From an optimization exercise on the open Yosys and OpenROAD flow, aimed at a short achievable clock period and few clock cycles; shortcuts taken in it are not production practice.
In this exercise RTL edits were held to simulation tests only and were not proved equivalent to the original.
Not every run is shown, and edits may drop behaviour that the tests do not exercise.
Power and IR drop assume default switching activity.

File: flow/config.mk
export PLATFORM = sky130hd
export DESIGN_NAME = top
export DESIGN_NICKNAME = top
export VERILOG_FILES = /design/flow/design.v
export SDC_FILE = /design/flow/constraint.sdc
export NUM_CORES = 4
export LEC_CHECK = 0
export CAP_MARGIN = 20
export CORE_MARGIN = 2
export CORE_UTILIZATION = 30
export SLEW_MARGIN = 20
File: flow/constraint.sdc
create_clock -name core_clock -period 11.0 [get_ports {clk}]
set_input_delay 2.2000 -clock core_clock [delete_from_list [all_inputs] [get_ports {clk}]]
set_output_delay 2.2000 -clock core_clock [all_outputs]
set_load 0.01 [all_outputs]
File: flow/design.v
module Alu(ALUCtrl,ALUSrcA,ALUSrc2,zeroflag,EX_alu_out);
    input [4:0] ALUCtrl;
    input [31:0] ALUSrcA,ALUSrc2;
    output logic zeroflag;
    output logic [31:0] EX_alu_out;
    always @(ALUSrcA or ALUSrc2 or ALUCtrl) begin
        case (ALUCtrl)
            5'b00000:begin
                EX_alu_out=ALUSrcA+ALUSrc2;
                zeroflag=1'b0;
            end
            5'b00001:begin
                EX_alu_out=ALUSrcA-ALUSrc2;
                zeroflag=1'b0;
            end
            5'b00010:begin
                EX_alu_out=ALUSrcA<<ALUSrc2[4:0];
                zeroflag=1'b0;
            end
            5'b00011:begin
                EX_alu_out=($signed(ALUSrcA)<$signed(ALUSrc2))?1:0;
                zeroflag=1'b0;
            end
            5'b00100:begin
                EX_alu_out=(ALUSrcA<ALUSrc2)?1:0;
                zeroflag=1'b0;
            end
            5'b00101:begin
                EX_alu_out=ALUSrcA^ALUSrc2;
                zeroflag=1'b0;
            end
            5'b00110:begin
                EX_alu_out=ALUSrcA>>ALUSrc2[4:0];
                zeroflag=1'b0;
            end
            5'b00111:begin
                EX_alu_out=$signed(ALUSrcA)>>>ALUSrc2[4:0];
                zeroflag=1'b0;
            end
            5'b01000:begin
                EX_alu_out=ALUSrcA|ALUSrc2;
                zeroflag=1'b0;
            end
            5'b01001:begin
                EX_alu_out=ALUSrcA&ALUSrc2;
                zeroflag=1'b0;
            end
            5'b01010:begin
                if(ALUSrcA==ALUSrc2) zeroflag=1'b1;
                else zeroflag=1'b0;
                EX_alu_out=32'b0;
            end
            5'b01011:begin
                if(ALUSrcA!=ALUSrc2) zeroflag=1'b1;
                else zeroflag=1'b0;
                EX_alu_out=32'b0;
            end
            5'b01100:begin
                if($signed(ALUSrcA)<$signed(ALUSrc2)) zeroflag=1'b1;
                else zeroflag=1'b0;
                EX_alu_out=32'b0;
            end
            5'b01101:begin
                if($signed(ALUSrcA)>=$signed(ALUSrc2)) zeroflag=1'b1;
                else zeroflag=1'b0;
                EX_alu_out=32'b0;
            end
            5'b01110:begin
                if(ALUSrcA<ALUSrc2) zeroflag=1'b1;
                else zeroflag=1'b0;
                EX_alu_out=32'b0;
            end
            5'b01111:begin
                if(ALUSrcA>=ALUSrc2) zeroflag=1'b1;
                else zeroflag=1'b0;
                EX_alu_out=32'b0;
            end
            5'b10000:begin
                EX_alu_out=ALUSrc2;
                zeroflag=1'b0;
            end
            5'b10001:begin
                EX_alu_out=(ALUSrcA+ALUSrc2)&{28'hfffffff,4'b1110};
                zeroflag=1'b0;
            end
            default:begin
                zeroflag=1'b0;
                EX_alu_out=32'b0;
            end
        endcase    
    end
endmodule
module AluCtrl(EX_Aluop,EX_funct3,EX_funct7,ALUCtrl);
    input [2:0] EX_Aluop;
    input [2:0] EX_funct3;
    input [6:0] EX_funct7;
    output logic[4:0] ALUCtrl;
    always @(*) begin
        case(EX_Aluop)
            3'b000:begin
                case (EX_funct3)
                    3'b000:begin
                        if(EX_funct7==7'b0000000) ALUCtrl=5'b00000;  
                        else ALUCtrl=5'b00001;  
                    end
                    3'b001:begin
                        ALUCtrl=5'b00010;  
                    end
                    3'b010:begin
                        ALUCtrl=5'b00011;  
                    end
                    3'b011:begin
                        ALUCtrl=5'b00100;  
                    end
                    3'b100:begin
                        ALUCtrl=5'b00101;  
                    end
                    3'b101:begin
                        if(EX_funct7==7'b0000000) ALUCtrl=5'b00110;  
                        else ALUCtrl=5'b00111;  
                    end
                    3'b110:begin
                        ALUCtrl=5'b01000;  
                    end
                    3'b111:begin
                        ALUCtrl=5'b01001;  
                    end
                endcase
            end
            3'b001:begin
                ALUCtrl=5'b00000;  
            end
            3'b010:begin
                case (EX_funct3)
                    3'b000:begin
                        ALUCtrl=5'b00000;  
                    end
                    3'b010:begin
                        ALUCtrl=5'b00011;  
                    end
                    3'b011:begin
                        ALUCtrl=5'b00100;  
                    end
                    3'b100:begin
                        ALUCtrl=5'b00101;  
                    end
                    3'b110:begin
                        ALUCtrl=5'b01000;  
                    end
                    3'b111:begin
                        ALUCtrl=5'b01001;  
                    end
                    3'b001:begin
                        ALUCtrl=5'b00010;  
                    end
                    3'b101:begin
                        if(EX_funct7==7'b0000000) ALUCtrl=5'b00110;  
                        else ALUCtrl=5'b00111;  
                    end
                endcase
            end
            3'b100:begin
                case(EX_funct3)
                    3'b000:begin 
                        ALUCtrl=5'b01010;  
                    end
                    3'b001:begin
                        ALUCtrl=5'b01011;  
                    end
                    3'b100:begin
                        ALUCtrl=5'b01100;  
                    end
                    3'b101:begin
                        ALUCtrl=5'b01101;  
                    end
                    3'b110:begin
                        ALUCtrl=5'b01110;  
                    end
                    3'b111:begin
                        ALUCtrl=5'b01111;  
                    end
                    default:begin
                        ALUCtrl=5'd0;
                    end
                endcase
            end
            3'b101:begin
                ALUCtrl=5'b10000;  
            end
            3'b011:begin
                ALUCtrl=5'b10001;  
            end
            default:begin
                        ALUCtrl=5'd0;
            end
        endcase
    end
endmodule
module BranchCtrl(jump,zeroflag,Branch_Ctrl);
    input [1:0] jump;
    input zeroflag;
    output logic[1:0] Branch_Ctrl;
    always @(*) begin
        case(jump)
            2'b00:begin  
                Branch_Ctrl=2'b10;
            end
            2'b01:begin  
                if(zeroflag) Branch_Ctrl=2'b01;
                else Branch_Ctrl=2'b10;
            end
            2'b10:begin  
                Branch_Ctrl=2'b00;
            end
            2'b11:begin  
                Branch_Ctrl=2'b01;
            end
        endcase
    end
endmodule
module Control_unit(op,funct3,imm,jump,ImmType,Aluop,Alusrc,Memread,Memwrite,Memtoreg,Regwrite,PCtoregsrc,RDsrc);
    input [6:0] op;
    input [2:0] funct3;
    input [31:0] imm;
    output logic [1:0] jump;
    output logic [2:0] ImmType;
    output logic [2:0] Aluop;
    output logic Alusrc,Memread,Memwrite,Memtoreg,Regwrite,PCtoregsrc,RDsrc; 
    always @(*) begin
        case(op) 
            7'b0110011:begin  
                jump=2'b00;
                ImmType=3'b000;
                Aluop=3'b000;
                Alusrc=1'b0;
                Memread=1'b0;
                Memwrite=1'b0;
                Memtoreg=1'b0;
                Regwrite=1'b1;
                PCtoregsrc=1'b0;
                RDsrc=1'b1;
            end
            7'b0000011:begin  
                jump=2'b00;
                ImmType=3'b000;
                Aluop=3'b001;
                Alusrc=1'b1;
                Memread=1'b1;
                Memwrite=1'b0;
                Memtoreg=1'b1;
                Regwrite=1'b1;
                PCtoregsrc=1'b0;
                RDsrc=1'b1;
            end
            7'b0010011:begin  
                jump=2'b00;
                ImmType=3'b000;
                Aluop=3'b010;
                Alusrc=1'b1;
                Memread=1'b0;
                Memwrite=1'b0;
                Memtoreg=1'b0;
                Regwrite=1'b1;
                PCtoregsrc=1'b0;
                RDsrc=1'b1;
            end
            7'b1100111:begin  
                jump=2'b10;
                ImmType=3'b000;
                Aluop=3'b011;
                Alusrc=1'b1;
                Memread=1'b0;
                Memwrite=1'b0;
                Memtoreg=1'b0;
                Regwrite=1'b1;
                PCtoregsrc=1'b1;
                RDsrc=1'b0;
            end
            7'b0100011:begin  
                jump=2'b00;
                ImmType=3'b001;
                Aluop=3'b001;
                Alusrc=1'b1;
                Memread=1'b0;
                Memwrite=1'b1;
                Memtoreg=1'b0;
                Regwrite=1'b0;
                PCtoregsrc=1'b0;
                RDsrc=1'b1;
            end
            7'b1100011:begin  
                jump=2'b01;
                ImmType=3'b010;
                Aluop=3'b100;
                Alusrc=1'b0;
                Memread=1'b0;
                Memwrite=1'b0;
                Memtoreg=1'b0;
                Regwrite=1'b0;
                PCtoregsrc=1'b0;
                RDsrc=1'b1;
            end
            7'b0010111:begin  
                jump=2'b00;
                ImmType=3'b011;
                Aluop=3'b001;
                Alusrc=1'b1;
                Memread=1'b0;
                Memwrite=1'b0;
                Memtoreg=1'b0;
                Regwrite=1'b1;
                PCtoregsrc=1'b0;
                RDsrc=1'b0;
            end
            7'b0110111:begin  
                jump=2'b00;
                ImmType=3'b011;
                Aluop=3'b101;
                Alusrc=1'b1;
                Memread=1'b0;
                Memwrite=1'b0;
                Memtoreg=1'b0;
                Regwrite=1'b1;
                PCtoregsrc=1'b0;
                RDsrc=1'b1;
            end
            7'b1101111:begin  
                jump=2'b11;
                ImmType=3'b100;
                Aluop=3'b110;
                Alusrc=1'b1;
                Memread=1'b0;
                Memwrite=1'b0;
                Memtoreg=1'b0;
                Regwrite=1'b1;
                PCtoregsrc=1'b1;
                RDsrc=1'b0;
            end
            default:begin
                jump=2'b00;
                ImmType=3'b000;
                Aluop=3'b000;
                Alusrc=1'b0;
                Memread=1'b0;
                Memwrite=1'b0;
                Memtoreg=1'b0;
                Regwrite=1'b0;
                PCtoregsrc=1'b0;
                RDsrc=1'b0;
            end
        endcase
    end
endmodule
module EXMEM(
    clk,rst,
    EX_Memread,EX_Memwrite,EX_Memtoreg,EX_Regwrite,EX_PCtoregsrc,EX_RDsrc,
    pc_to_reg,
    EX_alu_out,
    EX_forward_rs2_data,
    EX_rd_addr,
    EX_op,
    EX_funct3,
    MEM_Memread,MEM_Memwrite,MEM_Memtoreg,MEM_Regwrite,MEM_PCtoregsrc,MEM_RDsrc,
    MEM_pc_to_reg,
    MEM_alu_out,
    MEM_forward_rs2_data,
    MEM_rd_addr,
    MEM_op,
    MEM_funct3
);
    input clk,rst;
    input EX_Memread,EX_Memwrite,EX_Memtoreg,EX_Regwrite,EX_PCtoregsrc,EX_RDsrc;
    input [31:0] pc_to_reg;
    input [31:0] EX_alu_out;
    input [31:0] EX_forward_rs2_data;
    input [4:0] EX_rd_addr;
    input [6:0] EX_op;
    input [2:0] EX_funct3;
    output logic MEM_Memread,MEM_Memwrite,MEM_Memtoreg,MEM_Regwrite,MEM_PCtoregsrc,MEM_RDsrc;
    output logic [31:0] MEM_pc_to_reg;
    output logic [31:0] MEM_alu_out;
    output logic [31:0] MEM_forward_rs2_data;
    output logic [4:0] MEM_rd_addr;
    output logic [6:0] MEM_op;
    output logic [2:0] MEM_funct3;
    always @(posedge clk or posedge rst) begin
        if(rst) begin
            MEM_Memread<=1'b0;
            MEM_Memwrite<=1'b0;
            MEM_Memtoreg<=1'b0;
            MEM_Regwrite<=1'b0;
            MEM_PCtoregsrc<=1'b0;
            MEM_RDsrc<=1'b0;
            MEM_pc_to_reg<=32'b0;
            MEM_alu_out<=32'b0;
            MEM_forward_rs2_data<=32'b0;
            MEM_rd_addr<=5'b0;
            MEM_op<=7'b0;
            MEM_funct3<=3'b0;
        end
        else begin
            MEM_Memread<=EX_Memread;
            MEM_Memwrite<=EX_Memwrite;
            MEM_Memtoreg<=EX_Memtoreg;
            MEM_Regwrite<=EX_Regwrite;
            MEM_PCtoregsrc<=EX_PCtoregsrc;
            MEM_RDsrc<=EX_RDsrc;
            MEM_pc_to_reg<=pc_to_reg;
            MEM_alu_out<=EX_alu_out;
            MEM_forward_rs2_data<=EX_forward_rs2_data;
            MEM_rd_addr<=EX_rd_addr;
            MEM_op<=EX_op;
            MEM_funct3<=EX_funct3;
        end
    end
endmodule
module Forward_unit(EX_rs1_addr,EX_rs2_addr,MEM_rd_addr,WB_rd_addr,MEM_Regwrite,WB_Regwrite,WB_Memtoreg,WB_Memwrite,forwardrs1src,forwardrs2src,forwardRDsrc);
    input [4:0] EX_rs1_addr,EX_rs2_addr,MEM_rd_addr,WB_rd_addr;
    input MEM_Regwrite,WB_Regwrite,WB_Memtoreg,WB_Memwrite;
    output logic [1:0] forwardrs1src,forwardrs2src;
    output logic forwardRDsrc;
    always @(*) begin
        if((MEM_rd_addr==EX_rs1_addr)&&MEM_rd_addr!=5'b0&&MEM_Regwrite) forwardrs1src=2'b01;
        else if((WB_rd_addr==EX_rs1_addr)&&WB_rd_addr!=5'b0&&WB_Regwrite) forwardrs1src=2'b10;
        else forwardrs1src=2'b00;
    end
    always @(*) begin
        if((MEM_rd_addr==EX_rs2_addr)&&MEM_rd_addr!=5'b0&&MEM_Regwrite) forwardrs2src=2'b01;
        else if((WB_rd_addr==EX_rs2_addr)&&WB_rd_addr!=5'b0&&WB_Regwrite) forwardrs2src=2'b10;
        else forwardrs2src=2'b00;
    end
endmodule
module Hazard_unit(Branch_Ctrl,EX_Memread,EX_rd_addr,rs1,rs2,ImmType,flush,EX_flush,IFIDwrite,PCwrite);
    input [1:0] Branch_Ctrl;
    input EX_Memread;
    input [4:0] EX_rd_addr;
    input [4:0] rs1,rs2;
    input [2:0] ImmType;
    output logic flush,EX_flush,IFIDwrite,PCwrite;
    always @(*) begin
        if(Branch_Ctrl!=2'b10) begin
            flush=1'b1;
            EX_flush=1'b1;
            IFIDwrite=1'b1;
            PCwrite=1'b1;
        end
        else if((EX_rd_addr==rs1||EX_rd_addr==rs2)&&EX_Memread) begin
            flush=1'b0;
            EX_flush=1'b1;
            IFIDwrite=1'b0;
            PCwrite=1'b0;
        end
        else begin
            flush=1'b0;
            EX_flush=1'b0;
            IFIDwrite=1'b1;
            PCwrite=1'b1;
        end
    end
endmodule
module IDEX(
    clk,rst,flush,
    Aluop,Alusrc,Memread,Memwrite,Memtoreg,Regwrite,PCtoregsrc,RDsrc,
    RS1data,RS2data,
    ID_pc,
    imm,
    funct3,funct7,
    rs1,rs2,rd,
    EX_Aluop,EX_Alusrc,EX_Memread,EX_Memwrite,EX_Memtoreg,EX_Regwrite,EX_PCtoregsrc,EX_RDsrc,
    EX_rs1_data,EX_rs2_data,
    EX_pc,
    EX_imm,
    EX_funct3,EX_funct7,
    EX_rs1_addr,EX_rs2_addr,EX_rd_addr,
    jump,EX_jump,
    op,EX_op
    );
    input clk,rst,flush;
    input [2:0] Aluop;
    input Alusrc,Memread,Memwrite,Memtoreg,Regwrite,PCtoregsrc,RDsrc;
    input [31:0] RS1data,RS2data;
    input [31:0] ID_pc;
    input [31:0] imm;
    input [2:0] funct3;
    input [6:0] funct7;
    input [4:0] rs1,rs2,rd;
    input [1:0] jump;
    input [6:0] op;
    output logic [2:0] EX_Aluop;
    output logic EX_Alusrc,EX_Memread,EX_Memwrite,EX_Memtoreg,EX_Regwrite,EX_PCtoregsrc,EX_RDsrc;
    output logic [31:0] EX_rs1_data,EX_rs2_data;
    output logic [31:0] EX_pc;
    output logic [31:0] EX_imm;
    output logic [2:0] EX_funct3;
    output logic [6:0] EX_funct7;
    output logic [4:0] EX_rs1_addr,EX_rs2_addr,EX_rd_addr;
    output logic [1:0] EX_jump;
    output logic [6:0] EX_op;
    always @(posedge clk or posedge rst) begin
        if(rst) begin
            EX_Aluop<=3'd0;
            EX_Alusrc<=1'b0;
            EX_Memread<=1'b0;
            EX_Memwrite<=1'b0;
            EX_Memtoreg<=1'b0;
            EX_Regwrite<=1'b0;
            EX_PCtoregsrc<=1'b0;
            EX_RDsrc<=1'b0;
            EX_rs1_data<=32'd0;
            EX_rs2_data<=32'd0;
            EX_pc<=32'd0;
            EX_imm<=32'd0;
            EX_funct3<=3'd0;
            EX_funct7<=7'd0;
            EX_rs1_addr<=5'd0;
            EX_rs2_addr<=5'd0;
            EX_rd_addr<=5'd0;
            EX_jump<=2'd0;
            EX_op<=7'd0;
        end
        else begin
            if(flush) begin
                EX_Aluop<=3'd0;
                EX_Alusrc<=1'b0;
                EX_Memread<=1'b0;
                EX_Memwrite<=1'b0;
                EX_Memtoreg<=1'b0;
                EX_Regwrite<=1'b0;
                EX_PCtoregsrc<=1'b0;
                EX_RDsrc<=1'b0;
                EX_jump<=2'd0;
                EX_op<=7'd0;
            end
            else begin
                EX_Aluop<=Aluop;
                EX_Alusrc<=Alusrc;
                EX_Memread<=Memread;
                EX_Memwrite<=Memwrite;
                EX_Memtoreg<=Memtoreg;
                EX_Regwrite<=Regwrite;
                EX_PCtoregsrc<=PCtoregsrc;
                EX_RDsrc<=RDsrc;
                EX_jump<=jump;
                EX_op<=op;
            end
            EX_rs1_data<=RS1data;
            EX_rs2_data<=RS2data;
            EX_pc<=ID_pc;
            EX_imm<=imm;
            EX_funct3<=funct3;
            EX_funct7<=funct7;
            EX_rs1_addr<=rs1;
            EX_rs2_addr<=rs2;
            EX_rd_addr<=rd;
        end
    end
endmodule
module IFID(clk,rst,pc_out,inst,IFIDwrite,ID_pc,ID_inst);
    input clk,rst;
    input [31:0] pc_out,inst;
    input IFIDwrite;
    output logic [31:0] ID_pc,ID_inst;
    always @(posedge clk or posedge rst) begin
        if(rst) begin
            ID_pc<=0;
            ID_inst<=0;
        end
        else begin
            if(IFIDwrite) begin
                ID_pc<=pc_out;
                ID_inst<=inst;
            end
        end
    end
endmodule
module Imm_gen(ImmType,ID_inst,imm);
    input [2:0] ImmType;
    input [31:0] ID_inst;
    output logic[31:0] imm;
    always @(*) begin
        case(ImmType)
            3'b000:begin  
                imm={{20{ID_inst[31]}},ID_inst[31:20]};
            end
            3'b001:begin  
                imm={{20{ID_inst[31]}},ID_inst[31:25],ID_inst[11:7]};
            end
            3'b010:begin  
                imm={{19{ID_inst[31]}},ID_inst[31],ID_inst[7],ID_inst[30:25],ID_inst[11:8],1'b0};
            end
            3'b011:begin  
                imm={ID_inst[31:12],12'b0};
            end
            3'b100:begin  
                imm={{12{ID_inst[31]}},ID_inst[19:12],ID_inst[20],ID_inst[30:21],1'b0};
            end
            default:begin
                imm=0;
            end
        endcase
    end
endmodule
module MEMWB(
    clk,rst,
    MEM_Memread,MEM_Memwrite,MEM_Memtoreg,MEM_Regwrite,MEM_PCtoregsrc,MEM_RDsrc,
    MEM_rd_data,
    MEM_data_out,
    MEM_rd_addr,
    MEM_op,
    MEM_funct3,
    WB_Memread,WB_Memwrite,WB_Memtoreg,WB_Regwrite,WB_PCtoregsrc,WB_RDsrc,
    WB_rrd_data,
    WB_data_out,
    WB_rd_addr,
    WB_op,
    WB_funct3
);
    input clk,rst;
    input MEM_Memread,MEM_Memwrite,MEM_Memtoreg,MEM_Regwrite,MEM_PCtoregsrc,MEM_RDsrc;
    input [31:0] MEM_rd_data;
    input [31:0] MEM_data_out;
    input [4:0] MEM_rd_addr;
    input [6:0] MEM_op;
    input [2:0] MEM_funct3;
    output logic WB_Memread,WB_Memwrite,WB_Memtoreg,WB_Regwrite,WB_PCtoregsrc,WB_RDsrc;
    output logic [31:0] WB_rrd_data;
    output logic [31:0] WB_data_out;
    output logic [4:0] WB_rd_addr;
    output logic [6:0] WB_op;
    output logic [2:0] WB_funct3;
    always @(posedge clk or posedge rst) begin
        if(rst) begin
            WB_Memread<=1'b0;
            WB_Memwrite<=1'b0;
            WB_Memtoreg<=1'b0;
            WB_Regwrite<=1'b0;
            WB_PCtoregsrc<=1'b0;
            WB_RDsrc<=1'b0;
            WB_rrd_data<=32'd0;
            WB_data_out<=32'd0;
            WB_rd_addr<=5'd0;
            WB_op<=7'd0;
            WB_funct3<=3'd0;
        end
        else begin
            WB_Memread<=MEM_Memread;
            WB_Memwrite<=MEM_Memwrite;
            WB_Memtoreg<=MEM_Memtoreg;
            WB_Regwrite<=MEM_Regwrite;
            WB_PCtoregsrc<=MEM_PCtoregsrc;
            WB_RDsrc<=MEM_RDsrc;
            WB_rrd_data<=MEM_rd_data;
            WB_data_out<=MEM_data_out;
            WB_rd_addr<=MEM_rd_addr;
            WB_op<=MEM_op;
            WB_funct3<=MEM_funct3;
        end
    end
endmodule
module Mux(forward,rs_data,MEM_rd_data,WB_rd_data,ALUSrc);
    input [1:0] forward;
    input [31:0] rs_data,MEM_rd_data,WB_rd_data;
    output logic [31:0] ALUSrc;
    always @(*) begin
        case(forward)
            2'b00:begin
                ALUSrc=rs_data;
            end
            2'b01:begin
                ALUSrc=MEM_rd_data;
            end
            2'b10:begin
                ALUSrc=WB_rd_data;
            end
            default:begin
                ALUSrc=0;
            end
        endcase
    end
endmodule
module PC(clk,rst,pc_in,PCwrite,pc_out);
    input clk,rst,PCwrite;
    input [31:0] pc_in;
    output logic[31:0] pc_out;
    always @(posedge clk or posedge rst) begin
        if(rst) begin
            pc_out<=0;
        end
        else begin
            if(PCwrite) pc_out<=pc_in;
        end
    end
endmodule
module Regfile(clk,rst,WB_Regwrite,rs1,rs2,WB_rd_addr,WB_rd_data,WB_op,WB_funct3,RS1data,RS2data);
     input clk;
     input rst;
     input WB_Regwrite;
     input [4:0] WB_rd_addr;
     input [31:0] WB_rd_data;
     input [4:0] rs1,rs2;
     input [6:0] WB_op;
     input [2:0] WB_funct3;
     output logic [31:0] RS1data,RS2data;
     logic[31:0] reg_file[31:0];
     logic wb_en;
     assign wb_en=WB_Regwrite&&WB_rd_addr!=5'b0;
     always@(posedge clk or posedge rst) begin
        if(rst) begin
            for(int i=0;i<32;i++) begin
                reg_file[i]<=0;
            end
        end
        else begin
            if(wb_en) begin
                reg_file[WB_rd_addr]<=WB_rd_data;
            end
        end
    end
    assign RS1data=(wb_en&&WB_rd_addr==rs1)?WB_rd_data:reg_file[rs1];
    assign RS2data=(wb_en&&WB_rd_addr==rs2)?WB_rd_data:reg_file[rs2];
endmodule
module top(
    input  logic        clk,
    input  logic        rst,
    output logic [13:0] im_addr,
    input  logic [31:0] im_rdata,
    output logic        dm_cs,
    output logic        dm_oe,
    output logic [3:0]  dm_web,
    output logic [13:0] dm_addr,
    output logic [31:0] dm_wdata,
    input  logic [31:0] dm_rdata
);
    logic [31:0] pc_in,pc_out,pc_add4;
    logic [31:0] inst,instr;
    logic flush,IFIDwrite,PCwrite;
    assign pc_add4=pc_out+4;
    PC pc(clk,rst,pc_in,PCwrite,pc_out);
    logic [1:0] Branch_Ctrl;
    assign im_addr=pc_out[15:2];
    assign instr=im_rdata;
    always @(*) begin
        if(flush) begin
            inst=0;
        end
        else begin
            inst=instr;
        end
    end
    logic [1:0] jump;
    logic zeroflag;
    logic [31:0] ID_inst;
    logic [31:0] ID_pc;
    logic[4:0] rd,rs1,rs2;
    logic[2:0] funct3;
    logic[6:0] funct7;
    logic[31:0] imm;
    logic[2:0] ImmType;
    logic[31:0] RS1data,RS2data;
    IFID ifid(clk,rst,pc_out,inst,IFIDwrite,ID_pc,ID_inst);
    always @(*) begin
        if(flush) begin
            rd=5'd0;
            rs1=5'd0;
            rs2=5'd0;
            funct3=3'd0;
            funct7=7'd0;
        end
        else begin
            rd=ID_inst[11:7];
            rs1=ID_inst[19:15];
            rs2=ID_inst[24:20];
            funct3=ID_inst[14:12];
            funct7=ID_inst[31:25];
        end
    end
    Imm_gen imm_gen(ImmType,ID_inst,imm);
    logic [2:0] Aluop;
    logic Alusrc,Memread,Memwrite,Memtoreg,Regwrite,PCtoregsrc,RDsrc;
    logic [3:0] mmwrite;
    Control_unit control(ID_inst[6:0],funct3,imm,jump,ImmType,Aluop,Alusrc,Memread,Memwrite,Memtoreg,Regwrite,PCtoregsrc,RDsrc);
    logic [31:0] EX_alu_out;
    logic [31:0] EX_pc;
    logic [31:0] EX_imm;
    logic [31:0] EX_rs1_data,EX_rs2_data;
    logic [2:0] EX_funct3;
    logic [6:0] EX_funct7;
    logic [1:0] EX_jump;
    logic EX_flush;
    logic [4:0] EX_rs1_addr,EX_rs2_addr,EX_rd_addr;
    logic [2:0] EX_Aluop;
    logic EX_Alusrc,EX_Memread,EX_Memwrite,EX_Memtoreg,EX_Regwrite,EX_PCtoregsrc,EX_RDsrc;
    logic [31:0] EX_forward_rs2_data;
    logic [6:0] EX_op;
    logic [3:0] EX_mmwrite;
    IDEX idex(
        clk,rst,EX_flush,
        Aluop,Alusrc,Memread,Memwrite,Memtoreg,Regwrite,PCtoregsrc,RDsrc,
        RS1data,RS2data,
        ID_pc,
        imm,
        funct3,funct7,
        rs1,rs2,rd,
        EX_Aluop,EX_Alusrc,EX_Memread,EX_Memwrite,EX_Memtoreg,EX_Regwrite,EX_PCtoregsrc,EX_RDsrc,
        EX_rs1_data,EX_rs2_data,
        EX_pc,
        EX_imm,
        EX_funct3,EX_funct7,
        EX_rs1_addr,EX_rs2_addr,EX_rd_addr,
        jump,EX_jump,
        ID_inst[6:0],EX_op
        );
    BranchCtrl branchctrl(EX_jump,zeroflag,Branch_Ctrl);
    logic [4:0] ALU_Ctrl;
    AluCtrl aluctrl(EX_Aluop,EX_funct3,EX_funct7,ALU_Ctrl);
    logic [1:0] forwardrs1src,forwardrs2src;
    logic forwardRDsrc;
    logic [31:0] ALUSrcA,ALUSrcB;
    logic [31:0] pc_to_reg;
    assign pc_to_reg=EX_PCtoregsrc?(EX_pc+4):(EX_pc+EX_imm);
    logic MEM_Memread,MEM_Memwrite,MEM_Memtoreg,MEM_Regwrite,MEM_PCtoregsrc,MEM_RDsrc;
    logic [31:0] MEM_rd_data;
    logic [4:0] MEM_rd_addr;
    logic [31:0] MEM_pc_to_reg,MEM_alu_out;
    logic [31:0] MEM_data_in,MEM_data_out;
    logic [31:0] MEM_forward_rs2_data;
    logic [6:0] MEM_op;
    logic [2:0] MEM_funct3;
    logic [3:0] MEM_mmwrite;
    assign EX_forward_rs2_data=ALUSrcB;
    EXMEM exmem(
        clk,rst,
        EX_Memread,EX_Memwrite,EX_Memtoreg,EX_Regwrite,EX_PCtoregsrc,EX_RDsrc,
        pc_to_reg,
        EX_alu_out,
        EX_forward_rs2_data,
        EX_rd_addr,
        EX_op,
        EX_funct3,
        MEM_Memread,MEM_Memwrite,MEM_Memtoreg,MEM_Regwrite,MEM_PCtoregsrc,MEM_RDsrc,
        MEM_pc_to_reg,
        MEM_alu_out,
        MEM_forward_rs2_data,
        MEM_rd_addr,
        MEM_op,
        MEM_funct3
    );
    logic WB_Memread,WB_Memwrite,WB_Memtoreg,WB_Regwrite,WB_PCtoregsrc,WB_RDsrc;
    logic [4:0] WB_rd_addr;
    logic [31:0] WB_rrd_data;
    logic [31:0] WB_rd_data;
    logic [31:0] WB_data_out;
    logic [6:0] WB_op;
    logic [2:0] WB_funct3;
    assign MEM_rd_data=MEM_RDsrc?MEM_alu_out:MEM_pc_to_reg;
    MEMWB memwb(
        clk,rst,
        MEM_Memread,MEM_Memwrite,MEM_Memtoreg,MEM_Regwrite,MEM_PCtoregsrc,MEM_RDsrc,
        MEM_rd_data,
        MEM_data_out,
        MEM_rd_addr,
        MEM_op,
        MEM_funct3,
        WB_Memread,WB_Memwrite,WB_Memtoreg,WB_Regwrite,WB_PCtoregsrc,WB_RDsrc,
        WB_rrd_data,
        WB_data_out,
        WB_rd_addr,
        WB_op,
        WB_funct3
    );
    logic [31:0] WB_ld_shift;
    logic [31:0] WB_ld_data;
    assign WB_ld_shift=WB_data_out>>{WB_rrd_data[1:0],3'b000};
    always @(*) begin
        case(WB_funct3)
            3'b000:WB_ld_data={{24{WB_ld_shift[7]}},WB_ld_shift[7:0]};
            3'b001:WB_ld_data=WB_rrd_data[1]?{{16{WB_data_out[31]}},WB_data_out[31:16]}:{{16{WB_data_out[15]}},WB_data_out[15:0]};
            3'b100:WB_ld_data={24'd0,WB_ld_shift[7:0]};
            3'b101:WB_ld_data=WB_rrd_data[1]?{16'd0,WB_data_out[31:16]}:{16'd0,WB_data_out[15:0]};
            default:WB_ld_data=WB_data_out;
        endcase
    end
    assign WB_rd_data=WB_Memtoreg?WB_ld_data:WB_rrd_data;
    logic [1:0] c_b;
    logic c_h;
    assign c_b=MEM_alu_out%4;
    assign c_h=MEM_alu_out[31:1]%2;
    always @(*) begin
        if(MEM_Memwrite) begin
        MEM_data_in=0;
        case(MEM_funct3) 
            3'b000:begin
                case (c_b)
                    2'b00:begin
                        MEM_data_in[7:0]=MEM_forward_rs2_data[7:0];
                        mmwrite=4'b1110;
                    end 
                    2'b01:begin
                        MEM_data_in[15:8]=MEM_forward_rs2_data[7:0];
                        mmwrite=4'b1101;
                    end 
                    2'b10:begin
                        MEM_data_in[23:16]=MEM_forward_rs2_data[7:0];
                        mmwrite=4'b1011;
                    end 
                    2'b11:begin
                        MEM_data_in[31:24]=MEM_forward_rs2_data[7:0];
                        mmwrite=4'b0111;
                    end 
                endcase
            end
            3'b001:begin
                if(c_h) begin
                    MEM_data_in[31:16]=MEM_forward_rs2_data[15:0]; 
                    mmwrite=4'b0011;  
                end
                else begin
                    MEM_data_in[15:0]=MEM_forward_rs2_data[15:0]; 
                    mmwrite=4'b1100;
                end
            end
            default:begin
                MEM_data_in=MEM_forward_rs2_data;
                mmwrite=4'b0000;
            end
        endcase
        end
        else begin
            MEM_data_in=0;
            mmwrite=4'b1111;
        end
    end
    logic chip;
    assign chip=MEM_Memread|MEM_Memwrite;
    assign dm_cs=chip;
    assign dm_oe=MEM_Memread;
    assign dm_web=mmwrite;
    assign dm_addr=MEM_alu_out[15:2];
    assign dm_wdata=MEM_data_in;
    assign MEM_data_out=dm_rdata;
    Hazard_unit hu(Branch_Ctrl,EX_Memread,EX_rd_addr,rs1,rs2,ImmType,flush,EX_flush,IFIDwrite,PCwrite);
    Regfile regfile(clk,rst,WB_Regwrite,rs1,rs2,WB_rd_addr,WB_rd_data,WB_op,WB_funct3,RS1data,RS2data);
    Forward_unit fu(EX_rs1_addr,EX_rs2_addr,MEM_rd_addr,WB_rd_addr,MEM_Regwrite,WB_Regwrite,WB_Memtoreg,MEM_Memwrite,forwardrs1src,forwardrs2src,forwardRDsrc);
    Mux mux1(forwardrs1src,EX_rs1_data,MEM_rd_data,WB_rd_data,ALUSrcA);
    Mux mux2(forwardrs2src,EX_rs2_data,MEM_rd_data,WB_rd_data,ALUSrcB);
    logic [31:0] ALUSrc2;
    assign ALUSrc2 = EX_Alusrc?EX_imm:ALUSrcB;
    Alu alu(ALU_Ctrl,ALUSrcA,ALUSrc2,zeroflag,EX_alu_out);
    always @(*) begin
        case(Branch_Ctrl)
            2'b00:begin
                pc_in=EX_alu_out;
            end
            2'b01:begin
                pc_in=EX_pc+EX_imm;
            end
            2'b10:begin
                pc_in=pc_add4;
            end
            default:begin
                pc_in=0;
            end
        endcase
    end
endmodule
File: flow/run.sh
#!/bin/bash
# synth_recipe.tcl (not shown) runs the flow's synth.tcl, then flattens the netlist and writes it again
# the make line also repeats each setting of config.mk as NAME=value (left out here)
make -C /OpenROAD-flow-scripts/flow DESIGN_CONFIG=/design/flow/config.mk WORK_HOME=/design/flow/orfs CLKGATE_MAP_FILE= SYNTH_SCRIPT=/design/flow/synth_recipe.tcl finish
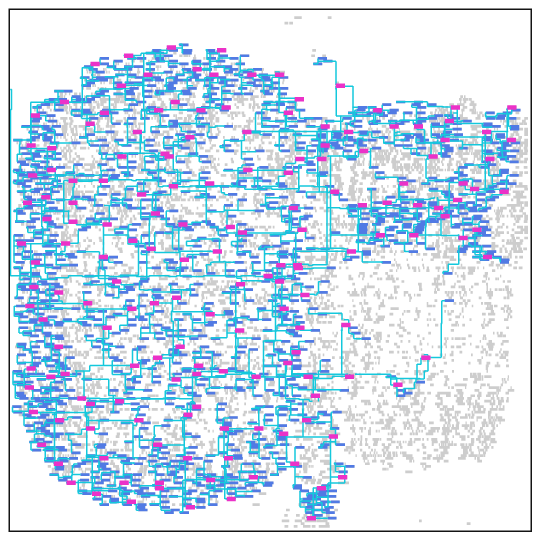
(run_1/clock_map.png)
Drawn at 1 px/µm.
[blue] flip-flops | count: 1466
[cyan] clock wires | length: 21.7 mm
[magenta] cells driving clock nets | count: 168
flops lie	widely spread
routed clock nets	169

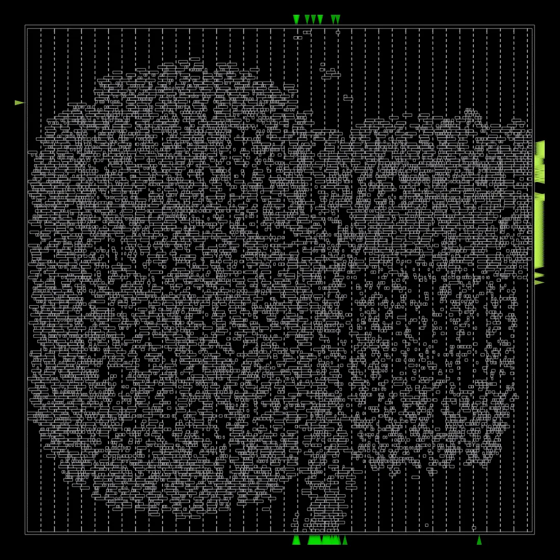
(run_1/final_placement.png)
Seq/total area: 39.5%
fill cell count: 27000

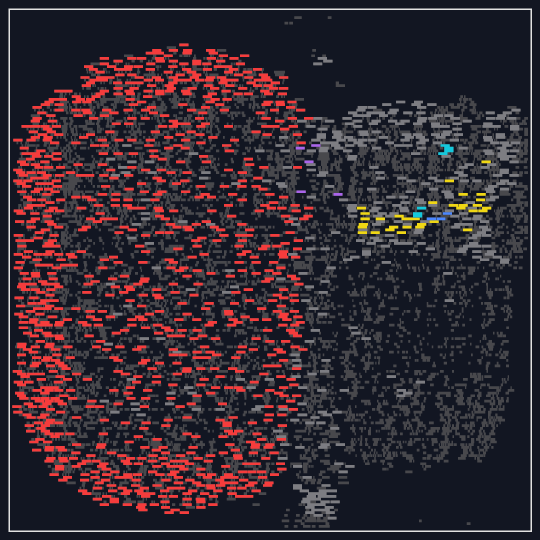
(run_1/registers.png)
Drawn at 1 px/µm.
color	netlist name	sequential cells
cyan	`idex.EX_funct7`	7
blue	`idex.EX_funct3`	3
red	`regfile.reg_file`	1024
yellow	`exmem.MEM_pc_to_reg`	32
purple	`idex.EX_rs2_addr`	5
not colored	395
seq pwr: 6.70 mW
final core utilization: 35.1%
storage element area: 0.0367 mm²

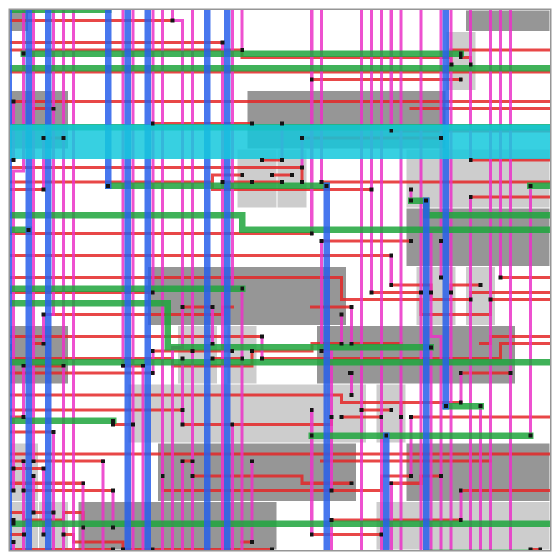
(run_1/zoom.png)
Region (248, 248) to (273, 273) µm. Cells in gray, sequential cells in the stronger gray; small squares are vias.
color	layer
blue	met4
magenta	met2
green	met3
red	met1
cyan	met5
sequential cells in the window	7
most frequent	dfrtp_1 (7), nand2_1 (5), o21ai_0 (5)
netlist names of flops here include	`regfile.reg_file` (6), `idex.EX_rs2_data` (1)
cells with their middle in the window	21

-- run 1: cell families (layout without fill, tap and decap cells) --
group                      Yosys count  count (layout)  synth area share [%]
muxes                              247             247                  3.23
adders and majority gates          133             133                  2.11
buffers and inverters              997            1036                  4.99
and+or+nand+nor                   2602            2602                  14.0
other                                0              75                     0
AOI/OAI and AO/OA                 3421            3421                  28.5
xor gates and xnor gates           114             114                  1.25
DFF                               1466            1466                  45.9
-- run 1: metal layers --
metal	share of wire (%)	wire length, µm
met5	0.094	504
met4	10	54100
met3	14	73400
met2	40	216000
met1	36	193000
-- run 1: layout make-up --
type                    instances  area share [%]
repair buffers                564            5.11
well taps                    3533            4.76
clock buffers                 232            5.21
flip-flops and latches       1466            39.5
diodes                         75           0.202
multi-input cells            6517            43.5
inverters                     169           0.689
clock inverters                71            1.01
-- run 1: stage by stage --
stage,setup WS [ps],hold WS [ps],instances,power [mW]
3_5_place_dp,1680,336,12200,11.2
4_1_cts,1660,351,12500,17.1
2_1_floorplan,-11500,331,8980,8.80
6_report,1230,349,12600,17.4
5_1_grt,1170,363,12600,17.7
3_3_place_gp,1570,333,12200,11.2
-- run 1: power groups by stage --
stage          clock network [mW]  logic (mW)  registers (mW)
2_1_floorplan                   0        2.42            6.38
3_3_place_gp                    0        4.42            6.74
3_5_place_dp                    0        4.42            6.74
4_1_cts                      6.03        4.44            6.65
5_1_grt                      6.25        4.76            6.72
6_report                     6.02        4.68            6.70
-- run 1: worst register-to-register path: stages (launching register included) --
cell,delay (ps)
dfrtp_1,1080
or4_4,280
o21a_1,210
and4_1,610
nand2_1,600
o21ai_0,1030
ha_1,490
nand4_1,320
nor4b_2,540
nand2_1,140
o211ai_1,810
and3_1,900
nor2_4,150
buf_12,250
nor3_4,1010
buf_4,460
a22oi_1,150
nand2_1,100
o32a_1,370
mux2_2,230
-- run 1: how the worst max path moves through the flow --
stage | from | endpoint | slack (ps) | depth (start not counted)
finish | memwb.WB_rd_addr[3] | idex.EX_rs2_data[21] | 1230 | 19
global placement | memwb.WB_rd_addr[3] | idex.EX_rs1_data[30] | 1570 | 20
CTS | memwb.WB_funct3[0] | ifid.ID_pc[29] | 1660 | 25
global route | memwb.WB_rd_addr[3] | ifid.ID_pc[17] | 1170 | 19
detailed placement | memwb.WB_funct3[0] | ifid.ID_pc[13] | 1680 | 20
floorplan | rst | exmem.MEM_Memread | -11500 | 1
==> flow_metrics.tcl, run 1 <==
set metrics [dict create \
    status "complete, no violations" \
    hp-class "reg -> reg" \
    crit_path_end_kind "register" \
    drc_errors 0 \
    post-dp-hpwl_um 370000 \
    hold_depth 0 \
    gp_congestion 1.09 \
    largest_register_ffs 1024 \
    post_cts_buffers 0 \
    syn_area_mm2 0.0800 \
    max_freq_mhz 102 \
    r2r_slack_ps 1230 \
    yosysUniqueCellTypes 102 \
    worst_path_max_delay_cell "dfrtp_1" \
    cts.sinks 1466 \
    yosys-top-cells-area "dfrtp_1 (46%), o21ai_0 (7.6%), nand2_1 (6.6%)" \
    clkTransAtPathRegs_ps 60 \
    finalSetupViolations 0 \
    crit_type "reg -> reg" \
    ir_worst_vdd_v 0.000185 \
    grt-ovfl-total 0 \
    tns_ps 0 \
    slowest_delay_ps 1080 \
    holdPathEnd "exmem.MEM_RDsrc" \
    ant_nets 0 \
    synthCells 8980 \
    ys.flop_type "dfrtp_1" \
    rsz0062_at_grt "no" \
    yosysMostFrequentCell "dfrtp_1" \
    p_per_area_mw_per_mm2 187 \
    syn2layout_area_growth_pct 16.2 \
    drive_above_1_share_pct 11.4 \
    clk_latency_ps 890 \
    finalCritPeriodShare_pct 88.8 \
    nets 9085 \
    multi_input_area_mm2 0.0405 \
    drt-pass1-iter-count 11 \
    yosysTopAreaCell "dfrtp_1" \
    drt_iter0_drc 15800 \
    crit_chain "or4_4 > o21a_1 > and4_1 > nand2_1 > o21ai_0 > ha_1 > nand4_1 > nor4b_2 > nand2_1 > o211ai_1 > and3_1 > nor2_4 > buf_12 > nor3_4 > buf_4 > a22oi_1 > nand2_1 > o32a_1 > mux2_2" \
    path_delay_family "simple AND/OR/NAND/NOR gates" \
    syn-num-nets 9179 \
    core_mm2 0.265 \
    r2r-start "memwb.WB_rd_addr[3]" \
    finalInstanceArea_mm2 0.0929 \
    cts-root-buf "clkbuf_16" \
    boundaryPins 132 \
    swShare_pct 38.9 \
    cts-hold-fix-buffers 0 \
    synth_edf_count 0 \
    path_buf_inv 2 \
    globalRouteMet1Util_pct 45.4 \
    path_common_cell "nand2_1" \
    start_kind "register" \
    rr_endpoint "idex.EX_rs2_data[21]" \
    gr-max-usage-layer "met2" \
    cts.repair.resized 0 \
    die_area_mm2 0.271 \
    hold_violations 0 \
    finalMaxSlewViolations 0 \
    track_usage_pct 38.3 \
    seqPwrFrac_pct 38.5 \
    cts_inserted_buffers 168 \
    final_common_cell "dfrtp_1" \
    power.leakage_nw 38.5 \
    tightest_slew_ps 1310 \
    synth_top_cells_by_count "dfrtp_1 (1466), nand2_1 (1400), o21ai_0 (1207)" \
    maxSlewHeadroom_pct 12.7 \
    switchingPower_mw 6.77 \
    via_per_inst 6.80 \
    die_y_um 520 \
    cp_max_fo 37 \
    vias 85800 \
]
Testbench counts for the RTL of run 1, summed over its fixed seeds: cycles 133,607.
## Run 2: files that changed since run 1, shown whole
removed: flow/run.sh
==> flow/design.v <==
module add32(
    input  logic [31:0] a,
    input  logic [31:0] b,
    input  logic        cin,
    output logic [31:0] sum,
    output logic        cout
);
    logic [32:0] g0, p0, g1, p1, g2, p2, g3, p3, g4, p4, g5, p5, g6;
    assign g0 = {a & b, cin};
    assign p0 = {a ^ b, 1'b0};
    always_comb begin
        for (int i = 0; i < 33; i++) begin
            g1[i] = (i >= 1)  ? (g0[i] | (p0[i] & g0[i-1]))  : g0[i];
            p1[i] = (i >= 1)  ? (p0[i] & p0[i-1])            : p0[i];
        end
        for (int i = 0; i < 33; i++) begin
            g2[i] = (i >= 2)  ? (g1[i] | (p1[i] & g1[i-2]))  : g1[i];
            p2[i] = (i >= 2)  ? (p1[i] & p1[i-2])            : p1[i];
        end
        for (int i = 0; i < 33; i++) begin
            g3[i] = (i >= 4)  ? (g2[i] | (p2[i] & g2[i-4]))  : g2[i];
            p3[i] = (i >= 4)  ? (p2[i] & p2[i-4])            : p2[i];
        end
        for (int i = 0; i < 33; i++) begin
            g4[i] = (i >= 8)  ? (g3[i] | (p3[i] & g3[i-8]))  : g3[i];
            p4[i] = (i >= 8)  ? (p3[i] & p3[i-8])            : p3[i];
        end
        for (int i = 0; i < 33; i++) begin
            g5[i] = (i >= 16) ? (g4[i] | (p4[i] & g4[i-16])) : g4[i];
            p5[i] = (i >= 16) ? (p4[i] & p4[i-16])           : p4[i];
        end
        for (int i = 0; i < 33; i++) begin
            g6[i] = (i >= 32) ? (g5[i] | (p5[i] & g5[i-32])) : g5[i];
        end
    end
    assign sum  = p0[32:1] ^ g6[31:0];
    assign cout = g6[32];
endmodule
module top(
    input  logic        clk,
    input  logic        rst,
    output logic [13:0] im_addr,
    input  logic [31:0] im_rdata,
    output logic        dm_cs,
    output logic        dm_oe,
    output logic [3:0]  dm_web,
    output logic [13:0] dm_addr,
    output logic [31:0] dm_wdata,
    input  logic [31:0] dm_rdata
);
    localparam int NB = 16;           
    localparam int IB = 4;            
    localparam int TB = 6;            
    logic [31:1] pc;
    logic        D_valid, D_pred, D_sredir;
    logic [31:1] D_ptgt;
    logic [31:0] D_off;
    logic [31:0] D_instr;
    logic [31:1] D_pc, D_pc4;
    logic        E_valid, E_pred, E_we;
    logic [31:1] E_ptgt;
    logic [4:0]  E_rd;
    logic [31:0] E_rs1v, E_rs2v, E_bv, E_pass;
    logic        E_fA, E_fB, E_fS;    
    logic        E_sub, E_sra;
    logic        E_r_add, E_r_sll, E_r_slt, E_r_sltu, E_r_xor, E_r_sr, E_r_or, E_r_and, E_r_pass;
    logic        E_br, E_jal, E_jalr, E_load, E_store;
    logic        E_b_eq, E_b_ne, E_b_lt, E_b_ge, E_b_ltu, E_b_geu;
    logic [2:0]  E_f3;
    logic [31:1] E_pc, E_pc4, E_tgt;
    logic        M_we, M_load;
    logic [4:0]  M_rd;
    logic [31:0] M_res;
    logic [1:0]  M_lane;
    logic [2:0]  M_f3;
    logic        W_we;
    logic [4:0]  W_rd;
    logic [31:0] W_res;
    logic        U_v, U_taken, U_jal, U_hit;
    logic [31:1] U_pc, U_tgt;
    logic [31:1] pc4;
    assign pc4 = {pc[31:2] + 30'd1, pc[1]};
    assign im_addr = pc[15:2];
    logic [NB-1:0]     btb_v;
    logic [1:0]        btb_ctr [NB];
    logic [TB:0]       btb_tag [NB];
    logic [15:1]       btb_tgt [NB];
    logic [TB:0]   f_tag;
    assign f_tag = {pc[IB+TB+1:IB+2], pc[1]};
    logic [NB-1:0] f_hit;
    logic          f_pred;
    logic [15:1]   f_tgt;
    always_comb begin
        f_pred = 1'b0;
        f_tgt  = '0;
        for (int i = 0; i < NB; i++) begin
            f_hit[i] = btb_v[i] && (pc[IB+1:2] == IB'(i)) && (btb_tag[i] == f_tag);
            f_pred = f_pred | (f_hit[i] & btb_ctr[i][1]);
            f_tgt  = f_tgt  | ({15{f_hit[i]}} & btb_tgt[i]);
        end
    end
    logic [4:0]  f_op;
    assign f_op = im_rdata[6:2];
    logic [31:0] f_off;
    always_comb begin
        if (f_op == 5'b11000)
            f_off = {{19{im_rdata[31]}}, im_rdata[31], im_rdata[7], im_rdata[30:25], im_rdata[11:8], 1'b0};
        else if (f_op == 5'b11011)
            f_off = {{11{im_rdata[31]}}, im_rdata[31], im_rdata[19:12], im_rdata[20], im_rdata[30:21], 1'b0};
        else
            f_off = {im_rdata[31:12], 12'b0};
    end
    logic f_static;
    assign f_static = !f_pred && (f_op == 5'b11011 || (f_op == 5'b11000 && im_rdata[31]));
    logic [7:0]  ld_b;
    logic [15:0] ld_h;
    logic [31:0] ld_v;
    always_comb begin
        case (M_lane)
            2'b00: ld_b = dm_rdata[7:0];
            2'b01: ld_b = dm_rdata[15:8];
            2'b10: ld_b = dm_rdata[23:16];
            default: ld_b = dm_rdata[31:24];
        endcase
        ld_h = M_lane[1] ? dm_rdata[31:16] : dm_rdata[15:0];
        case (M_f3)
            3'b000: ld_v = {{24{ld_b[7]}}, ld_b};
            3'b001: ld_v = {{16{ld_h[15]}}, ld_h};
            3'b100: ld_v = {24'd0, ld_b};
            3'b101: ld_v = {16'd0, ld_h};
            default: ld_v = dm_rdata;
        endcase
    end
    logic [4:0] d_op;
    assign d_op = D_instr[6:2];
    logic d_load, d_opimm, d_auipc, d_store, d_opr, d_lui, d_br, d_jalr, d_jal;
    assign d_load  = d_op == 5'b00000;
    assign d_opimm = d_op == 5'b00100;
    assign d_auipc = d_op == 5'b00101;
    assign d_store = d_op == 5'b01000;
    assign d_opr   = d_op == 5'b01100;
    assign d_lui   = d_op == 5'b01101;
    assign d_br    = d_op == 5'b11000;
    assign d_jalr  = d_op == 5'b11001;
    assign d_jal   = d_op == 5'b11011;
    logic [4:0] d_rd, d_rs1, d_rs2;
    logic [2:0] d_f3;
    assign d_rd  = D_instr[11:7];
    assign d_rs1 = D_instr[19:15];
    assign d_rs2 = D_instr[24:20];
    assign d_f3  = D_instr[14:12];
    logic [31:0] imm_i, imm_s, imm_b, imm_u, imm_j;
    assign imm_i = {{20{D_instr[31]}}, D_instr[31:20]};
    assign imm_s = {{20{D_instr[31]}}, D_instr[31:25], D_instr[11:7]};
    assign imm_b = {{19{D_instr[31]}}, D_instr[31], D_instr[7], D_instr[30:25], D_instr[11:8], 1'b0};
    assign imm_u = {D_instr[31:12], 12'b0};
    assign imm_j = {{11{D_instr[31]}}, D_instr[31], D_instr[19:12], D_instr[20], D_instr[30:21], 1'b0};
    logic [31:0] d_imm;
    assign d_imm = d_store ? imm_s : d_lui ? imm_u : imm_i;
    logic [31:0] d_tgt_full;
    logic        d_tgt_co;
    add32 u_dtgt(.a({D_pc, 1'b0}), .b(D_off), .cin(1'b0), .sum(d_tgt_full), .cout(d_tgt_co));
    logic [31:1] d_tgt;
    assign d_tgt = d_tgt_full[31:1];
    logic d_we, d_use1, d_use2, d_bimm;
    assign d_we   = (d_rd != 5'd0) && !(d_br || d_store);
    assign d_use1 = !(d_lui || d_auipc || d_jal);
    assign d_use2 = d_opr || d_store || d_br;
    assign d_bimm = !(d_opr || d_br);
    logic [31:0] rf [1:31];
    logic [31:0] d_rs1v, d_rs2v;
    assign d_rs1v = (d_rs1 == 5'd0) ? 32'd0 : rf[d_rs1];
    assign d_rs2v = (d_rs2 == 5'd0) ? 32'd0 : rf[d_rs2];
    logic stall;
    assign stall = D_valid && E_valid && E_load && E_we &&
                   ((d_use1 && d_rs1 == E_rd) || (d_use2 && d_rs2 == E_rd));
    logic e_fw;
    assign e_fw = E_valid && E_we;
    logic [31:0] m_val;
    assign m_val = M_load ? ld_v : M_res;
    logic d_fA, d_fS;
    assign d_fA = e_fw && E_rd == d_rs1;
    assign d_fS = e_fw && E_rd == d_rs2;
    logic [31:0] d_av, d_sv;
    always_comb begin
        if (M_we && M_rd == d_rs1)      d_av = m_val;
        else if (W_we && W_rd == d_rs1) d_av = W_res;
        else                            d_av = d_rs1v;
        if (M_we && M_rd == d_rs2)      d_sv = m_val;
        else if (W_we && W_rd == d_rs2) d_sv = W_res;
        else                            d_sv = d_rs2v;
    end
    logic        d_jfast;
    logic [31:0] d_jtgt;
    logic        d_jtgt_co;
    assign d_jfast = d_jalr && e_fw && E_rd == d_rs1 && E_r_pass;
    add32 u_djalr(.a(E_pass), .b(imm_i), .cin(1'b0), .sum(d_jtgt), .cout(d_jtgt_co));
    logic d_redir;
    assign d_redir = D_valid && !stall && (D_sredir || d_jfast);
    logic [31:1] d_rtgt;
    assign d_rtgt = d_jalr ? d_jtgt[31:1] : d_tgt;
    logic d_arith;
    assign d_arith = d_opr || d_opimm;
    logic r_add, r_sll, r_slt, r_sltu, r_xor, r_sr, r_or, r_and, r_pass;
    assign r_add  = (d_arith && d_f3 == 3'b000) || d_load || d_store;
    assign r_sll  = d_arith && d_f3 == 3'b001;
    assign r_slt  = d_arith && d_f3 == 3'b010;
    assign r_sltu = d_arith && d_f3 == 3'b011;
    assign r_xor  = d_arith && d_f3 == 3'b100;
    assign r_sr   = d_arith && d_f3 == 3'b101;
    assign r_or   = d_arith && d_f3 == 3'b110;
    assign r_and  = d_arith && d_f3 == 3'b111;
    assign r_pass = d_lui || d_auipc || d_jal || d_jalr;
    logic [31:0] d_pass;
    assign d_pass = d_lui ? imm_u : d_auipc ? d_tgt_full : {D_pc4, 1'b0};
    logic [31:0] A, B, S;
    assign A = E_fA ? M_res : E_rs1v;
    assign B = E_fB ? M_res : E_bv;
    assign S = E_fS ? M_res : E_rs2v;
    logic [31:0] sum, dif;
    logic        sum_co, dif_co;
    add32 u_add(.a(A), .b(B ^ {32{E_sub}}), .cin(E_sub), .sum(sum), .cout(sum_co));
    add32 u_cmp(.a(A), .b(~B), .cin(1'b1), .sum(dif), .cout(dif_co));
    logic eq, ltu, lt;
    assign eq  = A == B;
    assign ltu = !dif_co;
    assign lt  = (A[31] != B[31]) ? A[31] : ltu;
    logic [31:0] sll_r, sr_r;
    assign sll_r = A << B[4:0];
    assign sr_r  = 32'($signed({E_sra & A[31], A}) >>> B[4:0]);
    logic [31:0] res, res_o;
    assign res_o = ({32{E_r_sll}}  & sll_r) |
                 ({32{E_r_slt}}  & {31'd0, lt})  |
                 ({32{E_r_sltu}} & {31'd0, ltu}) |
                 ({32{E_r_xor}}  & (A ^ B)) |
                 ({32{E_r_sr}}   & sr_r)  |
                 ({32{E_r_or}}   & (A | B)) |
                 ({32{E_r_and}}  & (A & B)) |
                 ({32{E_r_pass}} & E_pass);
    assign res = ({32{E_r_add}} & sum) | res_o;
    logic cond;
    assign cond = (E_b_eq && eq) || (E_b_ne && !eq) || (E_b_lt && lt) ||
                  (E_b_ge && !lt) || (E_b_ltu && ltu) || (E_b_geu && !ltu);
    logic taken;
    assign taken = E_jal || (E_br && cond);
    logic e_tgtok;
    assign e_tgtok = E_ptgt == E_tgt;
    logic e_brv, e_jr, e_jbad, e_nbad;
    assign e_brv  = E_valid && E_br;
    assign e_jr   = E_valid && E_jalr && !E_pred;
    assign e_jbad = E_valid && E_jal && !(E_pred && e_tgtok);
    assign e_nbad = E_valid && E_pred && !(E_br || E_jal || E_jalr);
    logic redir_T, redir_N;
    assign redir_T = e_brv ? !(E_pred && e_tgtok) : (e_jr || e_jbad || e_nbad);
    assign redir_N = e_brv ? E_pred               : (e_jr || e_jbad || e_nbad);
    logic ex_redir;
    assign ex_redir = cond ? redir_T : redir_N;
    logic [31:1] tgt_T, tgt_N, tgt_X;
    assign tgt_X = e_jr ? sum[31:1] : e_jbad ? E_tgt : E_pc4;
    assign tgt_T = e_brv ? E_tgt  : tgt_X;
    assign tgt_N = e_brv ? E_pc4  : tgt_X;
    logic [31:0] st_data;
    logic [3:0]  st_web;
    always_comb begin
        case (E_f3[1:0])
            2'b00: begin
                st_data = {4{S[7:0]}};
                st_web  = ~(4'b0001 << sum[1:0]);
            end
            2'b01: begin
                st_data = {2{S[15:0]}};
                st_web  = sum[1] ? 4'b0011 : 4'b1100;
            end
            default: begin
                st_data = S;
                st_web  = 4'b0000;
            end
        endcase
    end
    logic [31:1] npc, npc_n, npc_T, npc_N;
    always_comb begin
        if (stall)         npc_n = pc;
        else if (d_redir)  npc_n = d_rtgt;
        else if (f_pred)   npc_n = {pc[31:16], f_tgt};
        else               npc_n = pc4;
    end
    assign npc_T = redir_T ? tgt_T : npc_n;
    assign npc_N = redir_N ? tgt_N : npc_n;
    assign npc = cond ? npc_T : npc_N;
    always_ff @(posedge clk or posedge rst) begin
        if (rst) begin
            pc      <= '0;
            D_valid <= 1'b0;
            E_valid <= 1'b0;
            M_we    <= 1'b0;
            W_we    <= 1'b0;
            U_v     <= 1'b0;
            dm_cs   <= 1'b0;
            dm_oe   <= 1'b0;
            btb_v   <= '0;
        end else begin
            pc      <= npc;
            D_valid <= ex_redir ? 1'b0 : stall ? D_valid : !d_redir;
            E_valid <= D_valid && !stall && !ex_redir;
            M_we    <= E_valid && E_we;
            W_we    <= M_we;
            U_v     <= E_valid && (E_br || E_jal);
            dm_cs   <= E_valid && (E_load || E_store);
            dm_oe   <= E_valid && E_load;
            if (U_v && !U_hit && U_taken)
                btb_v[U_pc[IB+1:2]] <= 1'b1;
        end
    end
    always_ff @(posedge clk or posedge rst) begin
        if (rst) begin
            for (int i = 1; i < 32; i++) rf[i] <= 32'd0;
        end else if (W_we) begin
            rf[W_rd] <= W_res;
        end
    end
    always_ff @(posedge clk) begin
        if (!stall) begin
            D_instr <= im_rdata;
            D_pc    <= pc;
            D_pc4   <= pc4;
            D_pred  <= f_pred;
            D_ptgt  <= {pc[31:16], f_tgt};
            D_off   <= f_off;
            D_sredir <= f_static;
        end
        E_pred  <= d_jalr ? d_jfast : (D_pred || D_sredir);
        E_ptgt  <= D_pred ? D_ptgt : d_tgt;
        E_we    <= d_we;
        E_rd    <= d_rd;
        E_rs1v  <= d_av;
        E_rs2v  <= d_sv;
        E_bv    <= d_bimm ? d_imm : d_sv;
        E_pass  <= d_pass;
        E_fA    <= d_fA;
        E_fS    <= d_fS;
        E_fB    <= d_fS && !d_bimm;
        E_sub   <= d_opr && D_instr[30] && d_f3 == 3'b000;
        E_sra   <= D_instr[30];
        E_r_add <= r_add;  E_r_sll <= r_sll;   E_r_slt <= r_slt;
        E_r_sltu <= r_sltu; E_r_xor <= r_xor;  E_r_sr  <= r_sr;
        E_r_or  <= r_or;   E_r_and <= r_and;   E_r_pass <= r_pass;
        E_br    <= d_br;
        E_jal   <= d_jal;
        E_jalr  <= d_jalr;
        E_load  <= d_load;
        E_store <= d_store;
        E_b_eq  <= d_f3 == 3'b000;
        E_b_ne  <= d_f3 == 3'b001;
        E_b_lt  <= d_f3 == 3'b100;
        E_b_ge  <= d_f3 == 3'b101;
        E_b_ltu <= d_f3 == 3'b110;
        E_b_geu <= d_f3 == 3'b111;
        E_f3    <= d_f3;
        E_pc    <= D_pc;
        E_pc4   <= D_pc4;
        E_tgt   <= d_tgt;
        M_rd    <= E_rd;
        M_res   <= res;
        M_load  <= E_load;
        M_lane  <= sum[1:0];
        M_f3    <= E_f3;
        dm_addr <= sum[15:2];
        dm_wdata <= st_data;
        dm_web  <= (E_valid && E_store) ? st_web : 4'b1111;
        U_pc    <= E_pc;
        U_tgt   <= E_tgt;
        U_taken <= taken;
        U_jal   <= E_jal;
        U_hit   <= btb_v[E_pc[IB+1:2]] && btb_tag[E_pc[IB+1:2]] == {E_pc[IB+TB+1:IB+2], E_pc[1]};
        W_rd    <= M_rd;
        W_res   <= M_load ? ld_v : M_res;
        if (U_v) begin
            if (U_hit) begin
                if (U_taken && btb_ctr[U_pc[IB+1:2]] != 2'b11)
                    btb_ctr[U_pc[IB+1:2]] <= btb_ctr[U_pc[IB+1:2]] + 2'd1;
                else if (!U_taken && btb_ctr[U_pc[IB+1:2]] != 2'b00)
                    btb_ctr[U_pc[IB+1:2]] <= btb_ctr[U_pc[IB+1:2]] - 2'd1;
            end else if (U_taken) begin
                btb_tag[U_pc[IB+1:2]] <= {U_pc[IB+TB+1:IB+2], U_pc[1]};
                btb_tgt[U_pc[IB+1:2]] <= U_tgt[15:1];
                btb_ctr[U_pc[IB+1:2]] <= U_jal ? 2'b11 : 2'b10;
            end
        end
    end
endmodule
==> flow/flow/run.sh <==
#!/bin/bash
# The standard layout (standard.sh: the same make targets and scripts),
# with two knobs changed through the environment:
#  * SETUP_SLACK_MARGIN: repair_timing keeps a 7 ns setup margin, so it
#    keeps working on the critical paths past the 11 ns constraint;
#  * ADDER_MAP_FILE empty: yosys does not turn XORs into sky130 half/full
#    adder cells, which ABC cannot optimise through; ABC maps them instead.
# Register names and types are those of the standard synthesis.
set -euo pipefail
export SETUP_SLACK_MARGIN=7.0
export ADDER_MAP_FILE=
bash standard.sh > standard.log 2>&1
==> flow/standard.sh <==
#!/bin/bash
# synth_recipe.tcl (not shown) runs the flow's synth.tcl, then flattens the netlist and writes it again
# the make line also repeats each setting of config.mk as NAME=value (left out here)
make -C /OpenROAD-flow-scripts/flow DESIGN_CONFIG=/design/flow/config.mk WORK_HOME=/design/flow/orfs CLKGATE_MAP_FILE= SYNTH_SCRIPT=/design/flow/synth_recipe.tcl "${@:-finish}"
==> flow/config.mk <==
export PLATFORM = sky130hd
export DESIGN_NAME = top
export DESIGN_NICKNAME = top
export VERILOG_FILES = /design/flow/design.v
export SDC_FILE = /design/flow/constraint.sdc
export NUM_CORES = 4
export LEC_CHECK = 0
export ABC_CLOCK_PERIOD_IN_PS = 3000
export CAP_MARGIN = 20
export CORE_MARGIN = 2
export CORE_UTILIZATION = 30
export SLEW_MARGIN = 20
==> run 2 against run 1 <==
Still clean; first-iteration DRC count down 1.9%; critical path depth unchanged; utilization increased by 1.1 points; combinational power is 29% higher; clock-buffer cell count up 60; worst hold slack worse by 72 ps; via count is 2.7% higher; flip-flop and latch count grew 526; clock skew is 28 ps higher; synthesized cell count down 0.46%; sequential share of layout area rose by 2.7 points; fmax is 130% higher; critical endpoint is now pc[30]; largest cell class is now flip-flops and latches; largest power group unchanged.
==> flow_metrics.tcl, run 2 <==
set metrics [dict create \
    max_freq_mhz 238 \
    syn_area_mm2 0.0993 \
    hold_depth 0 \
    multi_input_area_mm2 0.0489 \
    rsz0062_at_grt "yes" \
    ir_worst_vdd_v 0.000167 \
    drc_errors 0 \
    rr_endpoint "pc[30]" \
    final_cells 13700 \
    seq_area_mm2 0.0504 \
    synth_top_cells_by_count "mux2_2 (1075), dfrtp_1 (1046), clkbuf_1 (570)" \
    syn2layout_area_growth_pct 20.3 \
    tightest_slew_ps 1230 \
    utilization_pct 36.2 \
    dp_cells 13000 \
    cts.sinks 1992 \
    track_usage_pct 26.9 \
    synth-simple-area-share_pct 8.70 \
    start_kind "register" \
    cts-root-buf "clkbuf_16" \
    status "complete, no violations" \
    r2r_slack_ps 6800 \
    die_area_mm2 0.336 \
    finalMaxSlewViolations 0 \
    drive_above_1_share_pct 27.9 \
    finalSetupViolations 0 \
    path_delay_family "simple AND/OR/NAND/NOR gates" \
    drt_iter0_drc 15500 \
    via_per_inst 6.45 \
    cp_max_fo 12 \
    clkTransAtPathRegs_ps 70 \
    boundaryPins 132 \
    synth_top_family_by_area "compound AO/OA/AOI/OAI gates" \
    synth_xor_area_share_pct 3.69 \
    p_per_area_mw_per_mm2 204 \
    ys.flop_type "dfrtp_1" \
    post-dp-hpwl_um 280000 \
    maxSlewHeadroom_pct 18.1 \
    path_common_cell "buf_4" \
    crit_type "reg -> reg" \
    hold_violations 0 \
    cts_inserted_buffers 215 \
    drt-pass1-iter-count 14 \
    grt-ovfl-total 0 \
    crit_path_end_kind "register" \
    yosysMostFrequentCell "mux2_2" \
    slowest_delay_ps 620 \
    finalCritPeriodShare_pct 38.1 \
    vias 88200 \
    synth_edf_count 522 \
    core_mm2 0.330 \
    hp-class "reg -> reg" \
    final_common_cell "mux2_2" \
    synthAdderAreaFrac_pct 0.537 \
    yosysUniqueCellTypes 103 \
]
Testbench counts for the RTL of run 2, summed over its fixed seeds: cycles 111,533.
## run 2: power by group
part / total (mW) / internal, mW / leakage, nW / switching [mW]
Clock: 7.53 / 4.31 / 3.52 / 3.22
Combinational: 6.06 / 2.52 / 21.2 / 3.53
Sequential: 10.8 / 9.06 / 22.7 / 1.74
## run 2: layout make-up
class / count / area share (%)
timing repair buffer: 684 / 5.84
multi-input combinational: 6088 / 40.9
timing repair inverter: 1 / 0.00733
clock inverter: 92 / 0.883
antenna: 31 / 0.0650
clock buffer: 292 / 5.11
tap: 4366 / 4.57
sequential: 1992 / 42.2
inverter: 112 / 0.380
## run 2: logic make-up (layout without fill, tap and decap cells)
| logic type | Yosys count | count (layout) |
|---|---|---|
| compound gates | 2494 | 2494 |
| xor+xnor | 416 | 416 |
| fa+ha+maj | 53 | 53 |
| buf+inv | 866 | 1181 |
| flops | 1992 | 1992 |
| mux | 1282 | 1285 |
| other cells | 0 | 31 |
| simple gates | 1836 | 1840 |
## run 2: layer usage
layer / GRT usage, % / part of all wire [%]
met5: 0.227 / 0.065
met4: 18.5 / 8.9
met3: 10.5 / 14
met2: 37.6 / 40
met1: 33.8 / 37
## run 2: worst max-delay path by stage
stage,start,endpoint,slack (ps),cells past startpoint
global route,E_fA,pc[26],6770,17
detailed placement,E_fA,pc[30],4350,14
finish,E_fB,pc[30],6800,19
floorplan,rst,D_valid,-5620,1
CTS,E_fA,pc[30],6900,20
global placement,E_fB,pc[30],4370,14
## run 2: stage by stage
stage | instance area, µm² | worst slack, ps | setup TNS, ps | hold slack [ps] | total power [mW]
after floorplan | 99300 | -5620 | -5880260 | 310 | 13.5
after detailed placement | 106000 | 4350 | 0 | 326 | 15.9
after CTS | 117000 | 6900 | 0 | 287 | 23.9
final | 119000 | 6800 | 0 | 277 | 24.4
after global placement | 106000 | 4370 | 0 | 316 | 15.8
after global routing | 119000 | 6770 | 0 | 292 | 25.0
## run 2: timing repair
action                                  CTS  global route
buffers inserted                        154            99
pin swaps                                64            83
cloned                                   28             7
endpoints found under the setup margin  363           356
gates resized for setup                 426           254
hold buffers                              0             0
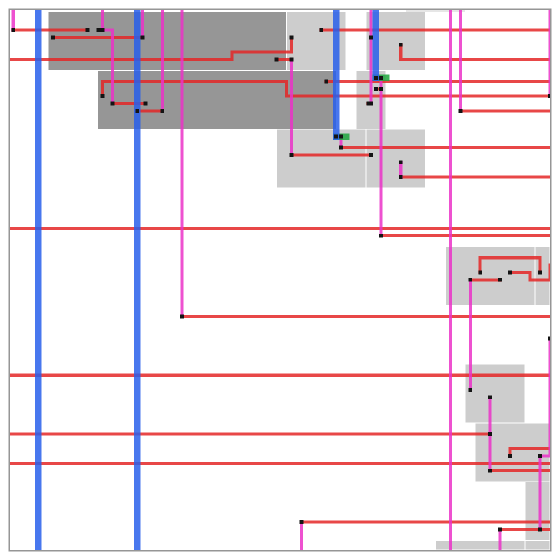
(run_2/zoom.png)
Region (277, 277) to (302, 302) µm. Cells in gray, sequential cells in the stronger gray; small squares are vias.

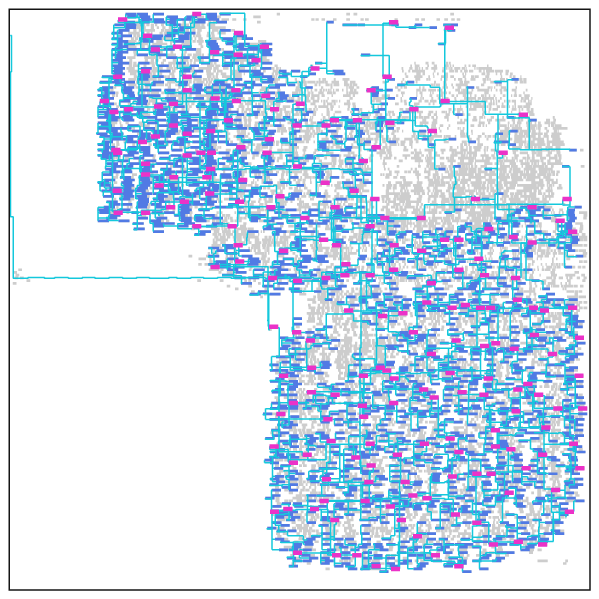
(run_2/clock_map.png)
Drawn at 1 px/µm.
Clk Latency, worst-skew pair: 960 ps
part of the power in the clock network: 30.9%
clock skew: 128 ps
clk pwr: 7.53 mW

## Run 3: what changed since run 2
==> flow/flow/run.sh (replaced) <==
#!/bin/bash
# The standard layout (standard.sh: the same make targets and scripts),
# with two knobs changed through the environment:
#  * SETUP_SLACK_MARGIN: repair_timing keeps a 7.5 ns setup margin, so it
#    keeps working on the critical paths past the 11 ns constraint;
#  * ADDER_MAP_FILE empty: yosys does not turn XORs into sky130 half/full
#    adder cells, which ABC cannot optimise through; ABC maps them instead.
# Register names and types are those of the standard synthesis.
set -euo pipefail
export SETUP_SLACK_MARGIN=7.5
export ADDER_MAP_FILE=
bash standard.sh > standard.log 2>&1
--- a/flow/config.mk
+++ b/flow/config.mk
@@ -8,5 +8,6 @@
 export ABC_CLOCK_PERIOD_IN_PS = 3000
 export CAP_MARGIN = 20
 export CORE_MARGIN = 2
-export CORE_UTILIZATION = 30
+export CORE_UTILIZATION = 45
+export CTS_CLUSTER_SIZE = 30
 export SLEW_MARGIN = 20
==> run 3 against run 2 <==
Worst hold slack improved by 79 ps; critical path type unchanged; via count rose by 0.66%; utilization grew 19 points; first-iteration DRC count grew 6.1%; global-route usage up 13 points; register-to-register slack better by 90 ps; die area is 33% lower; routed wire length shrank 0.67%; still clean; total power increased by 2.6%; critical path depth fell by 5; worst setup slack gained 85 ps; final area is 1.0% higher; highest routed layer unchanged.
==> flow_metrics.tcl, run 3 <==
set metrics [dict create \
    wl_met3_um 68000 \
    slowest_delay_ps 590 \
    start_kind "register" \
    hp-class "reg -> reg" \
    drive_above_1_share_pct 31.3 \
    grt_pass1_vias 83300 \
    ir_worst_vdd_v 0.000168 \
    crit_path_end_kind "register" \
    ys.flop_type "dfrtp_1" \
    synth_edf_count 522 \
    m1WireLength_um 170000 \
    cts_tree "built" \
    track_usage_pct 40.0 \
    syn2layout_area_growth_pct 21.5 \
    path_delay_family "simple AND/OR/NAND/NOR gates" \
    cts-root-buf "clkbuf_16" \
    status "complete, no violations" \
    finalSetupViolations 0 \
    place_area_mm2 0.104 \
    cp_max_fo 8 \
    finalCritPeriodShare_pct 37.4 \
    synth_top_cells_by_count "mux2_2 (1075), dfrtp_1 (1046), clkbuf_1 (570)" \
    hold_violations 0 \
    boundaryPins 132 \
    syn_area_mm2 0.0993 \
    finalMaxSlewViolations 0 \
    final_common_cell "mux2_2" \
    row_count 172 \
    p_per_area_mw_per_mm2 207 \
    rsz0062_at_grt "yes" \
    drc_errors 0 \
    crit_start "E_tgt[15]" \
    die_area_mm2 0.224 \
    via_per_inst 7.22 \
    maxSlewHeadroom_pct 18.6 \
    finClkSkew_ps 81.6 \
    synthCells 8939 \
    core_mm2 0.220 \
    routed-wl-met2_um 189000 \
    vias 88700 \
    post-dp-hpwl_um 271000 \
    drt-pass1-iter-count 10 \
    finalInstanceArea_mm2 0.121 \
    yosysMostFrequentCell "mux2_2" \
    clkTransAtPathRegs_ps 60 \
    drt_iter0_drc 16400 \
    top_layer_used "met5" \
    worst_slack_ps 6890 \
    hold_ws_ps 356 \
    utilization_pct 55.0 \
    path_common_cell "buf_12" \
    cts_inserted_buffers 212 \
    cts.sinks 1992 \
    cts-hold-fix-buffers 0 \
    grt-ovfl-total 0 \
    total_power_mw 25.0 \
    yosysUniqueCellTypes 103 \
    crit_type "reg -> reg" \
    tightest_slew_ps 1220 \
    pre_cts_slack_ps 4370 \
    max_freq_mhz 243 \
]
[run 3: cell counts after synthesis]
Identical to the previous run, type by type.
[run 3: area by class of cell]
| class | instances | area [µm²] | share of cell area (%) |
|---|---|---|---|
| repair inverters | 3 | 22.5 | 0.0187 |
| clock inverters | 99 | 1440 | 1.19 |
| repair buffers | 812 | 8750 | 7.26 |
| diodes | 19 | 47.5 | 0.0394 |
| clock buffers | 292 | 6070 | 5.03 |
| inverters | 112 | 469 | 0.389 |
| multi-input cells | 6088 | 49800 | 41.3 |
| flip-flops and latches | 1992 | 50400 | 41.8 |
| well taps | 2871 | 3590 | 2.98 |
[run 3: cell families (layout without fill, tap and decap cells)]
logic type / count (synthesis) / in the layout / share of synthesized area, %
flip-flops: 1992 / 1992 / 50.7
multiplexers: 1282 / 1284 / 14.9
buffers and inverters: 866 / 1318 / 3.47
AO/OA/AOI/OAI: 2494 / 2494 / 18.0
other: 0 / 19 / 0
adder cells (fa/ha/maj): 53 / 53 / 0.537
AND/OR/NAND/NOR: 1836 / 1841 / 8.70
XOR/XNOR: 416 / 416 / 3.69
[run 3: per-stage QoR]
step / setup TNS, ps / std cells
after global placement: 0 / 11400
after global routing: 0 / 12300
final: 0 / 12300
after CTS: 0 / 12100
after detailed placement: 0 / 11400
after floorplan: -5880260 / 8939
[run 3: worst paths after layout]
check / end / slack (ps) / depth (start not counted)
setup / recovery: pc[31] / 6890 / 14
hold / removal: E_pc4[2] / 360 / 0
setup reg to reg: pc[31] / 6890 / 14
hold reg to reg: E_pc4[2] / 360 / 0
max in group asynchronous: rf[9][29] / 7710 / 4
min in group asynchronous: rf[31][10] / 1780 / 2
[run 3: metal layers]
layer	GRT usage (%)	vias up
met5	0.541	-
met4	26.8	30
met3	14.6	2218
met2	56.2	7648
met1	51.3	44100
li1	-	34700
[run 3: where the power goes]
group,total [mW],switching (mW),internal (mW)
Combinational,6.49,3.68,2.81
Sequential,10.8,1.70,9.07
Clock,7.78,3.27,4.51
[run 3: what timing repair did]
| item | 4_1_cts | 5_1_grt |
|---|---|---|
| buffers inserted | 261 | 125 |
| endpoints found under the setup margin | 911 | 647 |
| resized for setup | 994 | 335 |
| pin swaps | 164 | 159 |
| gates cloned | 33 | 13 |
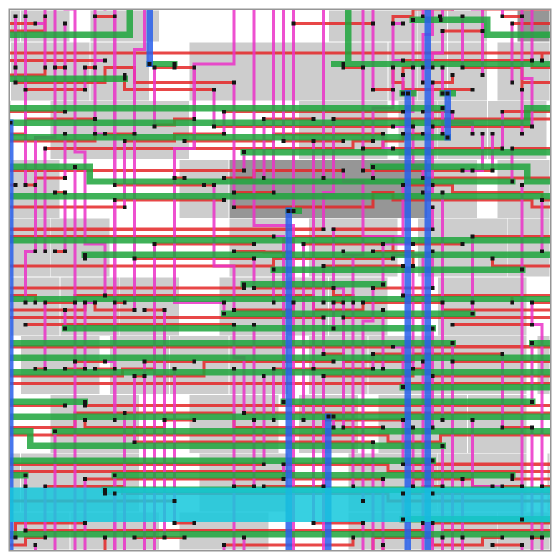
(run_3/zoom.png)
Region (224, 224) to (249, 249) µm. Cells in gray, sequential cells in the stronger gray; small squares are vias.
color	layer
magenta	met2
green	met3
cyan	met5
blue	met4
red	met1
most frequent	buf_4 (13), nor2_4 (11), nand2_2 (4)
sequential cells in the window	1
cells with their middle in the window	54
netlist names of flops here include	`rf` (1)

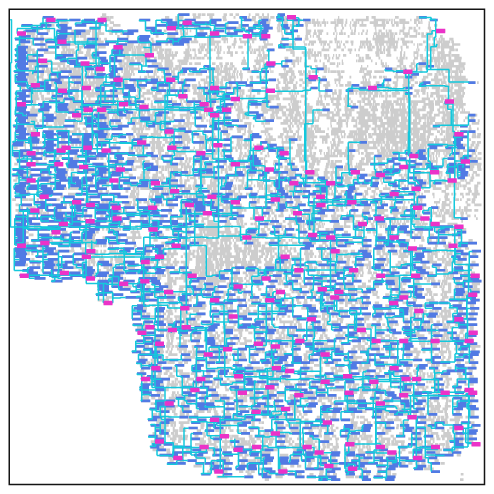
(run_3/clock_map.png)
Drawn at 1 px/µm.
clk pwr: 7.78 mW
part of the power in the clock network: 31.1%
Clk Latency, worst-skew pair: 920 ps

## Run 4: what changed since run 3
--- a/flow/design.v
+++ b/flow/design.v
@@ -58,7 +58,7 @@
     logic [31:0] D_instr;
     logic [31:1] D_pc, D_pc4;
     logic        E_valid, E_pred, E_we;
-    logic [31:1] E_ptgt;
+    logic        E_tgtok;
     logic [4:0]  E_rd;
     logic [31:0] E_rs1v, E_rs2v, E_bv, E_pass;
     logic        E_fA, E_fB, E_fS;    
@@ -244,7 +244,7 @@
     logic taken;
     assign taken = E_jal || (E_br && cond);
     logic e_tgtok;
-    assign e_tgtok = E_ptgt == E_tgt;
+    assign e_tgtok = E_tgtok;
     logic e_brv, e_jr, e_jbad, e_nbad;
     assign e_brv  = E_valid && E_br;
     assign e_jr   = E_valid && E_jalr && !E_pred;
@@ -329,7 +329,7 @@
             D_sredir <= f_static;
         end
         E_pred  <= d_jalr ? d_jfast : (D_pred || D_sredir);
-        E_ptgt  <= D_pred ? D_ptgt : d_tgt;
+        E_tgtok <= !D_pred || D_ptgt == d_tgt;
         E_we    <= d_we;
         E_rd    <= d_rd;
         E_rs1v  <= d_av;
==> run 4 against run 3 <==
Largest power group unchanged; via count grew 0.31%; clock-buffer cell count is 19 higher; flip-flop and latch count down 30; critical path depth is 4 higher; sequential share of layout area fell by 0.25 points; die area shrank 0.93%; area after synthesis fell by 0.94%; global-route usage grew 0.76 points; register-to-register slack got worse by 20 ps.
==> flow_metrics.tcl, run 4 <==
set metrics [dict create \
    track_usage_pct 40.8 \
    tightest_slew_ps 1280 \
    rsz0062_at_grt "yes" \
    gr-max-usage-layer "met2" \
    cts_tree "built" \
    status "complete, no violations" \
    synthCells 8828 \
    crit_type "reg -> reg" \
    grtUsageMet3_pct 16.4 \
    ys.flop_type "dfrtp_1" \
    cp_max_fo 7 \
    start_kind "register" \
    p_per_area_mw_per_mm2 199 \
    drc_errors 0 \
    cts_inserted_buffers 210 \
    seq_area_mm2 0.0498 \
    synth_edf_count 522 \
    syn2layout_area_growth_pct 21.9 \
    yosysMostFrequentCell "mux2_2" \
    multi_input_area_mm2 0.0495 \
    m1WireLength_um 172000 \
    grt-ovfl-total 0 \
    final_common_cell "mux2_2" \
    drt-pass1-iter-count 9 \
    hold_ws_ps 337 \
    wl_met3_um 72300 \
    tns_ps 0 \
    yosysUniqueCellTypes 107 \
    crit_start "E_fA" \
    ir_worst_vdd_v 0.000174 \
    hold_violations 0 \
    routed-wl-met2_um 192000 \
    grt_pass1_vias 82800 \
    synth_top_cells_by_count "mux2_2 (1051), dfrtp_1 (1046), clkbuf_1 (558)" \
    finalCritPeriodShare_pct 37.6 \
    post-dp-hpwl_um 274000 \
    cts-hold-fix-buffers 0 \
    globalRouteMet1Util_pct 51.8 \
    hp-class "reg -> reg" \
    drive_above_1_share_pct 32.0 \
    drt_iter0_drc 16900 \
]
Testbench counts for the RTL of run 4, summed over its fixed seeds: cycles 111,533.
## run 4: cell count changes after synthesis, moves of 12 or more
cell,before,now
a22oi_1,486,410
a22o_1,292,327
dfxtp_1,424,394
a221oi_1,285,312
nand2_1,479,454
mux2_2,1075,1051
xnor2_1,283,260
mux2i_1,150,134
a21oi_1,441,456
a32oi_1,12,26
clkbuf_1,570,558
nor2_1,544,532
## run 4: cell type report
type,instances,area share [%]
clock buffer,311,5.14
timing repair buffer,850,7.77
sequential,1962,41.6
multi-input combinational,6023,41.3
inverter,103,0.354
antenna,34,0.0709
clock inverter,84,0.808
tap,2854,2.98
timing repair inverter,2,0.0125
## run 4: metrics by stage
step / power, mW / worst slack [ps] / instance area (µm²) / cells
global placement: 15.1 / 4380 / 103000 / 11300
global route: 24.5 / 6850 / 120000 / 12200
CTS: 23.2 / 6980 / 116000 / 12000
floorplan: 13.0 / -5620 / 98400 / 8828
finish: 23.9 / 6870 / 120000 / 12200
detailed placement: 15.2 / 4290 / 103000 / 11300
## run 4: cells by family (layout without fill, tap and decap cells)
group,after synthesis,in the layout,synth area share (%)
muxes,1258,1260,14.9
xor gates and xnor gates,403,403,3.60
buffers and inverters,848,1350,3.48
other,0,34,0
AOI/OAI and AO/OA,2501,2501,18.2
adders and majority gates,54,54,0.557
and+or+nand+nor,1802,1805,8.68
DFF,1962,1962,50.6
## run 4: worst reg2reg max path, delay by kind of cell (launching register included)
| family | cells | cell delay, ps |
|---|---|---|
| compound gates | 6 | 1360 |
| buf+inv | 5 | 800 |
| flops | 1 | 450 |
| mux | 2 | 510 |
| simple gates | 5 | 920 |
## run 4: worst paths after layout
path | end | cells after the start | slack [ps]
setup / recovery | pc[28] | 18 | 6870
hold / removal | M_f3[2] | 0 | 340
setup reg to reg | pc[28] | 18 | 6870
hold reg to reg | M_f3[2] | 0 | 340
max in group asynchronous | rf[23][21] | 4 | 7740
min in group asynchronous | rf[29][2] | 2 | 1720
## run 4: repair_timing
action                                   CTS  global route
endpoints found under the setup margin  1138           591
pin swaps                                106           228
gates cloned                              38            15
resized for setup                        870           521
buffers inserted                         228           172
## run 4: power breakdown
| group | switching (mW) | internal, mW | total [mW] |
|---|---|---|---|
| registers | 1.59 | 8.83 | 10.4 |
| logic | 3.47 | 2.58 | 6.04 |
| clock network | 3.17 | 4.24 | 7.41 |
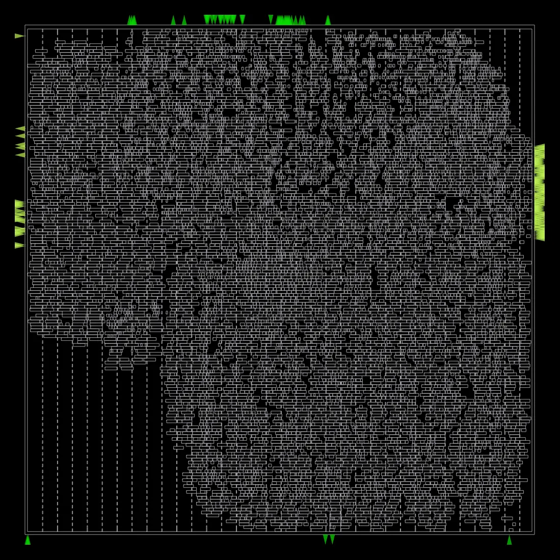
(run_4/final_placement.png)
core area: 0.217 mm²
final core utilization: 55.2%
Std-Cell Rows: 171
TAP cells: 2854
Seq/total area: 41.6%

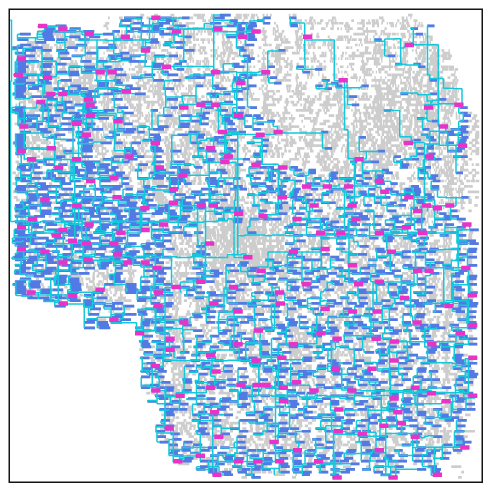
(run_4/clock_map.png)
Drawn at 1 px/µm.
Clk Latency, worst-skew pair: 930 ps
clk pwr: 7.41 mW

static timing again, ports no longer ideal:
Ports are ideal in the flow. The routed layouts listed here were re-timed in OpenROAD.
Step 1: set_driving_cell puts a clkbuf_16 on clk and a buf_2 on each other input, an assumption about the parent block.
Step 2 times the ports against the registers' clock, not the clock port: input delays grow and output delays shrink by t, the midpoint of the rising clock arrivals with the driver on.
a / b / c = no drivers / after step 1 / after step 2; a / b = the first two.
run | t (ns) | slack for setup (ns) | hold slack, ns | worst setup path at the end
run 1 | 0.933 | 1.233 / 1.233 / 1.233 | 0.349 / 0.349 / 0.349 | register to register
run 2 | 0.999 | 6.804 / 6.804 / 6.064 | 0.277 / 0.277 / 0.277 | input to register
run 3 | 0.962 | 6.890 / 6.890 / 6.582 | 0.356 / 0.356 / 0.356 | input to register
run 4 | 0.985 | 6.870 / 6.870 / 6.524 | 0.337 / 0.337 / 0.337 | input to register
After both steps every run listed still meets setup and hold. The setup slack of run 2, which loses most, moves by 0.000 ns with the drivers and by -0.740 ns with both steps.
